What follows belongs to an exercise in optimizing a design on an open flow for small area; a production flow would make more cautious choices. Function was checked by simulation only, so behaviour that the tests miss may differ from the original. Some runs may be left out. An edit can pass the tests and still lose a function that they never use. The clock cells of runs 6 to 14 come from the design's own scripts or RTL, not from TritonCTS. The clock port is modelled as an ideal driver, which makes a skipped or thinned clock tree look cheaper than it is; a real chip needs a root buffer or a tree. Power and IR drop assume default switching activity.

**Run 1: M1 wires**

Bar = 50 um. Supply wires on this layer in grey. Cells faint in the background.
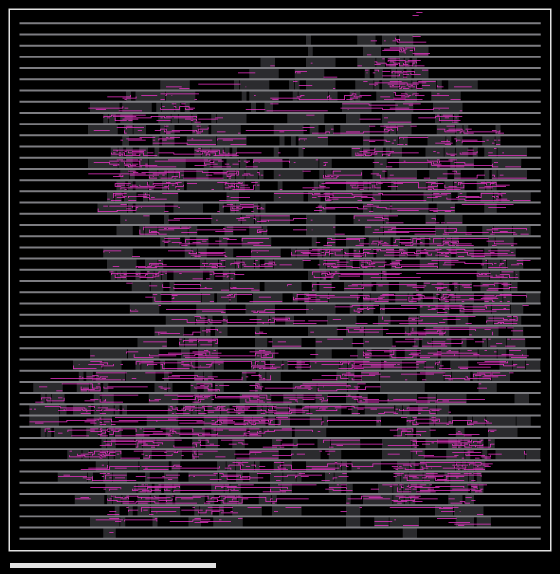
**Run 1: supply voltage drop heat map**

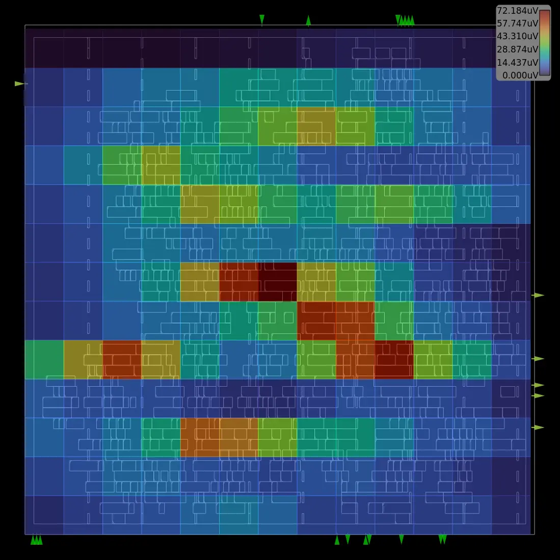
**Run 1: routed metal, one colour a layer**

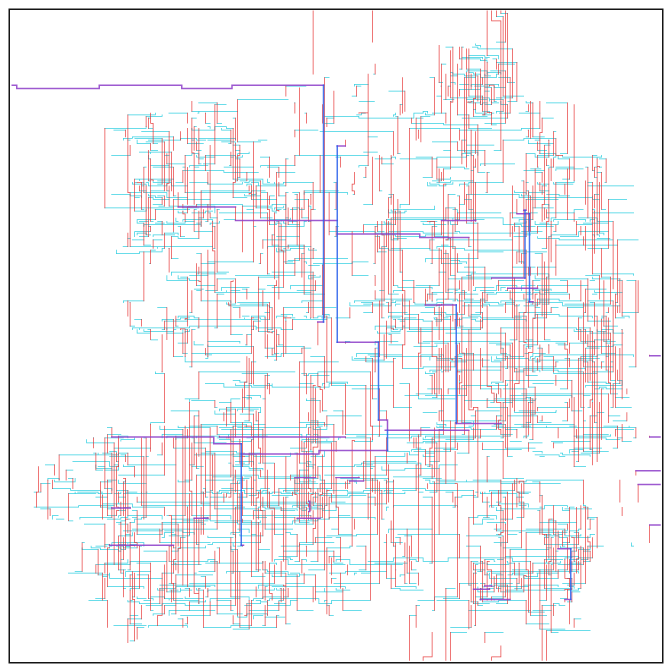
**Run 1: routed metal per tile**

Bar = 50 um. 26 x 26 tiles, from white (low) to dark blue (high), scaled to the fullest tile. Values are wire area over tile area, all layers added.
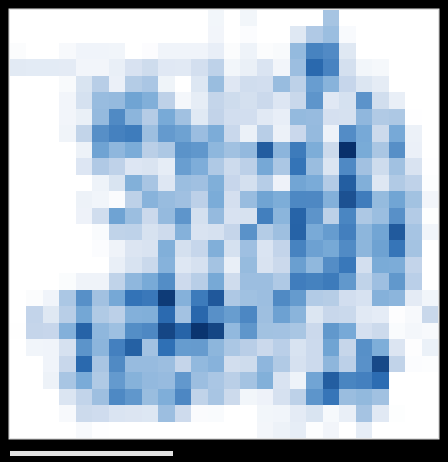
==> design.v <==
`timescale 1ns / 1ns
module Elevator(CLOCK_50, reset_n, SW, HEX0, LEDR, GPIO); 
	input [5:0] SW;
	output [2:0] LEDR;
	output [4:0] GPIO;
	output [6:0] HEX0;
	input CLOCK_50;
	input reset_n;
	reg stop;
	wire [3:0] count;
	Counter counter(.reset_n(reset_n), .Clear_b(SW[0]), .clock(CLOCK_50), .ParLoad(2'b01), .q(count));
	hex_decoder hexd0(.hex_digit(count[3:0]), .segments(HEX0));
	always @ (posedge CLOCK_50)
	begin
		if (reset_n == 1'b0)
			stop <= 1'b0;
		else if (count == 4'b0011)
			stop <= 1'b1;
	end
    StepperControl driver(CLOCK_50, reset_n, SW[3], SW[4], stop, LEDR[2:0], GPIO[3:0]);
	assign GPIO[4] = 1'b0;
endmodule
module Counter(reset_n, Clear_b, clock, ParLoad, q);
  input reset_n;
  input Clear_b;
  input clock;
  input [1:0] ParLoad;
  output reg [3:0] q;
  wire Enable;
  reg [27:0] f;
  always @(*)
  begin
	  if (ParLoad == 2'b00)
		 f = 28'd1;
	  else if (ParLoad == 2'b01)
		 f = 28'd49_999;
	  else if (ParLoad == 2'b10)
		 f = 28'd99_999;
	  else
	    f = 28'd199_499;
   end
  stop slow_rate(.reset_n(reset_n), .delay(Enable), .CLOCK_50(clock), .rate(f));
  always @(posedge clock)
  begin
    if (reset_n == 1'b0 || Clear_b == 1'b0) 
      q <= 0;
    else if (q == 4'b1111)
      q <= 0; 
    else if (Enable == 1'b1) 
      q <= q + 1'b1;
  end
endmodule
module stop(reset_n, delay, CLOCK_50, rate);
  input reset_n;
  output reg delay;
  input CLOCK_50;
  input [27:0] rate;
  reg	[27:0] count;
  always @(posedge CLOCK_50)
  begin
    if (reset_n == 1'b0)
      begin
        count<=28'd0;
        delay<=0;
      end
    else if(count==rate)
      begin
        count<=28'd0;
        delay<=1;
      end
    else
      begin
        count<=count+1;
        delay<=0;
      end
  end
endmodule
module hex_decoder(hex_digit, segments);
    input [3:0] hex_digit;
    output reg [6:0] segments;
    always @(*)
        case (hex_digit)
            4'h0: segments = 7'b100_0000;
            4'h1: segments = 7'b111_1001;
            4'h2: segments = 7'b010_0100;
            4'h3: segments = 7'b011_0000;
            4'h4: segments = 7'b001_1001;
            4'h5: segments = 7'b001_0010;
            4'h6: segments = 7'b000_0010;
            4'h7: segments = 7'b111_1000;
            4'h8: segments = 7'b000_0000;
            4'h9: segments = 7'b001_1000;
            4'hA: segments = 7'b000_1000;
            4'hB: segments = 7'b000_0011;
            4'hC: segments = 7'b100_0110;
            4'hD: segments = 7'b010_0001;
            4'hE: segments = 7'b000_0110;
            4'hF: segments = 7'b000_1110;
            default: segments = 7'h7f;
        endcase
endmodule
module StepperControl(clock, reset_n, reset, direction, stop, led, stepperPins);
input clock, reset_n, reset, direction, stop;
output [2:0] led;
reg [2:0] SevenCount;
reg [31:0] Count1;
localparam RATE = 50000;
always @ (posedge clock)
begin
    if (reset_n == 0)
        begin
            SevenCount <= 3'd0;
            Count1 <= 32'd0;
        end
    else
        begin
            if(SevenCount == 3'b111 || reset == 0)
                SevenCount <= 1'b0;
            if(Count1 + 1'b1 == RATE)
                begin
                    Count1 <= 1'b0;
                    SevenCount <= SevenCount + 1'b1;
                end
            else
                Count1 <= Count1 + 1'b1;
        end
end
assign led = ~SevenCount;
output [3:0] stepperPins;
reg [3:0] stepperPins;
reg [31:0] Count2;
reg [2:0] step; 
always @ (posedge clock)
begin
	if (reset_n == 0)
		begin
			step <= 3'd0;
			Count2 <= 32'd0;
		end
	else if (stop) 
		begin
			if(Count2 >= 5000 * (SevenCount + 1))
				begin
					step <= step + 1'b1;
					Count2 <= 1'b0;
				end
			else
				Count2 <= Count2 + 1'b1;
		 end
	else
		if(Count2 >= 45 * (SevenCount + 1))
			begin
				step <= step + 1'b1;
				Count2 <= 1'b0;
			end
		else
			Count2 <= Count2 + 1'b1;
end
always @ (*)
begin
    case(step)
        0: stepperPins = direction ? 4'b1000 : 4'b0001;
        1: stepperPins = direction ? 4'b1100 : 4'b0011;
        2: stepperPins = direction ? 4'b0100 : 4'b0010;
        3: stepperPins = direction ? 4'b0110 : 4'b0110;
        4: stepperPins = direction ? 4'b0010 : 4'b0100;
        5: stepperPins = direction ? 4'b0011 : 4'b1100;
        6: stepperPins = direction ? 4'b0001 : 4'b1000;
        7: stepperPins = direction ? 4'b1001 : 4'b1001;
    endcase
end
endmodule
==> run.sh <==
#!/bin/bash
# synth_recipe.tcl (not shown) runs the flow's synth.tcl, then flattens the netlist and writes it again
# the make line also repeats each setting of config.mk as NAME=value (left out here)
make -C /OpenROAD-flow-scripts/flow DESIGN_CONFIG=/design/flow/config.mk WORK_HOME=/design/flow/orfs CLKGATE_MAP_FILE= SYNTH_SCRIPT=/design/flow/synth_recipe.tcl finish
==> config.mk <==
export PLATFORM = sky130hd
export DESIGN_NAME = Elevator
export DESIGN_NICKNAME = Elevator
export VERILOG_FILES = /design/flow/design.v
export SDC_FILE = /design/flow/constraint.sdc
export NUM_CORES = 4
export LEC_CHECK = 0
export CAP_MARGIN = 20
export CORE_MARGIN = 2
export CORE_UTILIZATION = 40
export SLEW_MARGIN = 20
==> constraint.sdc <==
create_clock -name core_clock -period 10.0 [get_ports {CLOCK_50}]
set_input_delay 2.0000 -clock core_clock [delete_from_list [all_inputs] [get_ports {CLOCK_50}]]
set_output_delay 2.0000 -clock core_clock [all_outputs]
set_load 0.01 [all_outputs]
==> results.toml, run 1 <==
[global_route]
grt_max_degree = 28
grtUsageTotal_pct = 16.34
antenna_found_initial = 0

[place]
gp_congestion = 0.8522
dp_hpwl_mm = 9.994

[timing]
max_freq_ghz = 0.1725
setup_viol = 0
skew_ns = 0.009145
slew_viol_final = 0

[detailed_routing]
drt_iter0_drc = 345
via_per_inst = 5.232
wl_per_cell_um = 13.48
drt_wl_total_mm = 13.28
ant_nets = 0
drtPass1Iterations = 4
vias = 5154
drc = 0

[clock_network]
cts-hold-fix-buffers = 0
clock_latency_ns = 0.36
clock_sinks = 111
cts_buffers = 9
post-cts-setup-buffers = 0
cts.htree.levels = 3

[synthesis]
syn-cell-area_um2 = 6457
netlist.area_leader.share_pct = 34.41
ys_types = 62
yosysMostFrequentCell = "dfxtp_1"
netlist_top_cells_count = "111 x dfxtp_1, 107 x nor2_1, 65 x ha_1, 45 x xnor2_1, 44 x nand2_1"
synth-edff-count = 0
synth_warnings = 5
yosys.area.top_type = "dfxtp_1"
postSynthCellCount = 742
async_reset_ff_share_pct = 0

[setup_path]
worstSetupStartpointType = "register"
critPathMaxFanout = 17
cp.required_ns = 10.22
critical_path_class = "reg2reg"

[run]
max-cap-violations = 0

[floorplanning]
ios = 23
rows = 46
die_w_um = 131.1
die_h_um = 131.1

[status]
status = "complete, no violations"

[power]
leakage_nw = 2.841
vdd_drop_max_v = 0.00007979

[finish]
layout-drive-gt1-share_pct = 4.421
area_delta_synth_final_pct = 10.93
design_area_um2 = 7163
About 'M1 wires':
The longest straight run is 35.9 um. The layer carries 6,310 um of wire. The wires run mostly horizontal. 778 nets have wire on it.

About 'supply voltage drop heat map':
switching power: 0.0001998 W
Cell Int Power: 0.0006617 W
power density over the cells: 120.3 nW/um^2
Pwr Total: 0.0008615 W

About 'routed metal, one colour a layer':
Key: cyan = metal 1 [wire length 6,310 um]; purple = metal 3 [wire length 345 um]; red = metal 2 [wire length 6,430 um]; blue = metal 4 [wire length 192 um]

About 'routed metal per tile':
The fullest tile reaches 0.47. The mean over all tiles is 0.12. The emptiest ninth of the die: west. 17% of the tiles are over half the peak. 26% of the tiles are nearly empty. The densest ninth of the die: east.

-- run 1: logic make-up after synthesis --
group                      after synthesis  share of synthesized area [%]
AOI/OAI and AO/OA                       99                          10.33
xor gates and xnor gates                87                          11.80
adders and majority gates               67                          13.21
buffers and inverters                   62                          4.069
DFF                                    111                          34.41
muxes                                    8                          1.259
other                                    1                        0.05807
and+or+nand+nor                        307                          24.86
-- run 1: per-layer routing --
metal  GRT usage [%]  share of wire [%]  vias to the layer above
li1                -                  -                     2636
met1           20.16                 48                     2442
met2           28.38                 48                       55
met3           3.774                2.6                       21
met4           4.944                1.4                        0
met5               0                  0                        -
-- run 1: per-stage QoR --
step,instances,util (%),setup WS [ns]
floorplan,756,-,4.784
global placement,969,43.29,4.329
detailed placement,969,43.29,4.173
CTS,985,45.26,4.149
global route,985,45.26,3.737
finish,985,45.26,4.202
-- run 1: path summary, 6_finish.rpt --
check / start / to / slack [ns] / depth (start not counted)
worst max-delay path: driver.SevenCount[0]$_SDFFE_PN0P_ / driver.Count2[15]$_SDFF_PN0_ / 4.20 / 20
worst max register to register: driver.SevenCount[0]$_SDFFE_PN0P_ / driver.Count2[15]$_SDFF_PN0_ / 4.20 / 20
worst min-delay path: counter.slow_rate.count[0]$_SDFF_PP0_ / counter.slow_rate.count[0]$_SDFF_PP0_ / 0.47 / 1
worst min register to register: counter.slow_rate.count[0]$_SDFF_PP0_ / counter.slow_rate.count[0]$_SDFF_PP0_ / 0.47 / 1
-- run 1: critical path, cell delays in order, from the launching register on --
cell      delay [ns]
dfxtp_1         0.52
inv_1           0.32
ha_1            0.48
inv_1           0.32
fa_1            0.51
xnor2_1         0.15
ha_1            0.28
a21oi_1         0.22
nor2b_1         0.07
o21a_1          0.17
o21ai_0         0.14
nand2b_1        0.13
nand2_1         0.10
xnor2_1         0.08
ha_1            0.31
nand4_1         0.10
or4_1           0.50
a31o_2          0.23
a21oi_1         0.36
or3_1           0.54
nor2_1          0.11
-- run 1: sequential cells by signal (all words and copies together), names as in the netlist --
signal                   cells
counter.q                    4
counter.slow_rate.count     28
HEX0                         7
stop                         1
driver.SevenCount            3
driver.step                  3
driver.Count2               32
counter.slow_rate.delay      1
driver.Count1               32
-- run 1: layout by cell type (no fill, tap or decap), drive strengths merged, types with 3 or more instances in the layout --
master / netlist / routed
a211oi: 3 / 3
a21o: 7 / 7
a21oi: 29 / 29
a221oi: 3 / 3
a31o: 4 / 4
and2: 7 / 7
and3: 10 / 10
and4: 7 / 7
clkbuf: 10 / 9
clkdlybuf4s50: 0 / 18
conb: 1 / 15
dfxtp: 111 / 111
ha: 65 / 65
inv: 40 / 45
mux2i: 7 / 7
nand2: 44 / 44
nand2b: 5 / 5
nand3: 33 / 33
nand3b: 3 / 3
nand4: 32 / 32
nor2: 107 / 107
nor2b: 4 / 4
nor3: 17 / 17
nor4: 18 / 18
o211ai: 4 / 4
o21a: 4 / 4
o21ai: 19 / 19
o22ai: 4 / 4
o31ai: 3 / 3
or2: 3 / 3
or3: 12 / 12
xnor2: 45 / 45
xor2: 42 / 42
-- run 1: layout make-up --
type	count	area, um^2
Tap cell	216	270.3
Sequential cell	111	2222
Timing Repair Buffer	18	180.2
Inverter	41	153.9
Clock inverter	7	86.33
Multi-Input combinational cell	583	4025
Fill cell	1555	8665
Clock buffer	9	225.2
-- run 1: power breakdown --
group          internal, W  switching (W)  total [W]  leakage [nW]
clock             0.000201       0.000178   0.000378         0.151
sequential        0.000448     0.00000503   0.000453         0.901
combinational    0.0000134      0.0000171  0.0000305          1.79
==> run 2, diff against run 1 <==
==> design.v (replaced) <==
`timescale 1ns / 1ns
module Elevator(CLOCK_50, reset_n, SW, HEX0, LEDR, GPIO);
	input [5:0] SW;
	output [2:0] LEDR;
	output [4:0] GPIO;
	output [6:0] HEX0;
	input CLOCK_50;
	input reset_n;
	localparam [15:0] TICK_START = 16'h676B;
	localparam [15:0] TICK_END   = 16'h7AFD;
	reg [15:0] tick;
	reg delay;
	reg [3:0] q;
	reg stop;
	wire wrap = &(tick | ~TICK_END);
	always @(posedge CLOCK_50)
	begin
		if (reset_n == 1'b0 || wrap)
			tick <= TICK_START;
		else
			tick <= {tick[14:0], ~(tick[15] ^ tick[6])};
		delay <= reset_n & wrap;
	end
	always @(posedge CLOCK_50)
	begin
		if (reset_n == 1'b0 || SW[0] == 1'b0 || q == 4'b1111)
			q <= 4'd0;
		else if (delay)
			q <= q + 1'b1;
	end
	always @(posedge CLOCK_50)
	begin
		if (reset_n == 1'b0)
			stop <= 1'b0;
		else if (q == 4'b0011)
			stop <= 1'b1;
	end
	hex_decoder hexd0(.hex_digit(q), .segments(HEX0));
	StepperControl driver(CLOCK_50, reset_n, SW[3], SW[4], stop, wrap, LEDR[2:0], GPIO[3:0]);
	assign GPIO[4] = 1'b0;
endmodule
module hex_decoder(hex_digit, segments);
    input [3:0] hex_digit;
    output [6:0] segments;
    localparam [15:0] SEG0 = 16'b0010_1000_0001_0010;  
    localparam [15:0] SEG1 = 16'b1101_1000_0110_0000;
    localparam [15:0] SEG2 = 16'b1101_0000_0000_0100;
    localparam [15:0] SEG3 = 16'b1000_0110_1001_0010;
    localparam [15:0] SEG4 = 16'b0000_0010_1011_1010;
    localparam [15:0] SEG5 = 16'b0010_0000_1000_1110;
    localparam [15:0] SEG6 = 16'b0001_0000_1000_0011;
    assign segments = {SEG6[hex_digit], SEG5[hex_digit], SEG4[hex_digit],
                       SEG3[hex_digit], SEG2[hex_digit], SEG1[hex_digit],
                       SEG0[hex_digit]};
endmodule
module StepperControl(clock, reset_n, reset, direction, stop, wrap, led, stepperPins);
input clock, reset_n, reset, direction, stop;
input wrap;
output [2:0] led;
output reg [3:0] stepperPins;
reg [2:0] SevenCount_n;
wire [2:0] SevenCount = ~SevenCount_n;
always @ (posedge clock)
begin
    if (reset_n == 0)
        SevenCount_n <= 3'b111;
    else if (wrap)
        SevenCount_n <= ~(SevenCount + 1'b1);
    else if (SevenCount == 3'b111 || reset == 0)
        SevenCount_n <= 3'b111;
end
assign led = SevenCount_n;
reg [5:0] sub;
reg [6:0] unit;
reg [3:0] slow;
reg [2:0] step;
wire sub_end  = ~(sub[5] | sub[3] | sub[1] | sub[0]);    
wire last_5   = (unit[6:5] == 2'b11) & (unit[3:0] == 4'b1111);  
wire slow_end = last_5 & ~sub[3];                          
wire hit = stop ? (slow > {1'b0, SevenCount}) : (unit[3:0] > {1'b0, SevenCount});
always @ (posedge clock)
begin
	if (reset_n == 0 || hit || sub_end || slow_end)
		sub <= 6'b111111;
	else
		sub <= {sub[4:0], sub[5] ^ sub[0]};
	if (reset_n == 0 || hit || slow_end)
		unit <= 7'd0;
	else if (sub_end)
		unit <= unit + 1'b1;
	if (reset_n == 0 || hit)
		slow <= 4'd0;
	else if (slow_end)
		slow <= slow + 1'b1;
	if (reset_n == 0)
		step <= 3'd0;
	else if (hit)
		step <= step + 1'b1;
end
always @ (*)
begin
    case(step)
        0: stepperPins = direction ? 4'b1000 : 4'b0001;
        1: stepperPins = direction ? 4'b1100 : 4'b0011;
        2: stepperPins = direction ? 4'b0100 : 4'b0010;
        3: stepperPins = direction ? 4'b0110 : 4'b0110;
        4: stepperPins = direction ? 4'b0010 : 4'b0100;
        5: stepperPins = direction ? 4'b0011 : 4'b1100;
        6: stepperPins = direction ? 4'b0001 : 4'b1000;
        default: stepperPins = direction ? 4'b1001 : 4'b1001;
    endcase
end
endmodule
--- a/config.mk
+++ b/config.mk
@@ -7,5 +7,8 @@
 export LEC_CHECK = 0
 export CAP_MARGIN = 20
 export CORE_MARGIN = 2
-export CORE_UTILIZATION = 40
+export CORE_UTILIZATION = 60
+export CTS_BUF_LIST = sky130_fd_sc_hd__clkbuf_8
+export CTS_CLUSTER_DIAMETER = 200
+export CTS_CLUSTER_SIZE = 50
 export SLEW_MARGIN = 20
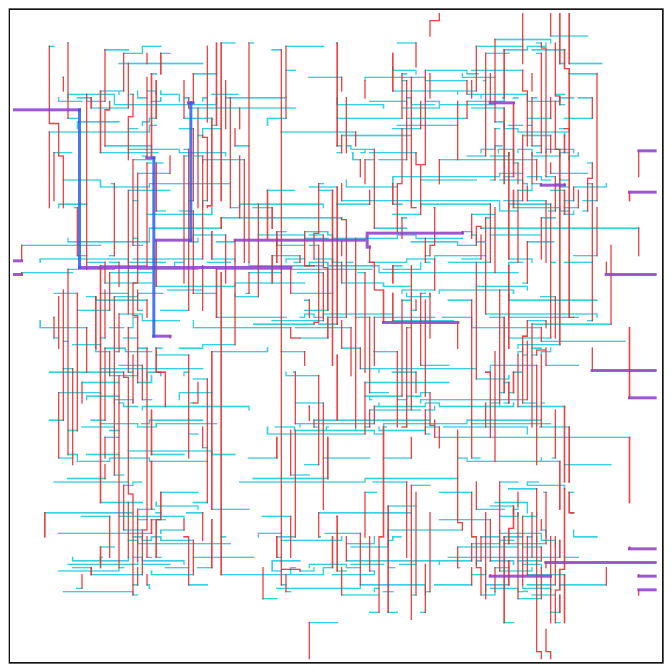
**Above:** run 2 (routed metal, one colour a layer).
Key: purple = metal 3 [wire length 111 um]; red = metal 2 [wire length 2,060 um]; cyan = metal 1 [wire length 1,870 um]; blue = metal 4 [wire length 46.9 um]
final WL: 4.093 mm
detailed-route via count: 1,684
Global Route Usage Sum: 22.71%

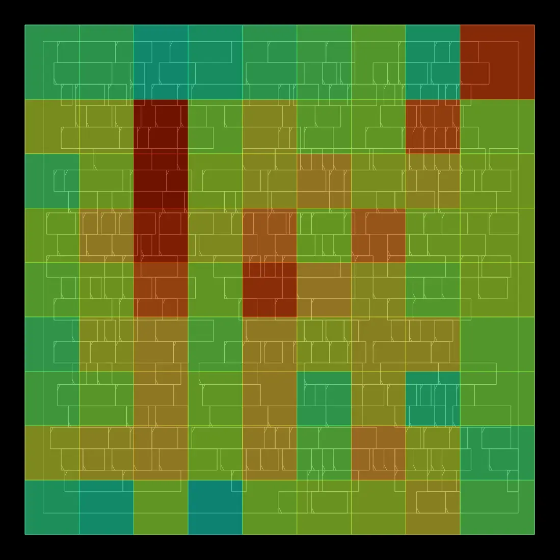
**Above:** run 2 (routing congestion map).
met1 track demand over resource: 27.01%
mean routed wirelength per cell: 13.46 um
final core utilization: 69.22%
Most Used Layer, Global Route: met2
met3 Use GR: 5.035%

==> run 2 against run 1 <==
Against the previous run:
- clock skew grew 0.00059 ns
- register-to-register slack better by 3.5 ns
- setup slack improved by 0.30 ns
- largest cell class unchanged
- maximum frequency is 5.5% higher
- core utilization rose by 24 points
- still clean
==> results.toml, run 2 <==
[status]
status = "complete, no violations"

[timing]
skew_ns = 0.009734
slew_viol_final = 0
setup_viol = 0

[finish]
design_area_um2 = 2496
layout_common_cells = "45 x dfxtp_1, 22 x nor2_1, 20 x ha_1"
layout-drive-gt1-share_pct = 5.859
largest_registers = "tick: 16 flops, driver.unit: 7 flops, driver.sub: 6 flops"
largest_reg_flops = 16
final_cells = 304

[floorplanning]
ios = 23

[detailed_routing]
top_layer = "met4"
drt_iter0_drc = 100
drtPass1Iterations = 4
via_per_inst = 5.539
ant_nets = 0
wl_met2_mm = 2.061
drc = 0

[global_route]
grt_max_degree = 21

[setup_path]
r2r_cells = 5
max_stage_delay_ns = 0.48
path_buf_inv = 3
cp.required_ns = 8.00
critPathMaxFanout = 5

[place]
dp_cells = 296
gp_congestion = 0.7642

[synthesis]
synth_compound_area_share_pct = 7.544
postSynthCellCount = 239
synth_top_family_by_area = "simple AND/OR/NAND/NOR gates"
yosysMostFrequentCell = "dfxtp_1"
synthAdderAreaFrac_pct = 11.34
synth_xor_xnor_area_share_pct = 5.559

[power]
p_sw_w = 0.00006746
pwr-share-seq_pct = 61.0
vdd_drop_max_v = 0.00009477
leakage_nw = 1.035
pwr-share-clk_pct = 35.1

[clock_network]
clock_sinks = 45
clock_latency_ns = 0.29
cts-hold-fix-buffers = 0
post-cts-setup-buffers = 0
-- run 2: changes by cell type after synthesis, moves of 30 or more --
| cell | before | now |
|---|---|---|
| dfxtp_1 | 111 | 45 |
| ha_1 | 65 | 20 |
| nand2_1 | 44 | 14 |
| nor2_1 | 107 | 22 |
| xnor2_1 | 45 | 3 |
| xor2_1 | 42 | 11 |
-- run 2: final cells by class --
| class | count | area (um^2) |
|---|---|---|
| repair buffers | 19 | 187.7 |
| clock buffers | 5 | 68.82 |
| well taps | 48 | 60.06 |
| multi-input cells | 172 | 1215 |
| fillers | 293 | 1110 |
| flip-flops and latches | 45 | 900.9 |
| inverters | 12 | 45.04 |
| clock inverters | 3 | 18.77 |
-- run 2: through the flow --
stage | utilization (%) | power (W)
floorplan | - | 0.0001982
global placement | 66.79 | 0.0002019
detailed placement | 66.79 | 0.0002028
CTS | 69.22 | 0.0003081
global route | 69.22 | 0.0003172
finish | 69.22 | 0.0003059
-- run 2: cell families after synthesis --
| group | after synthesis |
|---|---|
| AOI/OAI and AO/OA | 24 |
| xor gates and xnor gates | 14 |
| adders and majority gates | 20 |
| buffers and inverters | 22 |
| DFF | 45 |
| muxes | 8 |
| other | 1 |
| and+or+nand+nor | 105 |
-- run 2: power groups by stage --
stage | Combinational [W] | Sequential, W | Clock [W]
2_1_floorplan | 0.00000830 | 0.000190 | 0
3_3_place_gp | 0.0000114 | 0.000190 | 0
3_5_place_dp | 0.0000121 | 0.000191 | 0
4_1_cts | 0.0000121 | 0.000187 | 0.000109
5_1_grt | 0.0000136 | 0.000187 | 0.000116
6_report | 0.0000120 | 0.000187 | 0.000107
-- run 2: worst reg2reg max path: stages, from the launching register on --
cell and delay, ns:
dfxtp_1 0.45, ha_1 0.30, a211o_1 0.34, o211ai_4 0.26, nand3_4 0.22, or4_4 0.58
-- run 2: path summary, 6_finish.rpt --
path	start	slack, ns	endpoint
setup reg to reg	driver.SevenCount_n[2]$_SDFFE_PN1P_	7.74	driver.sub[0]$_SDFF_PP1_
setup / recovery	SW[4]	4.51	GPIO[1]
hold / removal	driver.sub[4]$_SDFF_PP1_	0.42	driver.sub[5]$_SDFF_PP1_
hold reg to reg	driver.sub[4]$_SDFF_PP1_	0.42	driver.sub[5]$_SDFF_PP1_
-- run 2: routing by layer --
metal  global-route usage (%)  vias to the layer above
li1                         -                      849
met1                    27.01                      802
met2                    40.76                       27
met3                    5.035                        6
met4                    6.915                        0
met5                        0                        -
==> run 3, diff against run 2 <==
--- a/config.mk
+++ b/config.mk
@@ -7,8 +7,5 @@
 export LEC_CHECK = 0
 export CAP_MARGIN = 20
 export CORE_MARGIN = 2
-export CORE_UTILIZATION = 60
-export CTS_BUF_LIST = sky130_fd_sc_hd__clkbuf_8
-export CTS_CLUSTER_DIAMETER = 200
-export CTS_CLUSTER_SIZE = 50
+export CORE_UTILIZATION = 40
 export SLEW_MARGIN = 20
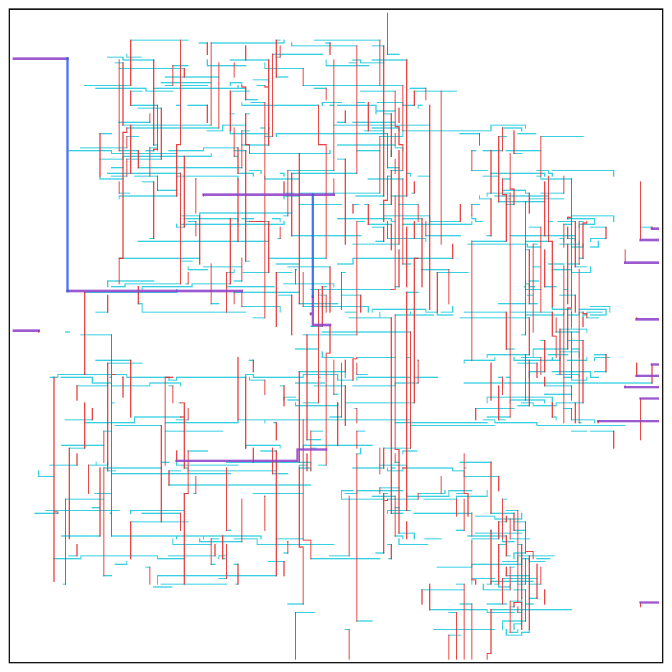
**Above:** run 3 (routed metal, one colour a layer).
Key: blue = metal 4 [wire length 40.1 um]; red = metal 2 [wire length 1,770 um]; purple = metal 3 [wire length 98.6 um]; cyan = metal 1 [wire length 1,940 um]
Global Route Usage Sum: 13.32%
mean routed wirelength per cell: 11.68 um
detailed-route via count: 1,612

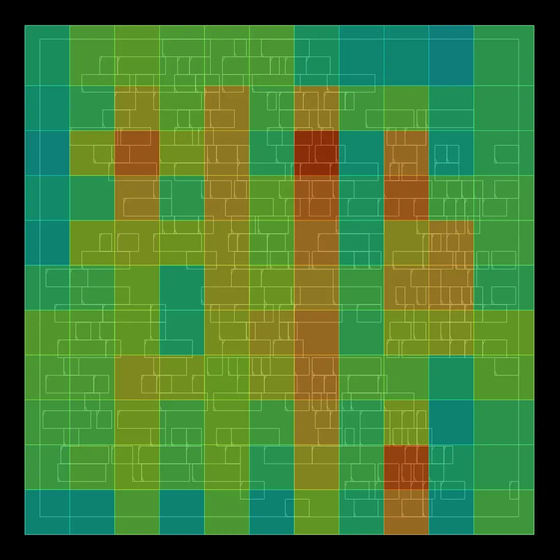
**Above:** run 3 (routing congestion map).
met1 track demand over resource: 17.55%
met3 Use GR: 3.103%

==> run 3 against run 2 <==
Against the previous run:
- clock skew is 0.0021 ns lower
- non-clock buffer count is 1 higher
- register-to-register slack better by 0.06 ns
- maximum frequency hardly changed
- global-route usage is 9.4 points lower
- highest routed layer unchanged
- sequential cell count stayed put
- critical endpoint unchanged
- sequential share of layout area is 1.0 points lower
- still clean on timing, DRC and antenna
- wire length is 6.1% lower
- synthesized cell count stayed put
- via count is 4.3% lower
- first-iteration DRC count is 75% lower
- largest power group unchanged
- total power is 10% higher
==> results.toml, run 3 <==
[status]
status = "complete, no violations"

[setup_path]
critPathMaxFanout = 5
r2r_end = "driver.sub[0]$_SDFF_PP1_"
reg2reg_from = "driver.SevenCount_n[2]$_SDFFE_PN1P_"
cpMaxStageDelayCell = "clkdlybuf4s50_1"
path_buf_inv = 3
max_stage_delay_ns = 0.49
r2r_slack_ns = 7.80
r2r_cells = 5
endpoint_kind = "output port"

[synthesis]
yosysMostFrequentCell = "dfxtp_1"
ys_types = 40
postSynthCellCount = 239

[finish]
layout-drive-gt1-share_pct = 7.004
diodes = 0
final_util_pct = 47.50
layout_common_cells = "45 x dfxtp_1, 22 x nor2_1, 20 x ha_1"
largest_registers = "tick: 16 flops, driver.unit: 7 flops, driver.sub: 6 flops"

[clock_network]
cts-hold-fix-buffers = 0
cts_buffer_depth = 2
cts_root_buf = "clkbuf_8"
post-cts-setup-buffers = 0
clock_sinks = 45

[power]
leakage_nw = 1.053
p_total_w = 0.0003379

[detailed_routing]
drc = 0
via_per_inst = 4.900
ant_nets = 0
drt_iter0_drc = 25
drtPass1Iterations = 4
drt_wl_total_mm = 3.844

[place]
gp_congestion = 0.7632
dp_hpwl_mm = 2.720

[timing]
setup_viol = 0
slew_viol_final = 0

[floorplanning]
ios = 23
core-area_um2 = 5405
rows = 27

[global_route]
antenna_found_initial = 0
grt_max_degree = 21

[min_path]
min_to = "tick[9]$_SDFF_PP1_"
min_from = "tick[8]$_SDFF_PP1_"
## run 3: logic make-up (layout without fill, tap and decap cells)
kind of cell	Yosys count	after routing	synth area share [%]
compound gates	24	24	7.544
xor+xnor	14	14	5.559
fa+ha+maj	20	20	11.34
buf+inv	22	40	4.084
flops	45	45	40.84
mux	8	8	3.800
other cells	1	1	0.1700
simple gates	105	105	26.66
## run 3: final cells by class
| type | instances | area (um^2) |
|---|---|---|
| fillers | 546 | 2838 |
| multi-input cells | 172 | 1221 |
| flip-flops and latches | 45 | 900.9 |
| repair buffers | 20 | 195.2 |
| well taps | 72 | 90.09 |
| clock buffers | 5 | 68.82 |
| clock inverters | 3 | 46.29 |
| inverters | 12 | 45.04 |
## run 3: worst max-delay path by stage
stage	cells past startpoint	slack [ns]	from	end
after floorplan	3	5.48	SW[4]	GPIO[1]
after global placement	5	4.51	SW[4]	GPIO[1]
after detailed placement	5	4.50	SW[4]	GPIO[1]
after CTS	5	4.50	SW[4]	GPIO[1]
after global routing	5	4.43	SW[4]	GPIO[1]
final	5	4.50	SW[4]	GPIO[1]
## run 3: stage by stage
stage | cell area (um^2) | cells
after global routing | 2567 | 329
after CTS | 2561 | 329
after floorplan | 2206 | 239
final | 2567 | 329
after global placement | 2446 | 321
after detailed placement | 2446 | 321
## run 3: per-layer routing
| metal | vias up | track usage [%] | part of all wire (%) |
|---|---|---|---|
| met3 | 4 | 3.103 | 2.5 |
| met4 | 0 | 4.737 | 1.0 |
| li1 | 850 | - | - |
| met5 | - | 0 | 0 |
| met2 | 18 | 21.38 | 46 |
| met1 | 740 | 17.55 | 50 |
## run 3: power by group
group	leakage (nW)	switching (W)	internal (W)
clock network	0.0543	0.0000643	0.0000748
logic	0.630	0.00000592	0.00000639
registers	0.368	0.00000240	0.000184
total	1.05	0.0000726	0.000265
==> run 4, diff against run 3 <==
==> flow/run.sh (new file) <==
#!/bin/bash
# Layout flow: the standard ORFS flow (standard.sh) with
#  - synthesis mapped for area (flow/synth_area.tcl),
#  - ports buffered with the smallest buffer,
#  - a clock tree without dummy loads.
set -euo pipefail
here=$(pwd)
bash standard.sh finish \
  SYNTH_SCRIPT="$here/flow/synth_area.tcl" \
  BUFFER_PORTS_ARGS="-buffer_cell sky130_fd_sc_hd__buf_1" \
  CTS_ARGS="-sink_clustering_enable -repair_clock_nets -dont_use_dummy_load -buf_list sky130_fd_sc_hd__clkbuf_8 -sink_clustering_size 100 -sink_clustering_max_diameter 500" \
  > "$here/flow.log" 2>&1
==> flow/abc_area.script (new file) <==
strash
&get -n
&fraig -x
&st
&dch -f
&nf -R 1000
&put
strash
&get -n
&dch -f
&nf -R 1000
&put
==> flow/synth_area.tcl (new file) <==
# The standard synthesis (synth_recipe.tcl, sourced below) with two changes
# that only touch the combinational logic:
#  - extract_fa is skipped, so the adder and counter logic is not frozen
#    into half/full-adder cells before technology mapping;
#  - abc maps for area (abc_area.script in this folder) instead of speed.
# Registers, their names and cell types are those of the standard synthesis.
set my_flow_dir [file dirname [file normalize [info script]]]

proc extract_fa {args} {
  puts "extract_fa skipped by flow/synth_area.tcl"
}

proc abc {args} {
  global my_flow_dir
  set i [lsearch -exact $args -script]
  if { $i >= 0 } {
    set args [lreplace $args [expr { $i + 1 }] [expr { $i + 1 }] $my_flow_dir/abc_area.script]
  }
  puts "abc $args"
  yosys abc {*}$args
}

source [file join [file dirname $my_flow_dir] synth_recipe.tcl]
==> standard.sh (new file) <==
#!/bin/bash
# synth_recipe.tcl (not shown) runs the flow's synth.tcl, then flattens the netlist and writes it again
# the make line also repeats each setting of config.mk as NAME=value (left out here)
make -C /OpenROAD-flow-scripts/flow DESIGN_CONFIG=/design/flow/config.mk WORK_HOME=/design/flow/orfs CLKGATE_MAP_FILE= SYNTH_SCRIPT=/design/flow/synth_recipe.tcl "${@:-finish}"
removed: run.sh
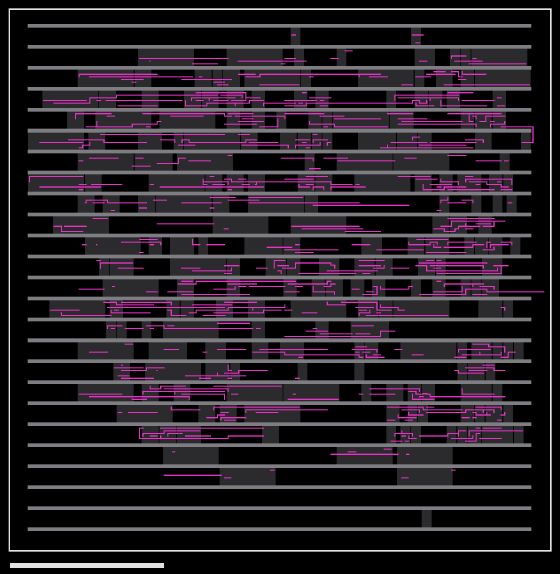
**Above:** run 4 (M1 wires).
Bar = 20 um. Supply wires on this layer in grey. Cells faint in the background.
The layer carries 1,630 um of wire. 202 nets have wire on it. The longest straight run is 16.1 um. The wires run mostly horizontal. The layer holds 53% of the routed length.

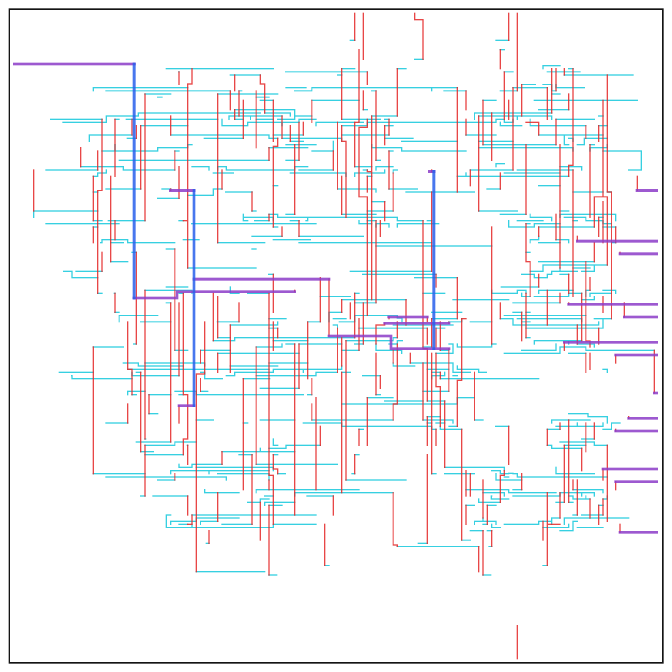
**Above:** run 4 (routed metal, one colour a layer).
Key: purple = metal 3 [wire length 138 um]; cyan = metal 1 [wire length 1,630 um]; blue = metal 4 [wire length 67.3 um]; red = metal 2 [wire length 1,250 um]
final WL: 3.090 mm
Global Route Usage Sum: 13.16%
detailed-route via count: 1,386
mean routed wirelength per cell: 11.32 um

==> run 4 against run 3 <==
Against the previous run:
- hold slack better by 0.0044 ns
- synthesized area is 21% lower
- maximum frequency is 15% higher
- sequential cell count stayed put
- total power is 12% lower
- largest cell class is now flip-flops and latches
- highest routed layer unchanged
==> results.toml, run 4 <==
[status]
status = "complete, no violations"

[clock_network]
clock_sinks = 45
cts-hold-fix-buffers = 0
cts_buffer_depth = 2
cts_root_buf = "clkbuf_8"
post-cts-setup-buffers = 0

[power]
leakage_nw = 0.6955
pwr-share-seq_pct = 63.1
p_sw_w = 0.00006254
p_int_w = 0.0002342
switching_share_pct = 21.08
pwr-share-comb_pct = 3.6

[detailed_routing]
via_per_inst = 5.077

[setup_path]
r2r_slack_ns = 7.83
endpoint_kind = "output port"
critPathMaxFanout = 4
r2r_end = "driver.sub[0]$_SDFF_PP1_"

[global_route]
busiest_layer = "met2"
antenna_found_initial = 0

[synthesis]
yosysMostFrequentCell = "dfxtp_1"
ys_types = 28
postSynthCellCount = 197

[place]
gp_congestion = 0.7416
dp_hpwl_mm = 2.113

[timing]
slew_viol_final = 0

[finish]
layout-drive-gt1-share_pct = 3.167

[floorplanning]
rows = 24
## run 4: final cells by class
class / instances / area [um^2]
timing repair buffer: 20 / 82.58
tap: 52 / 65.06
fill: 450 / 2310
inverter: 4 / 15.01
sequential: 45 / 900.9
clock buffer: 5 / 68.82
multi-input combinational: 147 / 822.0
## run 4: worst max-delay path by stage
stage | from | endpoint | slack, ns | cells past startpoint
CTS | SW[4] | GPIO[2] | 5.23 | 5
detailed placement | SW[4] | GPIO[2] | 5.24 | 5
global placement | SW[4] | GPIO[2] | 5.24 | 5
finish | SW[4] | GPIO[2] | 5.24 | 5
global route | SW[4] | GPIO[2] | 5.17 | 5
floorplan | SW[4] | GPIO[2] | 5.52 | 3
## run 4: kinds of logic after synthesis
| kind of cell | share of synthesized area, % |
|---|---|
| buf+inv | 1.290 |
| xor+xnor | 4.014 |
| mux | 1.290 |
| compound gates | 14.48 |
| simple gates | 27.10 |
| other cells | 0.2148 |
| flops | 51.61 |
## run 4: metal layers
metal	part of all wire, %	routed length (um)
met1	53	1630
met2	41	1254
met3	4.5	138
met4	2.2	67
met5	0	0
## run 4: metrics by stage
stage          std cells  cell area [um^2]  hold WS, ns  utilization (%)  total power, W
2_1_floorplan        197              1745       0.3863                -       0.0001981
3_3_place_gp         268              1886       0.3932            44.22       0.0002021
3_5_place_dp         268              1886       0.3987            44.22       0.0002022
4_1_cts              273              1954       0.4167            45.83       0.0003005
5_1_grt              273              1954       0.4317            45.83       0.0003085
6_report             273              1954       0.4158            45.83       0.0002967
## run 4: power groups by stage
stage / sequential (W) / combinational (W) / clock [W]
global placement: 0.000191 / 0.0000107 / 0
detailed placement: 0.000191 / 0.0000109 / 0
global route: 0.000188 / 0.0000121 / 0.000109
CTS: 0.000187 / 0.0000110 / 0.000102
floorplan: 0.000191 / 0.00000738 / 0
finish: 0.000187 / 0.0000108 / 0.0000986
## run 4: worst max-delay path, cell delays in order
cell     delay [ns]
buf_1          0.12
nor2_1         0.08
or3_1          0.35
nand2_1        0.07
buf_1          0.14
==> run 5, diff against run 4 <==
==> flow/run.sh (replaced) <==
#!/bin/bash
# Layout flow: the standard ORFS flow (standard.sh) with
#  - synthesis mapped for area (flow/synth_area.tcl),
#  - ports buffered with the smallest buffer,
#  - a one-level clock tree (flow/cts_pre.tcl),
#  - a denser floorplan.
# make's output goes to flow.log; ORFS keeps each step's log under orfs/logs.
set -euo pipefail
here=$(pwd)
bash standard.sh finish \
  SYNTH_SCRIPT="$here/flow/synth_area.tcl" \
  BUFFER_PORTS_ARGS="-buffer_cell sky130_fd_sc_hd__buf_1" \
  PRE_CTS_TCL="$here/flow/cts_pre.tcl" \
  CORE_UTILIZATION=60 \
  > "$here/flow.log" 2>&1
==> flow/cts_pre.tcl (new file) <==
# Clock tree of one level (read by run.sh as PRE_CTS_TCL): the design has a few dozen registers, so the
# clock port drives clock_nbuf clock buffers, each placed at the centre
# of its group of registers (groups by k-means on the register positions).
# clock_tree_synthesis's H-tree would add a root buffer and larger leaves.
set clock_port CLOCK_50
set clock_buf sky130_fd_sc_hd__clkbuf_8
set clock_nbuf 3

rename clock_tree_synthesis my_orig_clock_tree_synthesis
proc clock_tree_synthesis {args} {
  global clock_port clock_buf clock_nbuf
  set block [ord::get_db_block]
  set db [ord::get_db]
  set clk_net [[$block findBTerm $clock_port] getNet]
  set master [$db findMaster $clock_buf]
  set k $clock_nbuf
  set sinks {}
  foreach iterm [$clk_net getITerms] {
    set box [[$iterm getInst] getBBox]
    lappend sinks [list $iterm [expr { ([$box xMin] + [$box xMax]) / 2.0 }] [expr { ([$box yMin] + [$box yMax]) / 2.0 }]]
  }
  set n [llength $sinks]
  # initial centres: sinks spread along the sorted x order
  set sorted [lsort -real -index 1 $sinks]
  set centres {}
  for {set c 0} {$c < $k} {incr c} {
    set s [lindex $sorted [expr { int(($c + 0.5) * $n / $k) }]]
    lappend centres [list [lindex $s 1] [lindex $s 2]]
  }
  for {set it 0} {$it < 50} {incr it} {
    set assign {}
    foreach s $sinks {
      set best 0; set bd 1e30
      for {set c 0} {$c < $k} {incr c} {
        set cx [lindex $centres $c 0]; set cy [lindex $centres $c 1]
        set d [expr { ([lindex $s 1] - $cx) ** 2 + ([lindex $s 2] - $cy) ** 2 }]
        if { $d < $bd } { set bd $d; set best $c }
      }
      lappend assign $best
    }
    set new {}
    for {set c 0} {$c < $k} {incr c} {
      set sx 0; set sy 0; set m 0
      foreach s $sinks a $assign {
        if { $a == $c } { set sx [expr { $sx + [lindex $s 1] }]; set sy [expr { $sy + [lindex $s 2] }]; incr m }
      }
      if { $m > 0 } { lappend new [list [expr { $sx / $m }] [expr { $sy / $m }]] } else { lappend new [lindex $centres $c] }
    }
    set centres $new
  }
  for {set c 0} {$c < $k} {incr c} {
    set inst [odb::dbInst_create $block $master clkbuf_0_$c]
    set net [odb::dbNet_create $block clknet_0_$c]
    $net setSigType CLOCK
    set m 0
    foreach s $sinks a $assign {
      if { $a == $c } {
        set iterm [lindex $s 0]
        $iterm disconnect
        $iterm connect $net
        incr m
      }
    }
    [$inst findITerm A] connect $clk_net
    [$inst findITerm X] connect $net
    $inst setLocation [expr { int([lindex $centres $c 0]) }] [expr { int([lindex $centres $c 1]) }]
    $inst setPlacementStatus PLACED
    puts "clock buffer clkbuf_0_$c ($clock_buf) drives $m clock pins"
  }
}
==> run 5 against run 4 <==
Against the previous run:
- the flow now stops in clock tree synthesis
- synthesized area stayed put
- synthesized cell count did not move
==> results.toml, run 5 <==
[synthesis]
ys_seq_elements = 45
netlist_top_cells_count = "45 x dfxtp_1, 19 x nor2_1, 16 x nand2_1, 16 x o21ai_0, 14 x a21oi_1"
yosysMostFrequentCell = "dfxtp_1"
syn_avg_cell_area_um2 = 8.860
synth-edff-count = 0
netlist.area_leader.share_pct = 51.61
async_reset_ff_share_pct = 0
ys_types = 28
synth_warnings = 2
syn-cell-area_um2 = 1745
yosys.area.top_type = "dfxtp_1"
ys.flop_type = "dfxtp_1"
yosysSeqAreaShare_pct = 51.61
postSynthCellCount = 197

[floorplanning]
rows = 19
initial_core_util_pct = 63.29
die_w_um = 57.94
ios = 23
die_h_um = 57.94

[place]
numPortBuffers = 18
dp_hpwl_mm = 2.209
gp_congestion = 0.8042
dp_cells = 246

[status]
stop_stage = "clock tree synthesis"
tool.error = "Error: cts.tcl, 36 can't read \"clock_port\": no such variable"
status = "did not finish"
[run 5: worst min path at each step]
stage	to	slack (ns)	cells past startpoint
after floorplan	tick[9]$_SDFF_PP1_	0.39	1
after global placement	tick[9]$_SDFF_PP1_	0.39	1
after detailed placement	driver.sub[3]$_SDFF_PP1_	0.41	1
[run 5: kinds of logic after synthesis]
group                     after synthesis  share of synthesized area (%)
AOI/OAI and AO/OA                      44                          14.48
xor gates and xnor gates                8                          4.014
buffers and inverters                   5                          1.290
DFF                                    45                          51.61
muxes                                   2                          1.290
other                                   1                         0.2148
and+or+nand+nor                        92                          27.10
[run 5: power by group through the flow]
stage	Combinational, W	Clock, W	Sequential, W
floorplan	0.00000738	0	0.000191
global placement	0.00000996	0	0.000191
detailed placement	0.0000105	0	0.000192
[run 5: per-stage QoR]
| stage | cell area, um^2 | hold slack, ns | total power [W] |
|---|---|---|---|
| 3_3_place_gp | 1852 | 0.3930 | 0.0002013 |
| 3_5_place_dp | 1852 | 0.4108 | 0.0002020 |
| 2_1_floorplan | 1745 | 0.3863 | 0.0001981 |
==> run 6, diff against run 5 <==
--- a/flow/cts_pre.tcl
+++ b/flow/cts_pre.tcl
@@ -2,12 +2,12 @@
 # clock port drives clock_nbuf clock buffers, each placed at the centre
 # of its group of registers (groups by k-means on the register positions).
 # clock_tree_synthesis's H-tree would add a root buffer and larger leaves.
-set clock_port CLOCK_50
-set clock_buf sky130_fd_sc_hd__clkbuf_8
-set clock_nbuf 3
+set ::clock_port CLOCK_50
+set ::clock_buf sky130_fd_sc_hd__clkbuf_8
+set ::clock_nbuf 3
 
-rename clock_tree_synthesis my_orig_clock_tree_synthesis
-proc clock_tree_synthesis {args} {
+rename ::clock_tree_synthesis ::my_orig_clock_tree_synthesis
+proc ::clock_tree_synthesis {args} {
   global clock_port clock_buf clock_nbuf
   set block [ord::get_db_block]
   set db [ord::get_db]
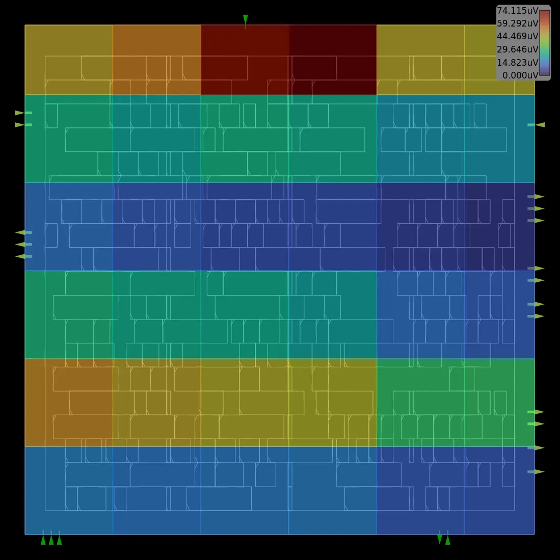
**Above:** run 6 (supply voltage drop heat map).
Cell Int Power: 0.0002166 W
Pwr Total: 0.0002680 W

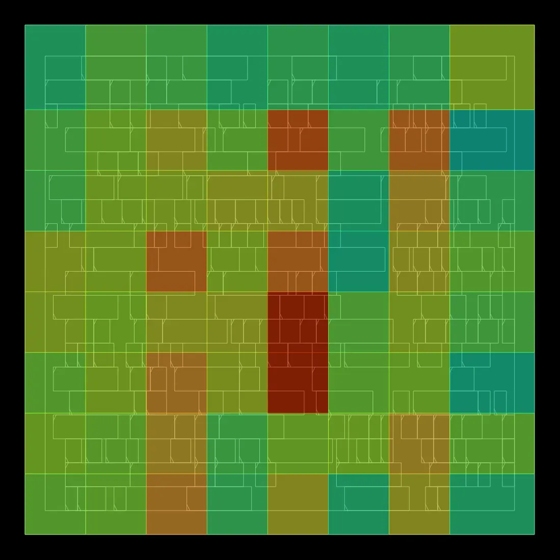
**Above:** run 6 (routing congestion map).
met1 track demand over resource: 27.16%
M2 GR Usage: 34.42%
mean routed wirelength per cell: 12.23 um
final core utilization: 68.65%
met3 Use GR: 2.232%

==> run 6 against run 5 <==
Against the previous run:
- now clean on timing, DRC and antenna
- synthesized cell count is the same
- synthesized area unchanged
==> results.toml, run 6 <==
[finish]
top_register = "tick"
nNetsFinal = 228
area_delta_synth_final_pct = 8.459
largest_reg_flops = 16
nFillCells = 248
layout_common_cells = "45 x dfxtp_1, 19 x nor2_1, 18 x buf_1"

[floorplanning]
die_h_um = 57.94
core-area_um2 = 2758
rows = 19
die_w_um = 57.94
initial_core_util_pct = 63.29
ios = 23
dieArea_um2 = 3356

[synthesis]
postSynthCellCount = 197
ys.flop_type = "dfxtp_1"
yosysSeqAreaShare_pct = 51.61
syn-cell-area_um2 = 1745
netlist_top_cells_count = "45 x dfxtp_1, 19 x nor2_1, 16 x nand2_1, 16 x o21ai_0, 14 x a21oi_1"
async_reset_ff_share_pct = 0
synth_warnings = 2
yosysMostFrequentCell = "dfxtp_1"
synth-edff-count = 0
netlist.area_leader.share_pct = 51.61
ys_seq_elements = 45
syn_avg_cell_area_um2 = 8.860
ys_types = 28
yosys.area.top_type = "dfxtp_1"

[timing]
setup_tns_ns = 0
worst_slew_pin_slew_ns = 0.7037
max_freq_ghz = 0.2093
relSlewSlack_pct = 53.09
skew_ns = 0.05139
setup_viol = 0

[place]
numPortBuffers = 18
place_ws_ns = 5.228
dpl_cell_area_um2 = 1852
dp_hpwl_mm = 2.209
gp_congestion = 0.8042

[clock_network]
post-cts-setup-buffers = 0
cts-hold-fix-buffers = 0

[setup_path]
critPathMaxFanout = 4
startpoint = "SW[4]"
reg2reg_from = "driver.SevenCount_n[0]$_SDFFE_PN1P_"
critical_path_class = "in2out"
r2r_slack_ns = 7.71
path_cells = "buf_1, nor2_1, or3_1, nand2_1, buf_1"
endpoint_kind = "output port"
crit_arrival_ns = 2.78
worst_path_most_repeated_cell = "buf_1"
cpMaxStageDelayCell = "or3_1"

[detailed_routing]
drc = 0
wl_met2_mm = 1.368
drt_wl_total_mm = 3.046
vias = 1408
drtPass1Iterations = 4
drt_iter0_drc = 94

[status]
status = "complete, no violations"

[power]
vdd_drop_max_v = 0.0001216

[global_route]
grt_pass1_wl_mm = 5.499
[run 6: how the worst min path moves through the flow]
stage | endpoint | from | cells after the start
after CTS | driver.sub[5]$_SDFF_PP1_ | driver.sub[4]$_SDFF_PP1_ | 1
after global placement | tick[9]$_SDFF_PP1_ | tick[8]$_SDFF_PP1_ | 1
after global routing | tick[9]$_SDFF_PP1_ | tick[8]$_SDFF_PP1_ | 1
final | tick[9]$_SDFF_PP1_ | tick[8]$_SDFF_PP1_ | 1
after floorplan | tick[9]$_SDFF_PP1_ | tick[8]$_SDFF_PP1_ | 1
after detailed placement | driver.sub[3]$_SDFF_PP1_ | driver.sub[2]$_SDFF_PP1_ | 1
[run 6: cell type report]
class | count | area (um^2) | area share [%]
Buffer | 3 | 41.29 | 2.181
Tap cell | 31 | 38.79 | 2.049
Inverter | 4 | 15.01 | 0.7931
Timing Repair Buffer | 19 | 75.07 | 3.966
Sequential cell | 45 | 900.9 | 47.59
Multi-Input combinational cell | 147 | 822.0 | 43.42
[run 6: cells by family (layout without fill, tap and decap cells)]
family,Yosys count,after routing,share of synthesized area [%]
simple gates,92,92,27.10
other cells,1,1,0.2148
mux,2,2,1.290
flops,45,45,51.61
compound gates,44,44,14.48
buf+inv,5,26,1.290
xor+xnor,8,8,4.014
[run 6: worst max-delay path, delay by kind of cell]
family,cells,cell delay [ns]
buffers and inverters,2,0.28
and+or+nand+nor,3,0.50
[run 6: stage by stage]
stage | std cells | hold WS, ns
2_1_floorplan | 197 | 0.3863
3_3_place_gp | 246 | 0.3930
3_5_place_dp | 246 | 0.4108
4_1_cts | 249 | 0.4087
5_1_grt | 249 | 0.4256
6_report | 249 | 0.4033
[run 6: where the power goes]
group	internal, W	switching (W)
Sequential	0.000184	0.00000312
Combinational	0.00000445	0.00000597
Clock	0.0000277	0.0000423
Total	0.000217	0.0000514
[run 6: layer usage]
metal | global-route usage, % | up-vias
met1 | 27.16 | 634
met4 | 2.990 | 0
met2 | 34.42 | 30
li1 | - | 741
met5 | 0 | -
met3 | 2.232 | 3
--- run 7 (changed files replaced; the others as in run 6) ---
==> design.v <==
`timescale 1ns / 1ns
module Elevator(CLOCK_50, reset_n, SW, HEX0, LEDR, GPIO);
	input [5:0] SW;
	output [2:0] LEDR;
	output [4:0] GPIO;
	output [6:0] HEX0;
	input CLOCK_50;
	input reset_n;
	localparam [15:0] TICK_START = 16'h676B;
	localparam [15:0] TICK_END   = 16'h7AFD;
	localparam [15:0] TICK_POL   = 16'hAAAA;
	reg [15:0] tick_r;
	wire [15:0] tick = tick_r ^ TICK_POL;
	wire wrap = &(tick | ~TICK_END);
	wire [15:0] tick_next = (reset_n == 1'b0 || wrap) ? TICK_START :
	                        {tick[14:0], ~(tick[15] ^ tick[6])};
	reg delay;
	always @(posedge CLOCK_50)
	begin
		tick_r <= tick_next ^ TICK_POL;
		delay <= reset_n & wrap;
	end
	localparam [15:0] Q_NEXT0 = 16'b1011001010110010;
	localparam [15:0] Q_NEXT1 = 16'b0000101001111011;
	localparam [15:0] Q_NEXT2 = 16'b1010000100011111;
	localparam [15:0] Q_NEXT3 = 16'b1100000111100011;
	localparam [15:0] SEG0 = 16'b1100110000000000;
	localparam [15:0] SEG1 = 16'b0001010100010101;
	localparam [15:0] SEG2 = 16'b0011000100000001;
	localparam [15:0] SEG3 = 16'b1001100011001000;
	localparam [15:0] SEG4 = 16'b1000100010101100;
	localparam [15:0] SEG5 = 16'b1110000010100000;
	localparam [15:0] SEG6 = 16'b1000000010000011;
	localparam [3:0] Q_0 = 4'd1, Q_3 = 4'd5, Q_15 = 4'd12;
	reg [3:0] q;
	reg stop;
	wire [3:0] q_next = {Q_NEXT3[q], Q_NEXT2[q], Q_NEXT1[q], Q_NEXT0[q]};
	always @(posedge CLOCK_50)
	begin
		if (reset_n == 1'b0 || SW[0] == 1'b0 || q == Q_15)
			q <= Q_0;
		else if (delay)
			q <= q_next;
	end
	always @(posedge CLOCK_50)
	begin
		if (reset_n == 1'b0)
			stop <= 1'b0;
		else if (q == Q_3)
			stop <= 1'b1;
	end
	assign HEX0 = {SEG6[q], SEG5[q], SEG4[q], SEG3[q], SEG2[q], SEG1[q], SEG0[q]};
	StepperControl driver(CLOCK_50, reset_n, SW[3], SW[4], stop, wrap, LEDR[2:0], GPIO[3:0]);
	assign GPIO[4] = 1'b0;
endmodule
module StepperControl(clock, reset_n, reset, direction, stop, wrap, led, stepperPins);
input clock, reset_n, reset, direction, stop;
input wrap;
output [2:0] led;
output [3:0] stepperPins;
reg [2:0] SevenCount_n;
wire [2:0] SevenCount = ~SevenCount_n;
always @ (posedge clock)
begin
    if (reset_n == 0)
        SevenCount_n <= 3'b111;
    else if (wrap)
        SevenCount_n <= ~(SevenCount + 1'b1);
    else if (SevenCount == 3'b111 || reset == 0)
        SevenCount_n <= 3'b111;
end
assign led = SevenCount_n;
reg [5:0] sub;
reg [6:0] unit;
reg [3:0] slow;
wire sub_end  = ~(sub[5] | sub[3] | sub[1] | sub[0]);    
wire last_5   = (unit[6:5] == 2'b11) & (unit[3:0] == 4'b1111);  
wire slow_end = last_5 & ~sub[3];                          
wire hit = stop ? (slow > {1'b0, SevenCount}) : (unit[3:0] > {1'b0, SevenCount});
always @ (posedge clock)
begin
	if (reset_n == 0 || hit || sub_end || slow_end)
		sub <= 6'b111111;
	else
		sub <= {sub[4:0], sub[5] ^ sub[0]};
	if (reset_n == 0 || hit || slow_end)
		unit <= 7'd0;
	else if (sub_end)
		unit <= unit + 1'b1;
	if (reset_n == 0 || hit)
		slow <= 4'd0;
	else if (slow_end)
		slow <= slow + 1'b1;
end
localparam [7:0] STEP_NEXT0 = 8'b00110011;
localparam [7:0] STEP_NEXT1 = 8'b11100001;
localparam [7:0] STEP_NEXT2 = 8'b10101010;
localparam [7:0] PIN_F0 = 8'b11000100;
localparam [7:0] PIN_F1 = 8'b10100010;
localparam [7:0] PIN_F2 = 8'b00011010;
localparam [7:0] PIN_F3 = 8'b00001101;
localparam [7:0] PIN_B0 = 8'b00001101;
localparam [7:0] PIN_B1 = 8'b00011010;
localparam [7:0] PIN_B2 = 8'b10100010;
localparam [7:0] PIN_B3 = 8'b11000100;
reg [2:0] step;
always @ (posedge clock)
begin
	if (reset_n == 0)
		step <= 3'd0;
	else if (hit)
		step <= {STEP_NEXT2[step], STEP_NEXT1[step], STEP_NEXT0[step]};
end
assign stepperPins = direction ? {PIN_F3[step], PIN_F2[step], PIN_F1[step], PIN_F0[step]}
                               : {PIN_B3[step], PIN_B2[step], PIN_B1[step], PIN_B0[step]};
endmodule
==> flow/run.sh <==
#!/bin/bash
# Layout flow: the standard ORFS flow (standard.sh) with
#  - synthesis mapped for area (flow/synth_area.tcl), kept only if its
#    registers are exactly the standard synthesis's (same names and cells);
#  - ports buffered with the smallest buffer;
#  - a one-level clock tree (flow/cts_pre.tcl);
set -euo pipefail
here=$(pwd)
res="$here/orfs/results/$FLOW_PLATFORM/Elevator/base"

regs() {
  # register instance, cell and output net of a synthesised netlist
  awk '/sky130_fd_sc_hd__df/ {cell=$1; name=$2} cell && /\.Q\(/ {print name, cell, $0; cell=""}' "$1" | sed 's/  */ /g' | sort
}

# 1. the standard synthesis, for reference
bash standard.sh synth > "$here/synth_standard.log" 2>&1
cp "$res/1_2_yosys.v" "$here/synth_standard.v"
regs "$here/synth_standard.v" > "$here/regs_standard.txt"

# 2. the area-mapped synthesis
rm -f "$res"/1_*
bash standard.sh synth SYNTH_SCRIPT="$here/flow/synth_area.tcl" > "$here/synth_area.log" 2>&1
regs "$res/1_2_yosys.v" > "$here/regs_area.txt"
if ! cmp -s "$here/regs_standard.txt" "$here/regs_area.txt"; then
  echo "registers differ from the standard synthesis: using the standard synthesis" | tee -a "$here/synth_area.log"
  rm -f "$res"/1_*
  bash standard.sh synth > "$here/synth_standard2.log" 2>&1
fi

# 3. the layout
bash standard.sh finish \
  BUFFER_PORTS_ARGS="-buffer_cell sky130_fd_sc_hd__buf_1" \
  PRE_CTS_TCL="$here/flow/cts_pre.tcl" \
  CORE_UTILIZATION= \
  > "$here/layout.log" 2>&1
==> flow/cts_pre.tcl <==
# Clock tree of one level (read by run.sh as PRE_CTS_TCL): the design has a few dozen registers, so the
# clock port drives clock_nbuf clock buffers, each placed at the centre
# of its group of registers (groups of equal size by k-means on the register positions).
# clock_tree_synthesis's H-tree would add a root buffer and larger leaves.
set ::clock_port CLOCK_50
set ::clock_buf sky130_fd_sc_hd__clkbuf_8
set ::clock_nbuf 3

rename ::clock_tree_synthesis ::my_orig_clock_tree_synthesis
proc ::clock_tree_synthesis {args} {
  global clock_port clock_buf clock_nbuf
  set block [ord::get_db_block]
  set db [ord::get_db]
  set clk_net [[$block findBTerm $clock_port] getNet]
  set master [$db findMaster $clock_buf]
  set k $clock_nbuf
  set sinks {}
  foreach iterm [$clk_net getITerms] {
    set box [[$iterm getInst] getBBox]
    lappend sinks [list $iterm [expr { ([$box xMin] + [$box xMax]) / 2.0 }] [expr { ([$box yMin] + [$box yMax]) / 2.0 }]]
  }
  set n [llength $sinks]
  # initial centres: sinks spread along the sorted x order
  set sorted [lsort -real -index 1 $sinks]
  set centres {}
  for {set c 0} {$c < $k} {incr c} {
    set s [lindex $sorted [expr { int(($c + 0.5) * $n / $k) }]]
    lappend centres [list [lindex $s 1] [lindex $s 2]]
  }
  # k-means with groups of at most ceil(n/k) registers: each round hands
  # the (register, centre) pairs out nearest first
  set cap [expr { ($n + $k - 1) / $k }]
  for {set it 0} {$it < 50} {incr it} {
    set pairs {}
    for {set i 0} {$i < $n} {incr i} {
      set s [lindex $sinks $i]
      for {set c 0} {$c < $k} {incr c} {
        set d [expr { ([lindex $s 1] - [lindex $centres $c 0]) ** 2 + ([lindex $s 2] - [lindex $centres $c 1]) ** 2 }]
        lappend pairs [list $d $i $c]
      }
    }
    set assign [lrepeat $n -1]
    set count [lrepeat $k 0]
    foreach p [lsort -real -index 0 $pairs] {
      lassign $p d i c
      if { [lindex $assign $i] < 0 && [lindex $count $c] < $cap } {
        lset assign $i $c
        lset count $c [expr { [lindex $count $c] + 1 }]
      }
    }
    set new {}
    for {set c 0} {$c < $k} {incr c} {
      set sx 0; set sy 0; set m 0
      foreach s $sinks a $assign {
        if { $a == $c } { set sx [expr { $sx + [lindex $s 1] }]; set sy [expr { $sy + [lindex $s 2] }]; incr m }
      }
      if { $m > 0 } { lappend new [list [expr { $sx / $m }] [expr { $sy / $m }]] } else { lappend new [lindex $centres $c] }
    }
    set centres $new
  }
  for {set c 0} {$c < $k} {incr c} {
    set inst [odb::dbInst_create $block $master clkbuf_0_$c]
    set net [odb::dbNet_create $block clknet_0_$c]
    $net setSigType CLOCK
    set m 0
    foreach s $sinks a $assign {
      if { $a == $c } {
        set iterm [lindex $s 0]
        $iterm disconnect
        $iterm connect $net
        incr m
      }
    }
    [$inst findITerm A] connect $clk_net
    [$inst findITerm X] connect $net
    $inst setLocation [expr { int([lindex $centres $c 0]) }] [expr { int([lindex $centres $c 1]) }]
    $inst setPlacementStatus PLACED
    puts "clock buffer clkbuf_0_$c ($clock_buf) drives $m clock pins"
  }
}
==> config.mk <==
export PLATFORM = sky130hd
export DESIGN_NAME = Elevator
export DESIGN_NICKNAME = Elevator
export VERILOG_FILES = /design/flow/design.v
export SDC_FILE = /design/flow/constraint.sdc
export NUM_CORES = 4
export LEC_CHECK = 0
export CAP_MARGIN = 20
export CORE_AREA = 2 2 61 61
export DIE_AREA = 0 0 63 63
export GPL_TIMING_DRIVEN = 0
export SLEW_MARGIN = 20
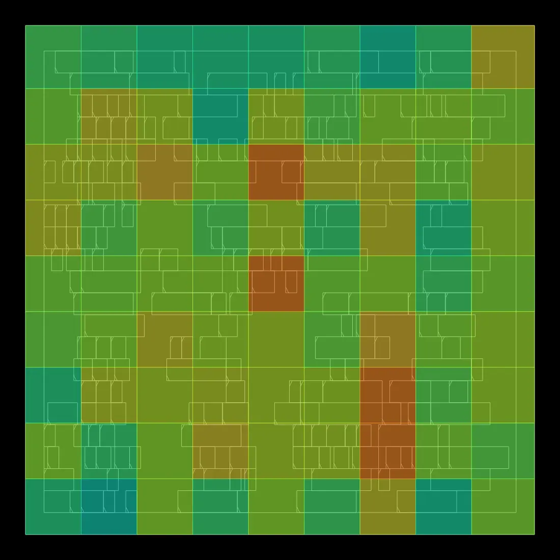
**Above:** run 7 (routing congestion map).
met1 track demand over resource: 20.09%
met3 Use GR: 1.081%
final core utilization: 55.91%

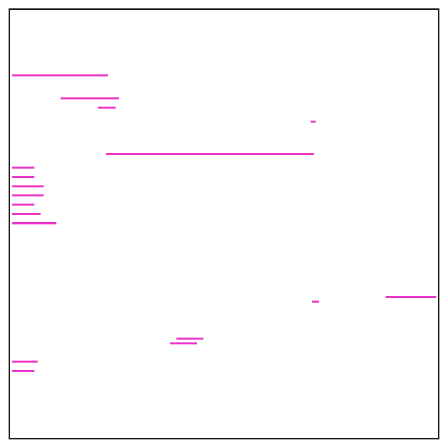
**Above:** run 7 (metal 3).
The longest straight run is 30.4 um. The layer holds 3.5% of the routed length. The layer carries 105 um of wire. The wires run mostly horizontal.
final WL: 2.953 mm
detailed-route via count: 1,357

==> run 7 against run 6 <==
Against the previous run:
- total power fell by 0.35%
- critical path type unchanged
- first-iteration DRC count fell by 4.3%
- largest power group unchanged
- still clean
- clock power fell by 0.7%
- sequential share of layout area rose by 0.70 points
- synthesized area fell by 3.0%
- design area fell by 1.5%
- critical endpoint is now GPIO[1]
- clock skew fell by 0.047 ns
- sequential power barely moved
- die area rose by 18%
- via count fell by 3.6%
- combinational power barely moved
- register-to-register slack got worse by 0.22 ns
==> results.toml, run 7 <==
[clock_network]
cts_resized = 0
post-cts-setup-buffers = 0
cts-hold-fix-buffers = 0

[floorplanning]
core-area_um2 = 3337
die_w_um = 63
dieArea_um2 = 3969
ios = 23
rows = 21
die_h_um = 63

[synthesis]
synth_top_family_by_area = "simple AND/OR/NAND/NOR gates"
yosysMostFrequentCell = "dfxtp_1"
synth-simple-area-share_pct = 24.83
synthAdderAreaFrac_pct = 0
synth-edff-count = 0
yosys.area.top_type = "dfxtp_1"
netlist_top_cells_count = "45 x dfxtp_1, 26 x nor2_1, 17 x a21oi_1, 17 x nand2_1, 12 x o21ai_0"
syn-cell-area_um2 = 1693
netlist.area_leader.share_pct = 53.22
postSynthCellCount = 189
syn_avg_cell_area_um2 = 8.957
synth_compound_area_share_pct = 14.71
synth_xor_xnor_area_share_pct = 4.139
ys.flop_type = "dfxtp_1"
synth_warnings = 2
async_reset_ff_share_pct = 0
ys_seq_elements = 45

[setup_path]
critPathMaxFanout = 6
r2r_slack_ns = 7.49
critical_path_class = "in2out"
endpoint_kind = "output port"
crit_arrival_ns = 2.60

[finish]
area_delta_synth_final_pct = 10.20
nFillCells = 327
final_cells = 256
nNetsFinal = 220
top_register = "tick_r"
layout_common_cells = "45 x dfxtp_1, 26 x nor2_1, 18 x buf_1"
final-seq-area_um2 = 900.9
multi_input_area_um2 = 779.5
layout_commonest_cell = "dfxtp_1"
largest_reg_flops = 16

[detailed_routing]
drc = 0
via_per_inst = 5.301
drt_iter0_drc = 90

[place]
dp_hpwl_mm = 2.159
gp_congestion = 0.7469
dp_cells = 253
numPortBuffers = 18

[timing]
skew_ns = 0.004765
max_freq_ghz = 0.2174
relSlewSlack_pct = 48.86
worst_slew_pin_slew_ns = 0.7574
rsz0062_at_grt = "no"
setup_viol = 0

[status]
status = "complete, no violations"

[min_path]
worstHoldPathCells = 1

[power]
vdd_drop_max_v = 0.00006599
-- run 7: cell types whose count changed after synthesis, sizes merged, moves of 3 or more --
cell	delta
a21oi	+3
nor2b	+4
and3	-4
nor2	+7
a31oi	+3
nand4	-4
nand2b	-5
o21ai	-4
and2	-6
mux2i	+3
-- run 7: power breakdown --
group | switching [W] | internal, W | leakage, nW | total, W
clock network | 0.0000419 | 0.0000277 | 0.0216 | 0.0000695
logic | 0.00000591 | 0.00000421 | 0.284 | 0.0000101
registers | 0.00000307 | 0.000184 | 0.368 | 0.000187
-- run 7: metal layers --
| layer | vias to the layer above | wire length [um] | global-route usage (%) |
|---|---|---|---|
| li1 | 706 | - | - |
| met1 | 623 | 1398 | 20.09 |
| met2 | 23 | 1413 | 28.99 |
| met3 | 5 | 104 | 1.081 |
| met4 | 0 | 38 | 1.389 |
| met5 | - | 0 | 0 |
-- run 7: layout make-up --
class | instances | area share (%)
well taps | 46 | 3.085
flip-flops and latches | 45 | 48.29
multi-input cells | 140 | 41.78
plain buffers | 4 | 2.616
repair buffers | 18 | 3.622
inverters | 3 | 0.6036
-- run 7: path summary, 6_finish.rpt --
path	endpoint	startpoint
worst min-delay path	tick_r[11]$_DFF_P_	tick_r[10]$_SDFF_PP1_
worst max-delay path	GPIO[1]	SW[4]
worst min register to register	tick_r[11]$_DFF_P_	tick_r[10]$_SDFF_PP1_
worst max register to register	driver.sub[0]$_SDFF_PP1_	driver.SevenCount_n[1]$_SDFFE_PN1P_
-- run 7: logic make-up (layout without fill, tap and decap cells) --
logic type | Yosys count | in the layout
compound gates | 43 | 43
xor+xnor | 8 | 8
buf+inv | 4 | 25
flops | 45 | 45
mux | 3 | 3
other cells | 1 | 1
simple gates | 85 | 85
-- run 7: critical path, stage by stage --
cell and delay [ns]:
buf_1 0.23, mux2i_1 0.21, buf_1 0.16
-- run 7: through the flow --
stage | instance area [um^2] | total power (W) | setup WS, ns | hold slack, ns
2_1_floorplan | 1693 | 0.0001975 | 5.718 | 0.3434
3_3_place_gp | 1818 | 0.0002014 | 5.431 | 0.3476
3_5_place_dp | 1818 | 0.0002018 | 5.401 | 0.3573
4_1_cts | 1859 | 0.0002565 | 5.400 | 0.3568
5_1_grt | 1866 | 0.0002795 | 5.318 | 0.3904
6_report | 1866 | 0.0002670 | 5.401 | 0.3735
==> run 8, diff against run 7 <==
--- a/config.mk
+++ b/config.mk
@@ -8,5 +8,4 @@
 export CAP_MARGIN = 20
 export CORE_AREA = 2 2 61 61
 export DIE_AREA = 0 0 63 63
-export GPL_TIMING_DRIVEN = 0
 export SLEW_MARGIN = 20
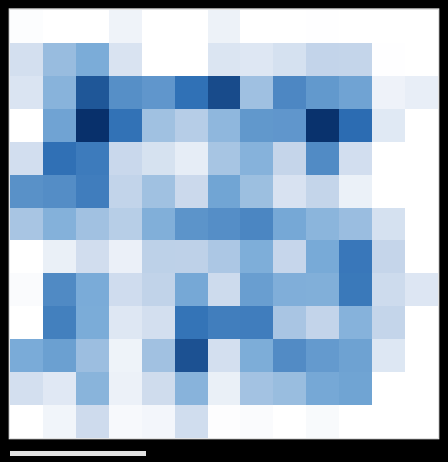
**Above:** run 8 (routed metal per tile).
Bar = 20 um. 13 x 13 tiles, from white (low) to dark blue (high), scaled to the fullest tile. Values are wire area over tile area, all layers added.
The fullest tile reaches 0.38. 25% of the tiles are over half the peak. The densest ninth of the die: centre. 21% of the tiles are nearly empty.
detailed-route via count: 1,344
final WL: 2.970 mm
mean routed wirelength per cell: 11.56 um

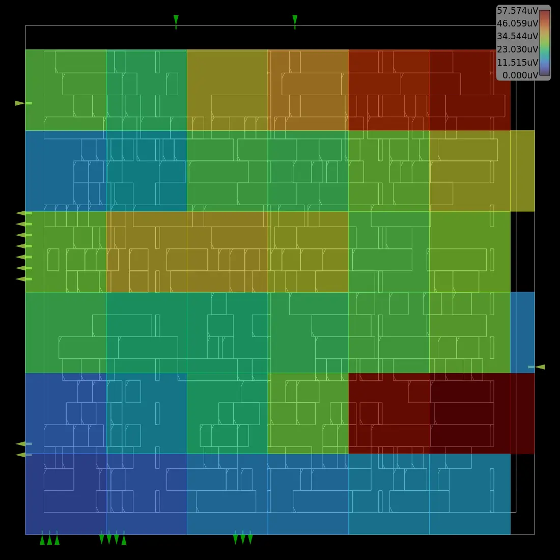
**Above:** run 8 (supply voltage drop heat map).
switching power: 0.00005093 W
Cell Int Power: 0.0002162 W
Pwr Total: 0.0002671 W
power density over the cells: 143.1 nW/um^2

==> run 8 against run 7 <==
Against the previous run:
- still clean
- via count decreased by 0.96%
- largest cell class unchanged
- clock skew fell by 0.0024 ns
- total power hardly changed
==> results.toml, run 8 <==
[status]
status = "complete, no violations"

[synthesis]
synth_warnings = 2
yosysMostFrequentCell = "dfxtp_1"
netlist.area_leader.share_pct = 53.22
ys.flop_type = "dfxtp_1"
syn_avg_cell_area_um2 = 8.957
netlist_top_cells_count = "45 x dfxtp_1, 26 x nor2_1, 17 x a21oi_1, 17 x nand2_1, 12 x o21ai_0"
ys_seq_elements = 45
yosys.area.top_type = "dfxtp_1"
syn-cell-area_um2 = 1693
postSynthCellCount = 189
synth-edff-count = 0

[timing]
hold_slack_ns = 0.3785
rsz0062_at_grt = "no"
relSlewSlack_pct = 45.07
layout_setup_ws_ns = 5.406
skew_ns = 0.002371
worst_slew_pin_slew_ns = 0.8136

[setup_path]
critPathMaxFanout = 6
critical_path_class = "in2out"
crit_arrival_ns = 2.59
endpoint_kind = "output port"

[finish]
largest_reg_flops = 16
top_register = "tick_r"
area_delta_synth_final_pct = 10.27
nNetsFinal = 221

[place]
numPortBuffers = 18
place_ws_ns = 5.392
dp_hpwl_mm = 2.157

[detailed_routing]
via_per_inst = 5.230
drt_iter0_drc = 49
drc = 0

[floorplanning]
die_h_um = 63
core-area_um2 = 3337
dieArea_um2 = 3969
rows = 21

[clock_network]
cts_resized = 0
post-cts-setup-buffers = 0
cts-hold-fix-buffers = 0

[power]
vdd_drop_max_v = 0.00006572
run 8: cell type report:
| type | instances | area, um^2 |
|---|---|---|
| fill | 331 | 1470 |
| tap | 46 | 57.56 |
| sequential | 45 | 900.9 |
| timing repair buffer | 20 | 82.58 |
| multi-input combinational | 140 | 773.2 |
| inverter | 3 | 11.26 |
| buffer | 3 | 41.29 |
run 8: per-layer routing:
layer	global-route usage [%]	part of all wire, %	vias up
met1	20.64	47	612
li1	-	-	709
met4	2.222	1.6	0
met2	26.99	48	18
met3	1.081	3.2	5
met5	0	0	-
run 8: kinds of logic (layout without fill, tap and decap cells):
logic type | after synthesis | after routing | share of synthesized area [%]
xor+xnor | 8 | 8 | 4.139
other cells | 1 | 1 | 0.2215
flops | 45 | 45 | 53.21
mux | 3 | 3 | 1.774
compound gates | 43 | 43 | 14.71
simple gates | 85 | 85 | 24.83
buf+inv | 4 | 26 | 1.109
run 8: worst max-delay path, stage by stage:
cell     delay (ns)
buf_1          0.22
mux2i_1        0.21
buf_1          0.16
run 8: metrics by stage:
| stage | power, W | cell area (um^2) | util, % | cells |
|---|---|---|---|---|
| after floorplan | 0.0001975 | 1693 | - | 189 |
| after global placement | 0.0002014 | 1826 | 54.71 | 254 |
| after global routing | 0.0002785 | 1867 | 55.94 | 257 |
| final | 0.0002671 | 1867 | 55.94 | 257 |
| after detailed placement | 0.0002019 | 1826 | 54.71 | 254 |
| after CTS | 0.0002567 | 1867 | 55.94 | 257 |
run 8: power by group:
group / switching, W / internal [W]
sequential: 0.00000301 / 0.000184
combinational: 0.00000606 / 0.00000422
clock: 0.0000419 / 0.0000277
run 8: worst paths after layout:
kind	from	end	depth (start not counted)	slack, ns
worst min register to register	tick_r[10]$_SDFF_PP1_	tick_r[11]$_DFF_P_	1	0.38
worst max-delay path	SW[4]	GPIO[2]	3	5.41
worst min-delay path	tick_r[10]$_SDFF_PP1_	tick_r[11]$_DFF_P_	1	0.38
worst max register to register	driver.SevenCount_n[1]$_SDFFE_PN1P_	driver.sub[0]$_SDFF_PP1_	7	7.53
==> run 9, diff against run 8 <==
--- a/flow/cts_pre.tcl
+++ b/flow/cts_pre.tcl
@@ -3,7 +3,7 @@
 # of its group of registers (groups of equal size by k-means on the register positions).
 # clock_tree_synthesis's H-tree would add a root buffer and larger leaves.
 set ::clock_port CLOCK_50
-set ::clock_buf sky130_fd_sc_hd__clkbuf_8
+set ::clock_buf sky130_fd_sc_hd__buf_6
 set ::clock_nbuf 3
 
 rename ::clock_tree_synthesis ::my_orig_clock_tree_synthesis
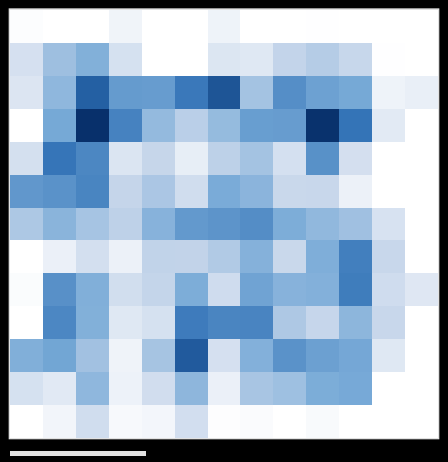
**Above:** run 9 (routed metal per tile).
Bar = 20 um. 13 x 13 tiles, from white (low) to dark blue (high), scaled to the fullest tile. Values are wire area over tile area, all layers added.
23% of the tiles are over half the peak. The densest ninth of the die: centre. 21% of the tiles are nearly empty. The mean over all tiles is 0.12. The fullest tile reaches 0.40.
mean routed wirelength per cell: 11.60 um
final WL: 2.980 mm

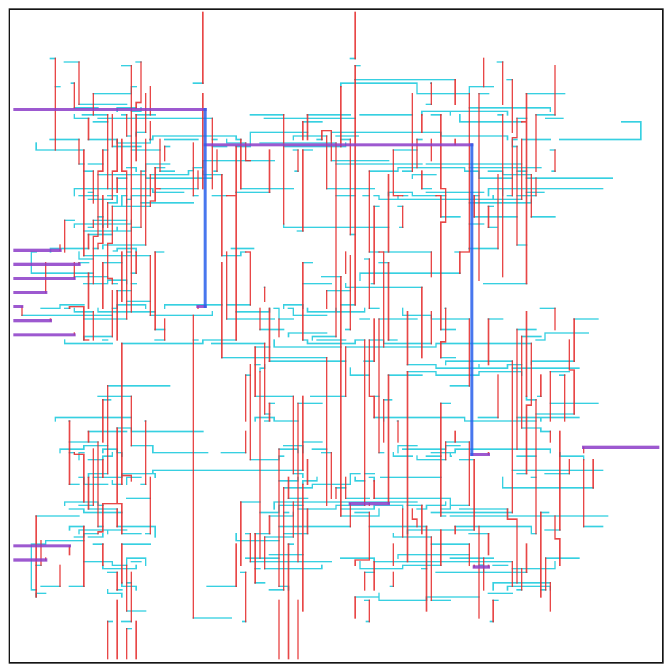
**Above:** run 9 (routed metal, one colour a layer).
Key: blue = metal 4 [wire length 49.0 um]; cyan = metal 1 [wire length 1,410 um]; red = metal 2 [wire length 1,430 um]; purple = metal 3 [wire length 96.2 um]
Global Route Usage Sum: 15.21%
detailed-route via count: 1,345

==> run 9 against run 8 <==
Against the previous run:
- critical path depth did not move
- cell count did not move
- still clean
- synthesized cell count did not move
- largest power group unchanged
- via count barely moved
- register-to-register slack barely moved
- sequential power barely moved
- total power fell by 1.2%
==> results.toml, run 9 <==
[setup_path]
r2r_slack_ns = 7.53
reg2reg_from = "driver.SevenCount_n[1]$_SDFFE_PN1P_"
crit_arrival_ns = 2.59
cpMaxStageDelayCell = "buf_1"
endpoint_kind = "output port"
max_stage_delay_ns = 0.22
path_cells = "buf_1, mux2i_1, buf_1"
r2r_cells = 7
worst_path_most_repeated_cell = "buf_1"
cp.required_ns = 8.00
critPathMaxFanout = 6
critical_path_class = "in2out"

[floorplanning]
core-area_um2 = 3337
rows = 21
dieArea_um2 = 3969
die_h_um = 63

[clock_network]
post-cts-setup-buffers = 0
cts-hold-fix-buffers = 0
cts_resized = 0
clock_latency_ns = 0.12

[synthesis]
ys_seq_elements = 45
postSynthCellCount = 189
yosysMostFrequentCell = "dfxtp_1"
syn-cell-area_um2 = 1693
synth-edff-count = 0
async_reset_ff_share_pct = 0
yosys.area.top_type = "dfxtp_1"
syn_avg_cell_area_um2 = 8.957
netlist_top_cells_count = "45 x dfxtp_1, 26 x nor2_1, 17 x a21oi_1, 17 x nand2_1, 12 x o21ai_0"
netlist.area_leader.share_pct = 53.22
synth_warnings = 2

[detailed_routing]
drt_iter0_drc = 50
drc = 0
via_per_inst = 5.233

[timing]
layout_setup_ws_ns = 5.406
relSlewSlack_pct = 45.02
max_freq_ghz = 0.2177
hold_violations = 0
skew_ns = 0.003110

[place]
dp_hpwl_mm = 2.157
numPortBuffers = 18
place_ws_ns = 5.392

[min_path]
min_from = "tick_r[10]$_SDFF_PP1_"
min_to = "tick_r[11]$_DFF_P_"
worstHoldPathCells = 1

[finish]
nFillCells = 332
final-seq-area_um2 = 900.9
top_register = "tick_r"
area_delta_synth_final_pct = 9.830
largest_reg_flops = 16
multi_input_area_um2 = 773.2
nNetsFinal = 221

[run]
max-cap-violations = 0

[status]
status = "complete, no violations"

[power]
vdd_drop_max_v = 0.00006341
power.density_nw_per_um2 = 142.0

[global_route]
grt_pass1_vias = 1167
-- run 9: changes by cell type in the layout (fill, tap and decap cells not counted), sizes merged --
cell / previous run / this run
buf: 20 / 23
clkbuf: 3 / 0
-- run 9: worst max path at each step --
stage,from,to
6_report,SW[4],GPIO[2]
5_1_grt,SW[4],GPIO[2]
4_1_cts,SW[4],GPIO[2]
3_5_place_dp,SW[4],GPIO[2]
3_3_place_gp,SW[4],GPIO[2]
2_1_floorplan,SW[4],GPIO[3]
-- run 9: cell families (layout without fill, tap and decap cells) --
kind of cell    Yosys count  in the layout  synth area share (%)
compound gates           43             43                 14.71
buf+inv                   4             26                 1.109
simple gates             85             85                 24.83
mux                       3              3                 1.774
flops                    45             45                 53.21
other cells               1              1                0.2215
xor+xnor                  8              8                 4.139
-- run 9: per-stage QoR --
| step | hold slack [ns] | cells | power (W) | util [%] | instance area [um^2] |
|---|---|---|---|---|---|
| 2_1_floorplan | 0.3434 | 189 | 0.0001975 | - | 1693 |
| 3_3_place_gp | 0.3470 | 254 | 0.0002014 | 54.71 | 1826 |
| 3_5_place_dp | 0.3574 | 254 | 0.0002019 | 54.71 | 1826 |
| 4_1_cts | 0.3574 | 257 | 0.0002533 | 55.72 | 1859 |
| 5_1_grt | 0.3986 | 257 | 0.0002750 | 55.72 | 1859 |
| 6_report | 0.3812 | 257 | 0.0002640 | 55.72 | 1859 |
-- run 9: report_power, final --
group | internal [W] | switching, W | leakage (nW)
Clock | 0.0000241 | 0.0000421 | 0.0182
Combinational | 0.00000422 | 0.00000605 | 0.288
Sequential | 0.000184 | 0.00000300 | 0.368
-- run 9: layout make-up --
class | count | share of cell area [%]
repair buffers | 20 | 4.441
multi-input cells | 140 | 41.59
plain buffers | 3 | 1.817
inverters | 3 | 0.6057
flip-flops and latches | 45 | 48.45
well taps | 46 | 3.096
-- run 9: critical path: cells and delay by family --
family | cells | cell delay, ns
buf+inv | 2 | 0.38
mux | 1 | 0.21
-- run 9: layer usage --
layer | track usage (%) | routed length (um) | vias up
li1 | - | - | 711
met1 | 20.64 | 1405 | 611
met2 | 26.99 | 1429 | 18
met3 | 1.081 | 96 | 5
met4 | 2.222 | 48 | 0
met5 | 0 | 0 | -
==> run 10, diff against run 9 <==
--- a/flow/run.sh
+++ b/flow/run.sh
@@ -1,7 +1,8 @@
 #!/bin/bash
 # Layout flow: the standard ORFS flow (standard.sh) with
 #  - synthesis mapped for area (flow/synth_area.tcl), kept only if its
-#    registers are exactly the standard synthesis's (same names and cells);
+#    registers are exactly the standard synthesis's (same names and cells),
+#    with the smallest buffer for pass-through outputs;
 #  - ports buffered with the smallest buffer;
 #  - a one-level clock tree (flow/cts_pre.tcl);
 set -euo pipefail
@@ -20,7 +21,8 @@
 
 # 2. the area-mapped synthesis
 rm -f "$res"/1_*
-bash standard.sh synth SYNTH_SCRIPT="$here/flow/synth_area.tcl" > "$here/synth_area.log" 2>&1
+bash standard.sh synth SYNTH_SCRIPT="$here/flow/synth_area.tcl" \
+  MIN_BUF_CELL_AND_PORTS="sky130_fd_sc_hd__buf_1 A X" > "$here/synth_area.log" 2>&1
 regs "$res/1_2_yosys.v" > "$here/regs_area.txt"
 if ! cmp -s "$here/regs_standard.txt" "$here/regs_area.txt"; then
   echo "registers differ from the standard synthesis: using the standard synthesis" | tee -a "$here/synth_area.log"
==> flow/abc_area1.script (new file) <==
strash
&get -n
&fraig -x
&st
&dch -f
&nf -R 1000
&put
strash
&get -n
&dch -f
&nf -R 1000
&put
==> flow/abc_area10.script (new file) <==
strash
dc2
&get -n
&fraig -x
&st
&dch
&nf -R 5000
&put
strash
&get -n
&dch -f
&nf -R 5000
&put
==> flow/abc_area11.script (new file) <==
strash
balance
rewrite
refactor
balance
rewrite -z
refactor -z
balance
&get -n
&st
&dch
&nf -R 2000
&put
strash
&get -n
&dch -f
&nf -R 2000
&put
==> flow/abc_area12.script (new file) <==
strash
dc2
&get -n
&st
&dch
&nf -R 2000
&put
==> flow/abc_area2.script (new file) <==
strash
&get -n
&fraig -x
&st
&dch -f
&nf -R 1000
&put
strash
&get -n
&dch -f
&nf -R 1000
&put
strash
&get -n
&dch -f
&nf -R 1000
&put
==> flow/abc_area3.script (new file) <==
&get -n
&st
&dch -f
&nf -R 1000
&put
==> flow/abc_area4.script (new file) <==
strash
&get -n
&fraig -x
&st
&dc2
&dch -f
&nf -R 1000
&put
==> flow/abc_area6.script (new file) <==
strash
dc2
&get -n
&fraig -x
&st
&dch
&nf -R 2000
&put
strash
&get -n
&dch -f
&nf -R 2000
&put
==> flow/abc_area8.script (new file) <==
strash
&get -n
&fraig -x
&st
&dc2
&dch -f
&nf -R 1000
&put
strash
dch -f
map -a
==> flow/abc_area9.script (new file) <==
strash
dc2
dc2
&get -n
&fraig -x
&st
&dch
&nf -R 2000
&put
strash
&get -n
&dch -f
&nf -R 2000
&put
==> flow/synth_area.tcl (replaced) <==
# The standard synthesis (synth_recipe.tcl, sourced below) with two changes
# that only touch the combinational logic:
#  - extract_fa is skipped, so the adder and counter logic is not frozen
#    into half/full-adder cells before technology mapping;
#  - abc maps for area: it runs once with each abc_area*.script in this
#    folder and keeps the mapping with the smallest cell area.
# Registers, their names and cell types are those of the standard synthesis.
set my_flow_dir [file dirname [file normalize [info script]]]

proc extract_fa {args} {
  puts "extract_fa skipped by flow/synth_area.tcl"
}

proc abc {args} {
  global my_flow_dir
  set i [lsearch -exact $args -script]
  set lib [lindex $args [expr { [lsearch -exact $args -liberty] + 1 }]]
  yosys design -save my_pre_abc
  set best_area ""
  foreach script [lsort [glob $my_flow_dir/abc_area*.script]] {
    yosys design -load my_pre_abc
    set try_args [lreplace $args [expr { $i + 1 }] [expr { $i + 1 }] $script]
    puts "abc $try_args"
    yosys abc {*}$try_args
    set stat_file $my_flow_dir/../abc_try.stat
    yosys tee -q -o $stat_file stat -liberty $lib
    set f [open $stat_file r]
    set text [read $f]
    close $f
    regexp {Chip area for module[^:]*:\s*([0-9.]+)} $text -> area
    puts "abc with [file tail $script]: cell area $area"
    if { $best_area eq "" || $area < $best_area } {
      set best_area $area
      yosys design -save my_best_abc
    }
  }
  yosys design -load my_best_abc
  puts "abc: kept the mapping with cell area $best_area"
}

source [file join [file dirname $my_flow_dir] synth_recipe.tcl]
--- a/config.mk
+++ b/config.mk
@@ -8,4 +8,5 @@
 export CAP_MARGIN = 20
 export CORE_AREA = 2 2 61 61
 export DIE_AREA = 0 0 63 63
+export GPL_TIMING_DRIVEN = 0
 export SLEW_MARGIN = 20
removed: flow/abc_area.script
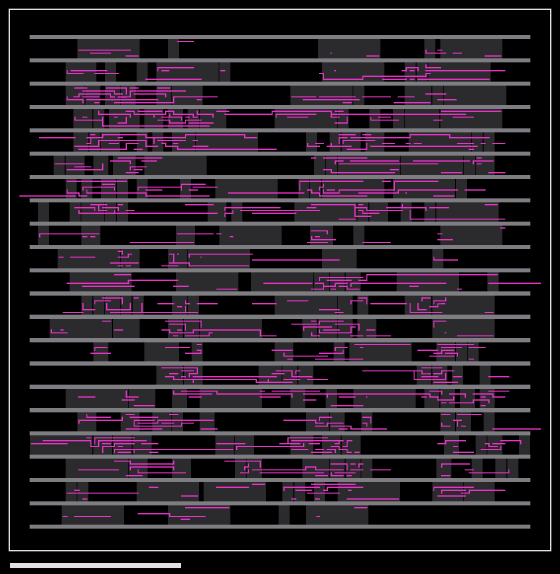
**Above:** run 10 (M1 wires).
Bar = 20 um. Supply wires on this layer in grey. Cells faint in the background.
The longest straight run is 16.1 um. The layer carries 1,490 um of wire. The layer holds 47% of the routed length.
final WL: 3.143 mm
detailed-route via count: 1,365

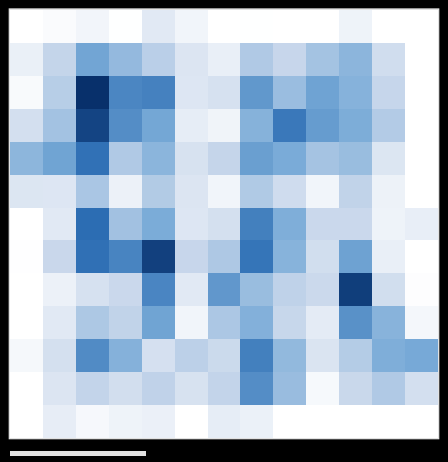
**Above:** run 10 (routed metal per tile).
Bar = 20 um. 13 x 13 tiles, from white (low) to dark blue (high), scaled to the fullest tile. Values are wire area over tile area, all layers added.
18% of the tiles are over half the peak. 16% of the tiles are nearly empty. The mean over all tiles is 0.12.
Global Route Usage Sum: 16.34%
mean routed wirelength per cell: 12.23 um

==> run 10 against run 9 <==
Against the previous run:
- design area down 2.0%
- total power up 0.39%
- critical path depth unchanged
- sequential share of layout area up 0.96 points
- cell count unchanged
- register-to-register slack worse by 0.03 ns
- critical path type unchanged
- largest power group unchanged
- die area unchanged
- clock power up 2%
==> results.toml, run 10 <==
[status]
status = "complete, no violations"

[setup_path]
crit_arrival_ns = 2.62
path_buf_inv = 2
worst_path_most_repeated_cell = "buf_1"
max_stage_delay_ns = 0.22
cpMaxStageDelayCell = "buf_1"
path_cells = "buf_1, mux2i_1, buf_1"
critical_path_class = "in2out"

[timing]
hold_violations = 0
relSlewSlack_pct = 45.27
max_freq_ghz = 0.2167

[finish]
top_register = "tick_r"
final_util_pct = 54.63
largest_reg_flops = 16
nNetsFinal = 221

[synthesis]
yosys.area.top_type = "dfxtp_1"
synth_compound_area_share_pct = 14.89
postSynthCellCount = 190
netlist.area_leader.share_pct = 54.14
netlist_top_cells_count = "45 x dfxtp_1, 30 x nor2_1, 20 x nand2_1, 16 x a21oi_1, 14 x o21ai_0"
async_reset_ff_share_pct = 0
syn_avg_cell_area_um2 = 8.758
synth_warnings = 2
ys_seq_elements = 45
synthMuxAreaShare_pct = 2.406

[detailed_routing]
via_per_inst = 5.311
drc = 0

[clock_network]
post-cts-setup-buffers = 0
clock_latency_ns = 0.13

[floorplanning]
core-area_um2 = 3337
rows = 21

[place]
numPortBuffers = 18
==> run 10: cell types whose count changed in the layout (fill, tap and decap cells not counted), moves of 3 or more <==
cell / previous run / this run
and2_0: 2 / 5
nand2_1: 17 / 20
nor2_1: 26 / 30
nor2b_1: 9 / 2
==> run 10: area by class of cell <==
type,count,area [um^2]
plain buffers,4,37.54
fillers,348,1514
inverters,4,15.01
multi-input cells,140,744.5
flip-flops and latches,45,900.9
well taps,46,57.56
repair buffers,18,67.56
==> run 10: path summary, 6_finish.rpt <==
kind	from	cells past startpoint	slack (ns)	to
worst max-delay path	SW[4]	3	5.38	GPIO[1]
worst min-delay path	tick_r[10]$_SDFF_PP1_	1	0.37	tick_r[11]$_DFF_P_
worst max register to register	driver.SevenCount_n[1]$_SDFFE_PN1P_	6	7.50	driver.sub[0]$_SDFF_PP1_
worst min register to register	tick_r[10]$_SDFF_PP1_	1	0.37	tick_r[11]$_DFF_P_
==> run 10: power breakdown <==
part           switching (W)  internal, W  leakage (nW)
clock network      0.0000431    0.0000242        0.0182
registers         0.00000307     0.000184         0.368
logic             0.00000651   0.00000369         0.276
==> run 10: cell families after synthesis <==
family | count (synthesis)
and+or+nand+nor | 87
DFF | 45
AOI/OAI and AO/OA | 43
xor gates and xnor gates | 5
buffers and inverters | 5
muxes | 4
other | 1
==> run 10: routing by layer <==
layer	part of all wire (%)	vias to the layer above	track usage, %
met5	0	-	0
met2	47	22	29.12
met1	47	629	22.17
met4	0.92	0	1.944
li1	-	711	-
met3	4.4	3	1.261
==> run 10: through the flow <==
| step | power [W] | std cells | worst slack [ns] | area (um^2) | hold WS, ns |
|---|---|---|---|---|---|
| 3_3_place_gp | 0.0002012 | 254 | 5.429 | 1789 | 0.3533 |
| 5_1_grt | 0.0002742 | 257 | 5.289 | 1823 | 0.3841 |
| 4_1_cts | 0.0002531 | 257 | 5.386 | 1823 | 0.3517 |
| 3_5_place_dp | 0.0002018 | 254 | 5.388 | 1789 | 0.3517 |
| 2_1_floorplan | 0.0001974 | 190 | 5.718 | 1664 | 0.3434 |
| 6_report | 0.0002650 | 257 | 5.385 | 1823 | 0.3717 |
==> run 11, diff against run 10 <==
--- a/design.v
+++ b/design.v
@@ -20,18 +20,18 @@
 		tick_r <= tick_next ^ TICK_POL;
 		delay <= reset_n & wrap;
 	end
-	localparam [15:0] Q_NEXT0 = 16'b1011001010110010;
-	localparam [15:0] Q_NEXT1 = 16'b0000101001111011;
-	localparam [15:0] Q_NEXT2 = 16'b1010000100011111;
-	localparam [15:0] Q_NEXT3 = 16'b1100000111100011;
-	localparam [15:0] SEG0 = 16'b1100110000000000;
-	localparam [15:0] SEG1 = 16'b0001010100010101;
-	localparam [15:0] SEG2 = 16'b0011000100000001;
-	localparam [15:0] SEG3 = 16'b1001100011001000;
-	localparam [15:0] SEG4 = 16'b1000100010101100;
-	localparam [15:0] SEG5 = 16'b1110000010100000;
-	localparam [15:0] SEG6 = 16'b1000000010000011;
-	localparam [3:0] Q_0 = 4'd1, Q_3 = 4'd5, Q_15 = 4'd12;
+	localparam [15:0] Q_NEXT0 = 16'b0111000010001111;
+	localparam [15:0] Q_NEXT1 = 16'b1010101010101010;
+	localparam [15:0] Q_NEXT2 = 16'b1100110011001100;
+	localparam [15:0] Q_NEXT3 = 16'b1111000011110000;
+	localparam [15:0] SEG0 = 16'b0101000010100000;
+	localparam [15:0] SEG1 = 16'b1010110010010000;
+	localparam [15:0] SEG2 = 16'b1010101000000000;
+	localparam [15:0] SEG3 = 16'b0001100100101010;
+	localparam [15:0] SEG4 = 16'b0001010100100110;
+	localparam [15:0] SEG5 = 16'b0101001100000100;
+	localparam [15:0] SEG6 = 16'b1001000101000000;
+	localparam [3:0] Q_0 = 4'd6, Q_3 = 4'd2, Q_15 = 4'd11;
 	reg [3:0] q;
 	reg stop;
 	wire [3:0] q_next = {Q_NEXT3[q], Q_NEXT2[q], Q_NEXT1[q], Q_NEXT0[q]};
--- a/flow/cts_pre.tcl
+++ b/flow/cts_pre.tcl
@@ -3,8 +3,8 @@
 # of its group of registers (groups of equal size by k-means on the register positions).
 # clock_tree_synthesis's H-tree would add a root buffer and larger leaves.
 set ::clock_port CLOCK_50
-set ::clock_buf sky130_fd_sc_hd__buf_6
-set ::clock_nbuf 3
+set ::clock_buf sky130_fd_sc_hd__buf_8
+set ::clock_nbuf 2
 
 rename ::clock_tree_synthesis ::my_orig_clock_tree_synthesis
 proc ::clock_tree_synthesis {args} {
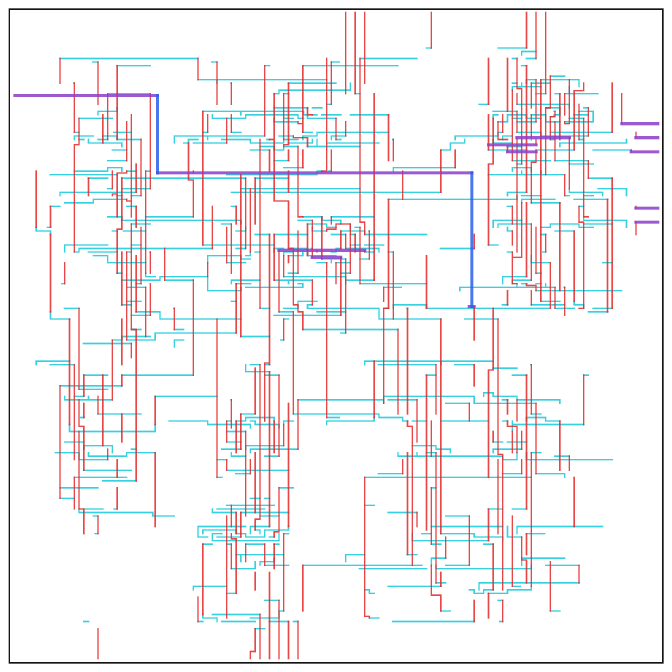
**Above:** run 11 (routed metal, one colour a layer).
Key: blue = metal 4 [wire length 20.4 um]; red = metal 2 [wire length 1,500 um]; purple = metal 3 [wire length 80.2 um]; cyan = metal 1 [wire length 1,340 um]

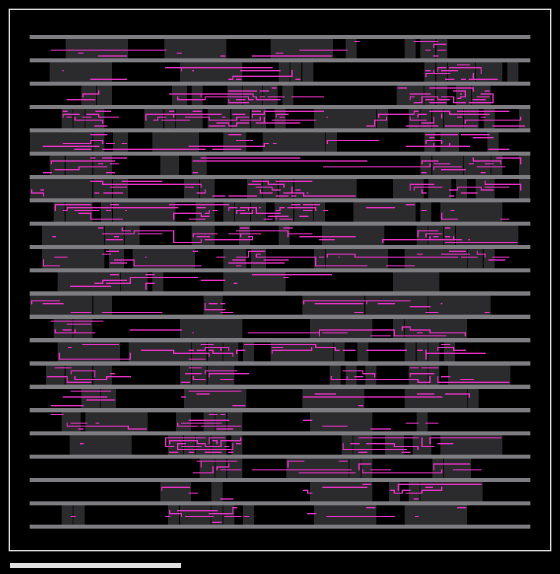
**Above:** run 11 (M1 wires).
Bar = 20 um. Supply wires on this layer in grey. Cells faint in the background.
The layer holds 45% of the routed length. The layer carries 1,340 um of wire.
detailed-route via count: 1,370
final WL: 2.939 mm
met1 track demand over resource: 18.36%

==> run 11 against run 10 <==
Against the previous run:
- maximum frequency rose by 0.38%
- sequential share of layout area rose by 0.48 points
- sequential cell count is the same
- design area decreased by 0.96%
- setup slack improved by 0.017 ns
- global-route usage fell by 1.2 points
- wire length is 6.5% lower
- critical path depth unchanged
- core utilization down 0.52 points
- die area stayed put
==> results.toml, run 11 <==
[min_path]
min_from = "tick_r[10]$_SDFF_PP1_"
worstHoldPathCells = 1
holdCritPathClass = "reg2reg"
min_to = "tick_r[11]$_DFF_P_"

[timing]
hold_violations = 0
relSlewSlack_pct = 57.73
max_freq_ghz = 0.2175
hold_slack_ns = 0.3844

[global_route]
grt_pass1_wl_mm = 5.209
grtUsageTotal_pct = 15.10

[finish]
nFillCells = 340
top_register = "tick_r"
design_area_um2 = 1805
largest_reg_flops = 16
final_util_pct = 54.11
nNetsFinal = 218

[synthesis]
netlist.area_leader.share_pct = 54.75
syn_avg_cell_area_um2 = 8.799
synth-edff-count = 0
postSynthCellCount = 187
async_reset_ff_share_pct = 0
synth_warnings = 2
yosys.area.top_type = "dfxtp_1"
ys_types = 28
ys_seq_elements = 45
netlist_top_cells_count = "45 x dfxtp_1, 26 x nand2_1, 25 x nor2_1, 14 x a21oi_1, 14 x o21ai_0"

[setup_path]
cp.required_ns = 8.00
crit_arrival_ns = 2.60
r2r_end = "driver.sub[0]$_SDFF_PP1_"
r2r_cells = 6
endpoint_kind = "output port"
critical_path_class = "in2out"
reg2reg_from = "driver.SevenCount_n[1]$_SDFFE_PN1P_"
r2r_slack_ns = 7.50

[clock_network]
cts-hold-fix-buffers = 0
clock_latency_ns = 0.14
clk_pin_slew_ns = 0.11
post-cts-setup-buffers = 0

[detailed_routing]
via_per_inst = 5.394
drc = 0
wl_per_cell_um = 11.57
ant_nets = 0

[status]
status = "complete, no violations"

[floorplanning]
core-area_um2 = 3337
rows = 21
initial_core_util_pct = 49.31

[power]
p_total_w = 0.0002613

[place]
dpl_cell_area_um2 = 1770
numPortBuffers = 18
run 11: cell types whose count changed after synthesis, sizes merged, moves of 2 or more:
cell / change
xnor2: +3
and2: -3
nor2: -5
clkinv: +2
a21oi: -2
a211oi: -2
nand2: +6
o22ai: +2
nand2b: -2
run 11: report_power, final:
group | switching [W] | total [W] | internal, W
clock | 0.0000411 | 0.0000641 | 0.0000230
combinational | 0.00000625 | 0.00000988 | 0.00000363
sequential | 0.00000305 | 0.000187 | 0.000184
run 11: cell type report:
| class | instances | area [um^2] | share of cell area (%) |
|---|---|---|---|
| buffer | 3 | 33.78 | 1.871 |
| timing repair buffer | 19 | 72.57 | 4.019 |
| tap | 46 | 57.56 | 3.188 |
| multi-input combinational | 135 | 718.2 | 39.78 |
| sequential | 45 | 900.9 | 49.90 |
| inverter | 6 | 22.52 | 1.247 |
run 11: metal layers:
metal / track usage (%) / up-vias / share of wire (%)
met4: 0.8333 / 0 / 0.68
met5: 0 / - / 0
li1: - / 695 / -
met2: 29.92 / 18 / 51
met1: 18.36 / 653 / 45
met3: 1.081 / 4 / 2.7
run 11: stage by stage:
| stage | worst slack, ns | std cells |
|---|---|---|
| 3_5_place_dp | 5.393 | 251 |
| 3_3_place_gp | 5.435 | 251 |
| 5_1_grt | 5.357 | 254 |
| 6_report | 5.402 | 254 |
| 2_1_floorplan | 5.718 | 187 |
| 4_1_cts | 5.390 | 253 |
run 11: cell families after synthesis:
kind of cell	Yosys count	synth area share, %
flops	45	54.75
simple gates	80	22.05
xor+xnor	8	4.259
compound gates	43	15.29
other cells	1	0.2279
mux	3	1.825
buf+inv	7	1.597
run 11: worst max path at each step:
stage | start | end
detailed placement | SW[4] | GPIO[2]
floorplan | SW[4] | GPIO[3]
CTS | SW[4] | GPIO[2]
global placement | SW[4] | GPIO[2]
global route | SW[4] | GPIO[1]
finish | SW[4] | GPIO[2]
run 11: critical path: stages:
cell and delay (ns):
buf_1 0.22, mux2i_1 0.21, buf_1 0.17
==> run 12, diff against run 11 <==
--- a/flow/cts_pre.tcl
+++ b/flow/cts_pre.tcl
@@ -3,8 +3,8 @@
 # of its group of registers (groups of equal size by k-means on the register positions).
 # clock_tree_synthesis's H-tree would add a root buffer and larger leaves.
 set ::clock_port CLOCK_50
-set ::clock_buf sky130_fd_sc_hd__buf_8
-set ::clock_nbuf 2
+set ::clock_buf sky130_fd_sc_hd__buf_4
+set ::clock_nbuf 4
 
 rename ::clock_tree_synthesis ::my_orig_clock_tree_synthesis
 proc ::clock_tree_synthesis {args} {
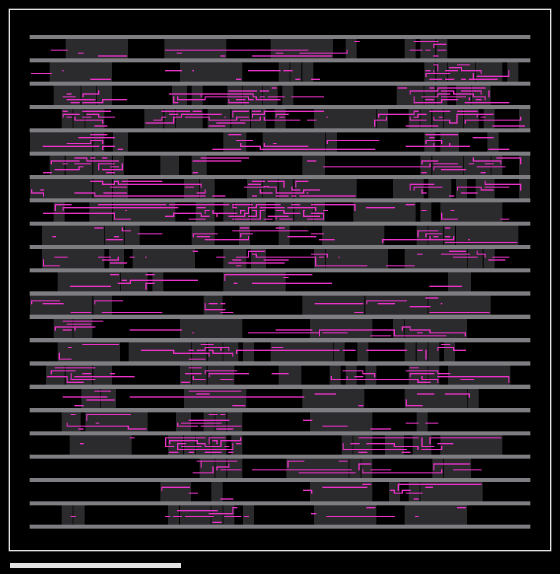
**Above:** run 12 (M1 wires).
Bar = 20 um. Supply wires on this layer in grey. Cells faint in the background.
The layer holds 45% of the routed length. The longest straight run is 20.2 um. 202 nets have wire on it. The wires run mostly horizontal. The layer carries 1,330 um of wire.

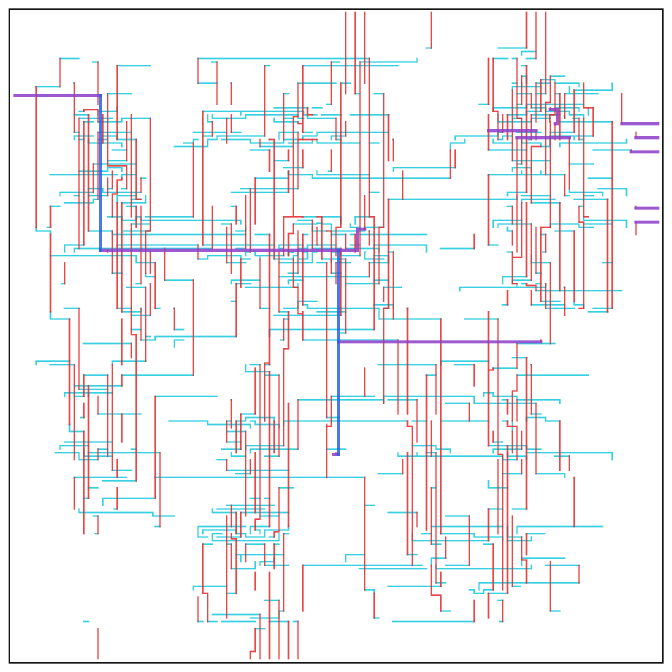
**Above:** run 12 (routed metal, one colour a layer).
Key: cyan = metal 1 [wire length 1,330 um]; red = metal 2 [wire length 1,540 um]; purple = metal 3 [wire length 80.0 um]; blue = metal 4 [wire length 34.7 um]
detailed-route via count: 1,378
final WL: 2.983 mm
mean routed wirelength per cell: 11.65 um

==> run 12 against run 11 <==
Against the previous run:
- clock power is 4.1% lower
- synthesized cell count stayed put
- die area stayed put
- setup slack better by 0.0017 ns
- critical endpoint unchanged
- design area stayed put
- sequential power hardly changed
- via count is 0.58% higher
- critical path type unchanged
- still clean on timing, DRC and antenna
==> results.toml, run 12 <==
[status]
status = "complete, no violations"

[global_route]
grt_use_met3_pct = 1.261
grtUsageMet1_pct = 18.24
grtUsageTotal_pct = 15.56
busiest_layer = "met2"

[setup_path]
cp.required_ns = 8.00
endpoint_kind = "output port"
reg2reg_from = "driver.SevenCount_n[0]$_SDFFE_PN1P_"
r2r_slack_ns = 7.50
crit_arrival_ns = 2.60
r2r_end = "driver.sub[0]$_SDFF_PP1_"

[finish]
nFillCells = 344
largest_reg_flops = 16
top_register = "tick_r"

[synthesis]
async_reset_ff_share_pct = 0
syn_avg_cell_area_um2 = 8.799
netlist_top_cells_count = "45 x dfxtp_1, 26 x nand2_1, 25 x nor2_1, 14 x a21oi_1, 14 x o21ai_0"
synth-edff-count = 0
postSynthCellCount = 187
ys_seq_elements = 45
netlist.area_leader.share_pct = 54.75
ys_types = 28

[timing]
relSlewSlack_pct = 57.77
max_freq_ghz = 0.2176

[place]
numPortBuffers = 18

[detailed_routing]
drc = 0
via_per_inst = 5.383

[clock_network]
cts-hold-fix-buffers = 0
clock_latency_ns = 0.14

[min_path]
min_from = "tick_r[10]$_SDFF_PP1_"
holdCritPathClass = "reg2reg"
worstHoldPathCells = 1

[floorplanning]
initial_core_util_pct = 49.31
==> run 12: cell count changes in the layout (fill, tap and decap cells not counted) <==
cell,change
buf_4,+4
buf_8,-2
==> run 12: per-layer routing <==
metal / vias up / share of wire (%)
li1: 698 / -
met3: 5 / 2.6
met1: 660 / 44
met5: - / 0
met4: 0 / 1.1
met2: 15 / 52
==> run 12: where the power goes <==
part           internal, W  switching, W   total (W)  leakage, nW
clock            0.0000210     0.0000404   0.0000615       0.0192
sequential        0.000184    0.00000306    0.000187        0.368
combinational   0.00000363    0.00000627  0.00000990        0.278
==> run 12: cell type report <==
cell class / count / area, um^2 / share of cell area (%)
Sequential cell: 45 / 900.9 / 49.90
Inverter: 6 / 22.52 / 1.247
Multi-Input combinational cell: 135 / 718.2 / 39.78
Tap cell: 46 / 57.56 / 3.188
Timing Repair Buffer: 19 / 72.57 / 4.019
Buffer: 5 / 33.78 / 1.871
==> run 12: critical path, stage by stage <==
cell and delay (ns):
buf_1 0.22, mux2i_1 0.21, buf_1 0.17
==> run 12: logic make-up after synthesis <==
family          count (synthesis)  share of synthesized area (%)
buf+inv                         7                          1.597
mux                             3                          1.825
other cells                     1                         0.2279
xor+xnor                        8                          4.259
simple gates                   80                          22.05
flops                          45                          54.75
compound gates                 43                          15.29
==> run 12: how the worst max path moves through the flow <==
stage,start,endpoint,slack (ns),depth (start not counted)
after floorplan,SW[4],GPIO[3],5.72,1
after global placement,SW[4],GPIO[2],5.43,3
after detailed placement,SW[4],GPIO[2],5.39,3
after CTS,SW[4],GPIO[2],5.39,3
after global routing,SW[4],GPIO[1],5.36,3
final,SW[4],GPIO[2],5.40,3
==> run 12: stage by stage <==
step | instance area, um^2 | setup WS [ns] | instances | total power, W | util, %
final | 1805 | 5.404 | 256 | 0.0002588 | 54.11
after global routing | 1805 | 5.357 | 256 | 0.0002716 | 54.11
after CTS | 1800 | 5.390 | 255 | 0.0002500 | 53.96
after detailed placement | 1770 | 5.393 | 251 | 0.0002017 | 53.06
after global placement | 1770 | 5.435 | 251 | 0.0002011 | 53.06
after floorplan | 1645 | 5.718 | 187 | 0.0001973 | -
==> run 13, diff against run 12 <==
--- a/config.mk
+++ b/config.mk
@@ -5,8 +5,8 @@
 export SDC_FILE = /design/flow/constraint.sdc
 export NUM_CORES = 4
 export LEC_CHECK = 0
-export CAP_MARGIN = 20
+export CAP_MARGIN = 5
 export CORE_AREA = 2 2 61 61
 export DIE_AREA = 0 0 63 63
 export GPL_TIMING_DRIVEN = 0
-export SLEW_MARGIN = 20
+export SLEW_MARGIN = 5
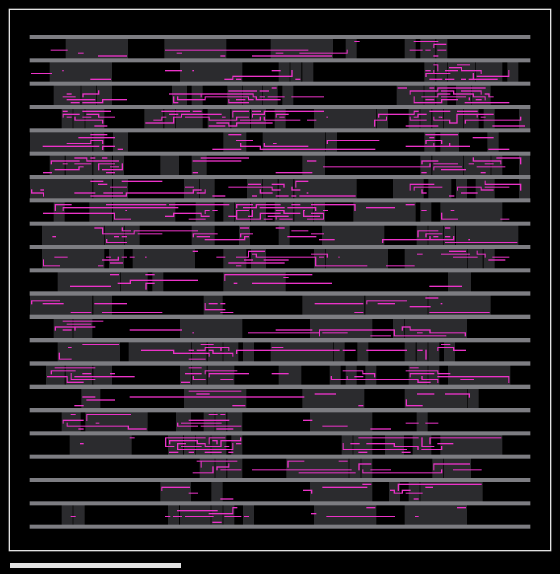
**Above:** run 13 (M1 wires).
Bar = 20 um. Supply wires on this layer in grey. Cells faint in the background.
The layer carries 1,320 um of wire. The longest straight run is 20.2 um. The wires run mostly horizontal.
met1 track demand over resource: 18.24%
detailed-route via count: 1,375
final WL: 2.975 mm

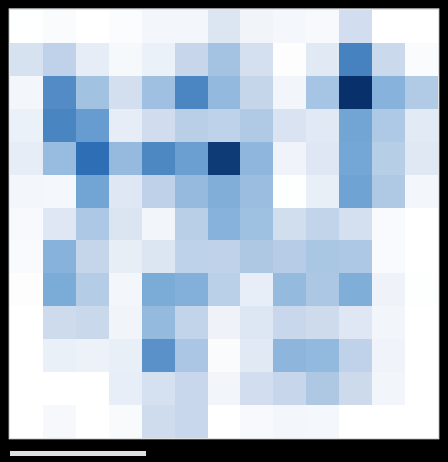
**Above:** run 13 (routed metal per tile).
Bar = 20 um. 13 x 13 tiles, from white (low) to dark blue (high), scaled to the fullest tile. Values are wire area over tile area, all layers added.
The fullest tile reaches 0.53. The mean over all tiles is 0.12. The densest ninth of the die: centre. The emptiest ninth of the die: south-west. 15% of the tiles are nearly empty. 8.9% of the tiles are over half the peak.

==> run 13 against run 12 <==
Against the previous run:
- global-route usage stayed put
- setup slack stayed put
- clock skew is 0.00077 ns lower
- still clean on timing, DRC and antenna
- first-iteration DRC count is 1.2% higher
- wire length is 0.27% lower
- largest power group unchanged
==> results.toml, run 13 <==
[synthesis]
syn_avg_cell_area_um2 = 8.799
synthMuxAreaShare_pct = 1.825
syn-cell-area_um2 = 1645
async_reset_ff_share_pct = 0
ys_types = 28
synth_xor_xnor_area_share_pct = 4.259
postSynthCellCount = 187
netlist_top_cells_count = "45 x dfxtp_1, 26 x nand2_1, 25 x nor2_1, 14 x a21oi_1, 14 x o21ai_0"
synthAdderAreaFrac_pct = 0
synth-simple-area-share_pct = 22.05
ys_seq_elements = 45
synth_compound_area_share_pct = 15.29
synth_top_family_by_area = "simple AND/OR/NAND/NOR gates"
synth-edff-count = 0
netlist.area_leader.share_pct = 54.75

[floorplanning]
die_w_um = 63
rows = 21
initial_core_util_pct = 49.31

[timing]
slew_viol_final = 0
relSlewSlack_pct = 32.95
max_freq_ghz = 0.2176

[setup_path]
r2r_end = "driver.sub[0]$_SDFF_PP1_"
startpoint = "SW[4]"
crit_arrival_ns = 2.60
endpoint_kind = "output port"
worstSetupStartpointType = "primary input"
cp.required_ns = 8.00
reg2reg_from = "driver.SevenCount_n[0]$_SDFFE_PN1P_"
r2r_slack_ns = 7.50
cp-endpoint = "GPIO[2]"

[clock_network]
cts-hold-fix-buffers = 0
clock_latency_ns = 0.14
post-cts-setup-buffers = 0

[global_route]
grtUsageTotal_pct = 15.56
busiest_layer = "met2"
grt_pass1_vias = 1248
grt_use_met3_pct = 1.261

[finish]
largest_reg_flops = 16
top_register = "tick_r"
layout-drive-gt1-share_pct = 1.914
nNetsFinal = 219
nFillCells = 345
design_area_um2 = 1800

[detailed_routing]
drt_iter0_drc = 87
wl_per_cell_um = 11.67
via_per_inst = 5.392
drc = 0

[place]
dpl_cell_area_um2 = 1770
numPortBuffers = 18

[status]
status = "complete, no violations"

[min_path]
holdCritPathClass = "reg2reg"
run 13: cell counts after synthesis:
Identical to the previous run, type by type.
run 13: report_power, final:
part	switching, W	internal, W
Combinational	0.00000626	0.00000363
Clock	0.0000406	0.0000210
Sequential	0.00000306	0.000184
run 13: logic make-up (layout without fill, tap and decap cells):
kind of cell,after synthesis,in the layout
AOI/OAI and AO/OA,43,43
xor gates and xnor gates,8,8
buffers and inverters,7,29
DFF,45,45
muxes,3,3
other,1,1
and+or+nand+nor,80,80
run 13: routing by layer:
layer | vias up | wire length, um
met5 | - | 0
met4 | 0 | 34
met3 | 5 | 85
met2 | 18 | 1535
met1 | 655 | 1319
li1 | 697 | -
run 13: cell type report:
cell class | instances | area [um^2] | area share [%]
sequential | 45 | 900.9 | 50.03
tap | 46 | 57.56 | 3.197
timing repair buffer | 18 | 67.56 | 3.753
multi-input combinational | 135 | 718.2 | 39.89
inverter | 6 | 22.52 | 1.251
buffer | 5 | 33.78 | 1.876
run 13: worst min-delay path by stage:
| stage | from | endpoint | slack, ns | cells after the start |
|---|---|---|---|---|
| 3_5_place_dp | tick_r[10]$_SDFF_PP1_ | tick_r[11]$_DFF_P_ | 0.35 | 1 |
| 5_1_grt | tick_r[8]$_SDFF_PP1_ | tick_r[9]$_DFF_P_ | 0.41 | 1 |
| 2_1_floorplan | tick_r[10]$_SDFF_PP1_ | tick_r[11]$_DFF_P_ | 0.34 | 1 |
| 6_report | tick_r[10]$_SDFF_PP1_ | tick_r[11]$_DFF_P_ | 0.38 | 1 |
| 4_1_cts | tick_r[10]$_SDFF_PP1_ | tick_r[11]$_DFF_P_ | 0.36 | 1 |
| 3_3_place_gp | tick_r[10]$_SDFF_PP1_ | tick_r[11]$_DFF_P_ | 0.35 | 1 |
run 13: stage by stage:
stage / util, % / total power (W) / std cells / setup slack [ns] / hold WS, ns
after floorplan: - / 0.0001973 / 187 / 5.718 / 0.3434
after global placement: 53.06 / 0.0002011 / 251 / 5.435 / 0.3509
after detailed placement: 53.06 / 0.0002017 / 251 / 5.393 / 0.3549
after CTS: 53.96 / 0.0002500 / 255 / 5.390 / 0.3604
after global routing: 53.96 / 0.0002716 / 255 / 5.357 / 0.4107
final: 53.96 / 0.0002589 / 255 / 5.404 / 0.3823
run 13: worst max-delay path: stages:
cell and delay, ns:
buf_1 0.22, mux2i_1 0.21, buf_1 0.17
==> run 14, diff against run 13 <==
--- a/config.mk
+++ b/config.mk
@@ -9,4 +9,5 @@
 export CORE_AREA = 2 2 61 61
 export DIE_AREA = 0 0 63 63
 export GPL_TIMING_DRIVEN = 0
+export PLACE_DENSITY = 0.85
 export SLEW_MARGIN = 5
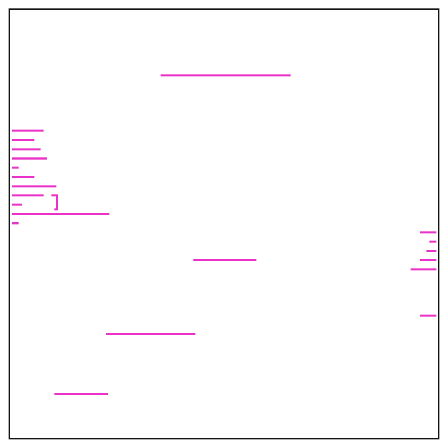
**Above:** run 14 (metal 3).
The longest straight run is 18.9 um. 19 nets have wire on it.

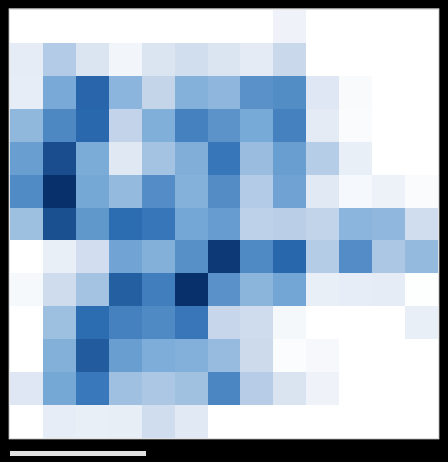
**Above:** run 14 (routed metal per tile).
Bar = 20 um. 13 x 13 tiles, from white (low) to dark blue (high), scaled to the fullest tile. Values are wire area over tile area, all layers added.
The emptiest ninth of the die: south-east. The densest ninth of the die: centre. The mean over all tiles is 0.11. The fullest tile reaches 0.38.

==> run 14 against run 13 <==
Against the previous run:
- clock skew increased by 0.0077 ns
- maximum frequency barely moved
- first-iteration DRC count decreased by 80%
- clock power rose by 2%
- total power is 0.47% higher
- wire length is 5.5% lower
- core utilization did not move
- via count is 5.3% lower
- largest cell class unchanged
==> results.toml, run 14 <==
[finish]
final_util_pct = 53.96
largest_reg_flops = 16
nNetsFinal = 219
top_register = "tick_r"
final_cells = 255
final-seq-area_um2 = 900.9
nFillCells = 319
multi_input_area_um2 = 718.2

[timing]
layout_setup_ws_ns = 5.407
hold_slack_ns = 0.3742
slew_viol_final = 0
skew_ns = 0.01137
relSlewSlack_pct = 32.17

[setup_path]
max_stage_delay_ns = 0.22
startpoint = "SW[4]"
crit_arrival_ns = 2.59
reg2reg_from = "driver.SevenCount_n[1]$_SDFFE_PN1P_"
endpoint_kind = "output port"
r2r_end = "driver.sub[0]$_SDFF_PP1_"
path_cells = "buf_1, mux2i_1, buf_1"
r2r_slack_ns = 7.47
cp.required_ns = 8.00
worstSetupStartpointType = "primary input"
cpMaxStageDelayCell = "mux2i_1"

[synthesis]
ys_seq_elements = 45
yosysSeqAreaShare_pct = 54.75
syn_avg_cell_area_um2 = 8.799
yosys.area.top_type = "dfxtp_1"
postSynthCellCount = 187
netlist_top_cells_count = "45 x dfxtp_1, 26 x nand2_1, 25 x nor2_1, 14 x a21oi_1, 14 x o21ai_0"

[detailed_routing]
vias = 1302
wl_per_cell_um = 11.02
via_per_inst = 5.106
drt_iter0_drc = 17
drt_wl_total_mm = 2.811
drc = 0

[clock_network]
post-cts-setup-buffers = 0
cts-hold-fix-buffers = 0
clock_latency_ns = 0.14

[place]
dp_cells = 251
place_ws_ns = 5.400

[global_route]
grt_pass1_vias = 1054
grtUsageTotal_pct = 13.58

[min_path]
min_to = "tick_r[11]$_DFF_P_"
worstHoldPathCells = 1
holdCritPathClass = "reg2reg"
min_from = "tick_r[10]$_SDFF_PP1_"

[floorplanning]
initial_core_util_pct = 49.31
rows = 21

[status]
status = "complete, no violations"
==> run 14: cell counts in the layout (fill, tap and decap cells not counted) <==
No cell type changed its count.
==> run 14: power breakdown <==
group	total [W]	internal, W	switching, W
clock network	0.0000630	0.0000211	0.0000420
logic	0.00000973	0.00000362	0.00000610
registers	0.000187	0.000184	0.00000304
==> run 14: per-stage QoR <==
stage,area (um^2),total power [W]
after CTS,1800,0.0002496
after detailed placement,1770,0.0002012
after floorplan,1645,0.0001973
after global placement,1770,0.0002010
after global routing,1800,0.0002708
final,1800,0.0002601
==> run 14: layout make-up <==
| cell class | count | share of cell area, % |
|---|---|---|
| repair buffers | 18 | 3.753 |
| well taps | 46 | 3.197 |
| multi-input cells | 135 | 39.89 |
| inverters | 6 | 1.251 |
| flip-flops and latches | 45 | 50.03 |
| plain buffers | 5 | 1.876 |
==> run 14: per-layer routing <==
metal | global-route usage [%] | part of all wire, % | up-vias
li1 | - | - | 698
met1 | 20.95 | 54 | 575
met2 | 20.21 | 40 | 24
met3 | 1.802 | 3.9 | 5
met4 | 2.500 | 1.6 | 0
met5 | 0 | 0 | -
==> run 14: critical path, delay by kind of cell <==
| kind | cells | cell delay [ns] |
|---|---|---|
| buffers and inverters | 2 | 0.37 |
| muxes | 1 | 0.22 |
==> run 14: worst max path at each step <==
| stage | end | depth (start not counted) |
|---|---|---|
| CTS | GPIO[1] | 3 |
| global route | GPIO[2] | 3 |
| finish | GPIO[1] | 3 |
| detailed placement | GPIO[1] | 3 |
| floorplan | GPIO[3] | 1 |
| global placement | GPIO[1] | 3 |
==> run 14: kinds of logic after synthesis <==
kind of cell	after synthesis	synth area share [%]
flops	45	54.75
other cells	1	0.2279
buf+inv	7	1.597
compound gates	43	15.29
mux	3	1.825
simple gates	80	22.05
xor+xnor	8	4.259

==> screenshots <==
M1 wires.
Bar = 20 um. Supply wires on this layer in grey. Cells faint in the background.
panel A
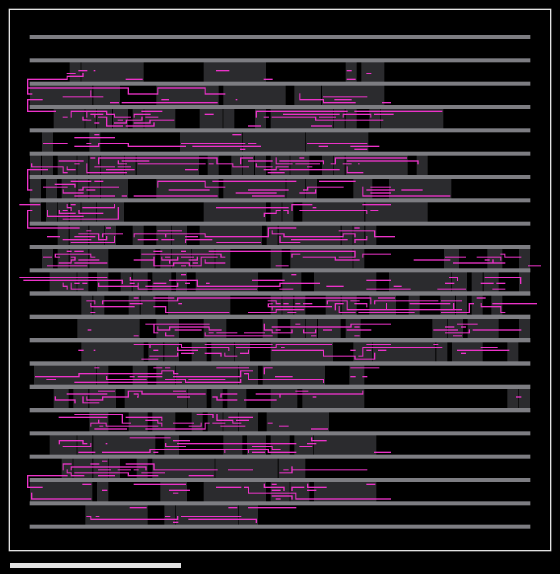
panel B
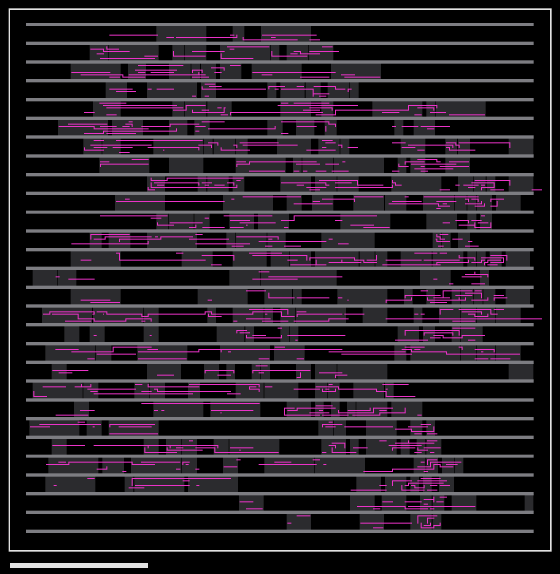
panel C
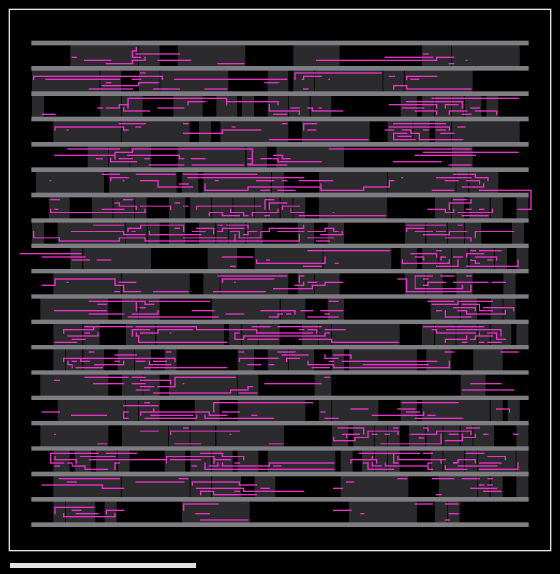
panel D
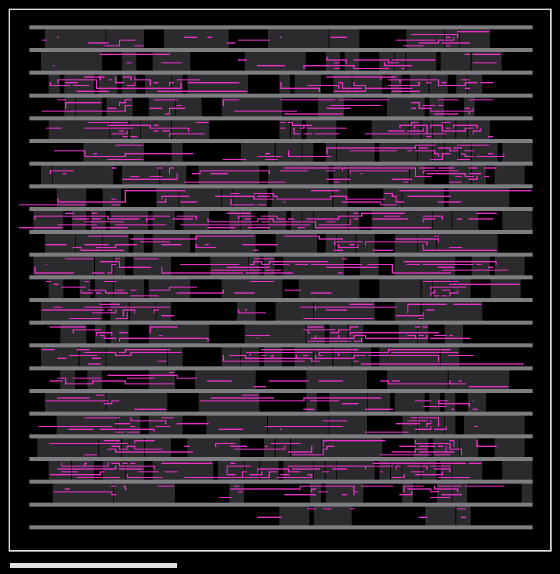
panel E
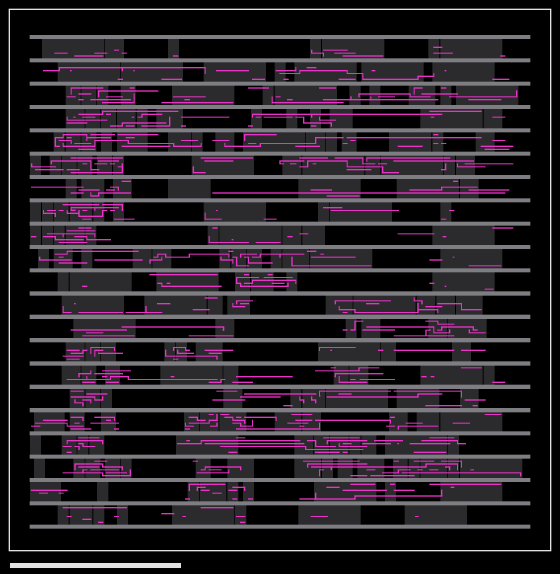
run 2 -> panel D
run 3 -> panel B
run 6 -> panel C
run 14 -> panel A
run 7 -> panel E
The one with the smallest die is panel C.


==> notes/layouts.md <==
Pictures saved along the way, in no particular order.

Routing congestion map.
(a)
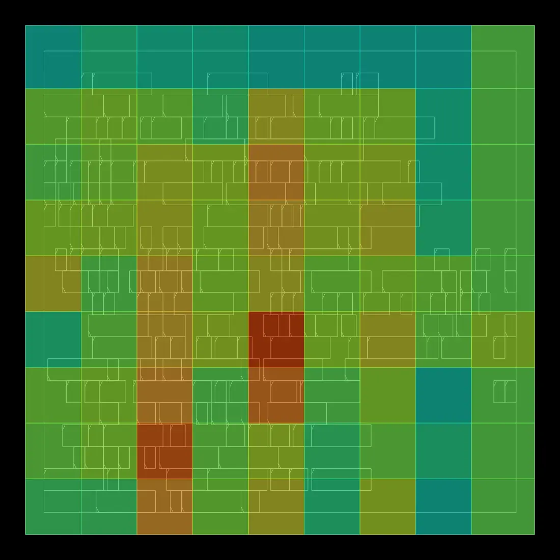
(b)
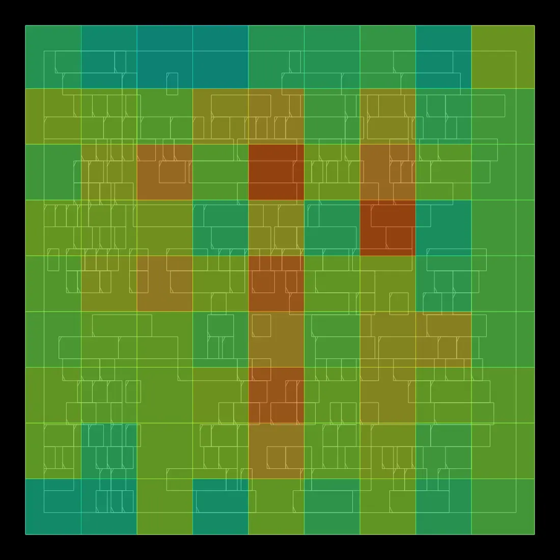
(c)
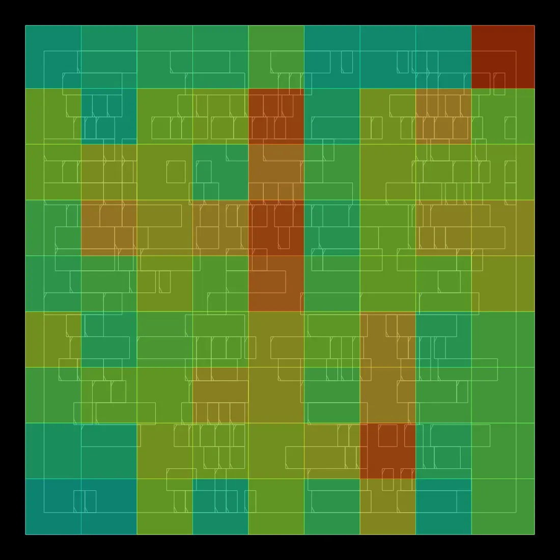
(d)
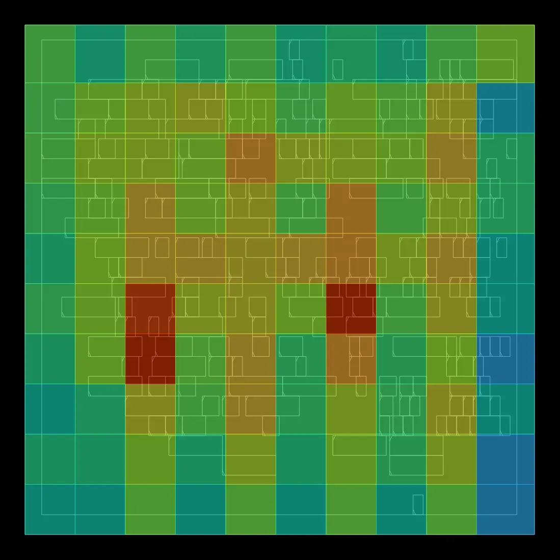
(e)
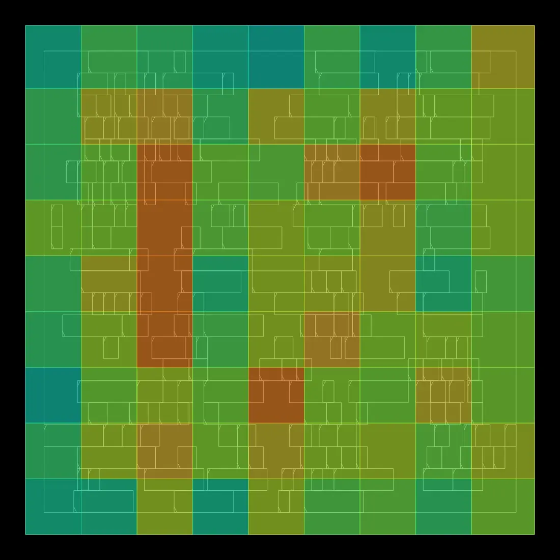
(f)
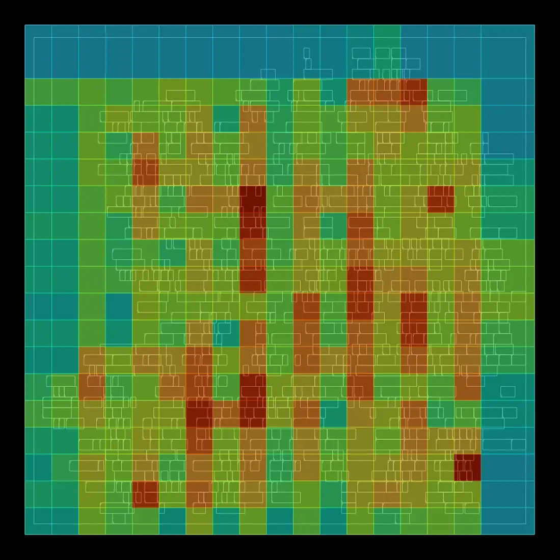
run 14 -> (a)
run 12 -> (c)
run 10 -> (e)
run 1 -> (f)
run 8 -> (b)
run 4 -> (d)

[re-timing with driven ports]
Ports are ideal in the flow. The routed layouts listed here were re-timed in OpenROAD. Step 1 assumes that a clkbuf_16 drives the clock port and a buf_2 every other input. Step 2 also shifts input and output timing later by t, the mid clock arrival at the registers, as if the neighbouring blocks saw the same clock. Slacks: ideal / step 1 / step 2; pairs: ideal / step 1.
| run | t (ns) | setup slack, ns |
|---|---|---|
| run 1 | 0.395 | 4.202 / 4.202 / 4.202 |
| run 2 | 0.312 | 4.506 / 4.480 / 4.480 |
| run 3 | 0.319 | 4.503 / 4.481 / 4.481 |
| run 4 | 0.315 | 5.241 / 5.218 / 5.218 |
| run 6 | 0.195 | 5.223 / 5.201 / 5.201 |
| run 7 | 0.191 | 5.401 / 5.380 / 5.380 |
| run 8 | 0.192 | 5.406 / 5.385 / 5.385 |
| run 9 | 0.171 | 5.406 / 5.385 / 5.385 |
| run 10 | 0.175 | 5.385 / 5.360 / 5.360 |
| run 11 | 0.177 | 5.402 / 5.379 / 5.379 |
| run 12 | 0.178 | 5.404 / 5.381 / 5.381 |
| run 13 | 0.179 | 5.404 / 5.381 / 5.381 |
| run 14 | 0.180 | 5.407 / 5.383 / 5.383 |
After both steps setup and hold are still met in every run listed.
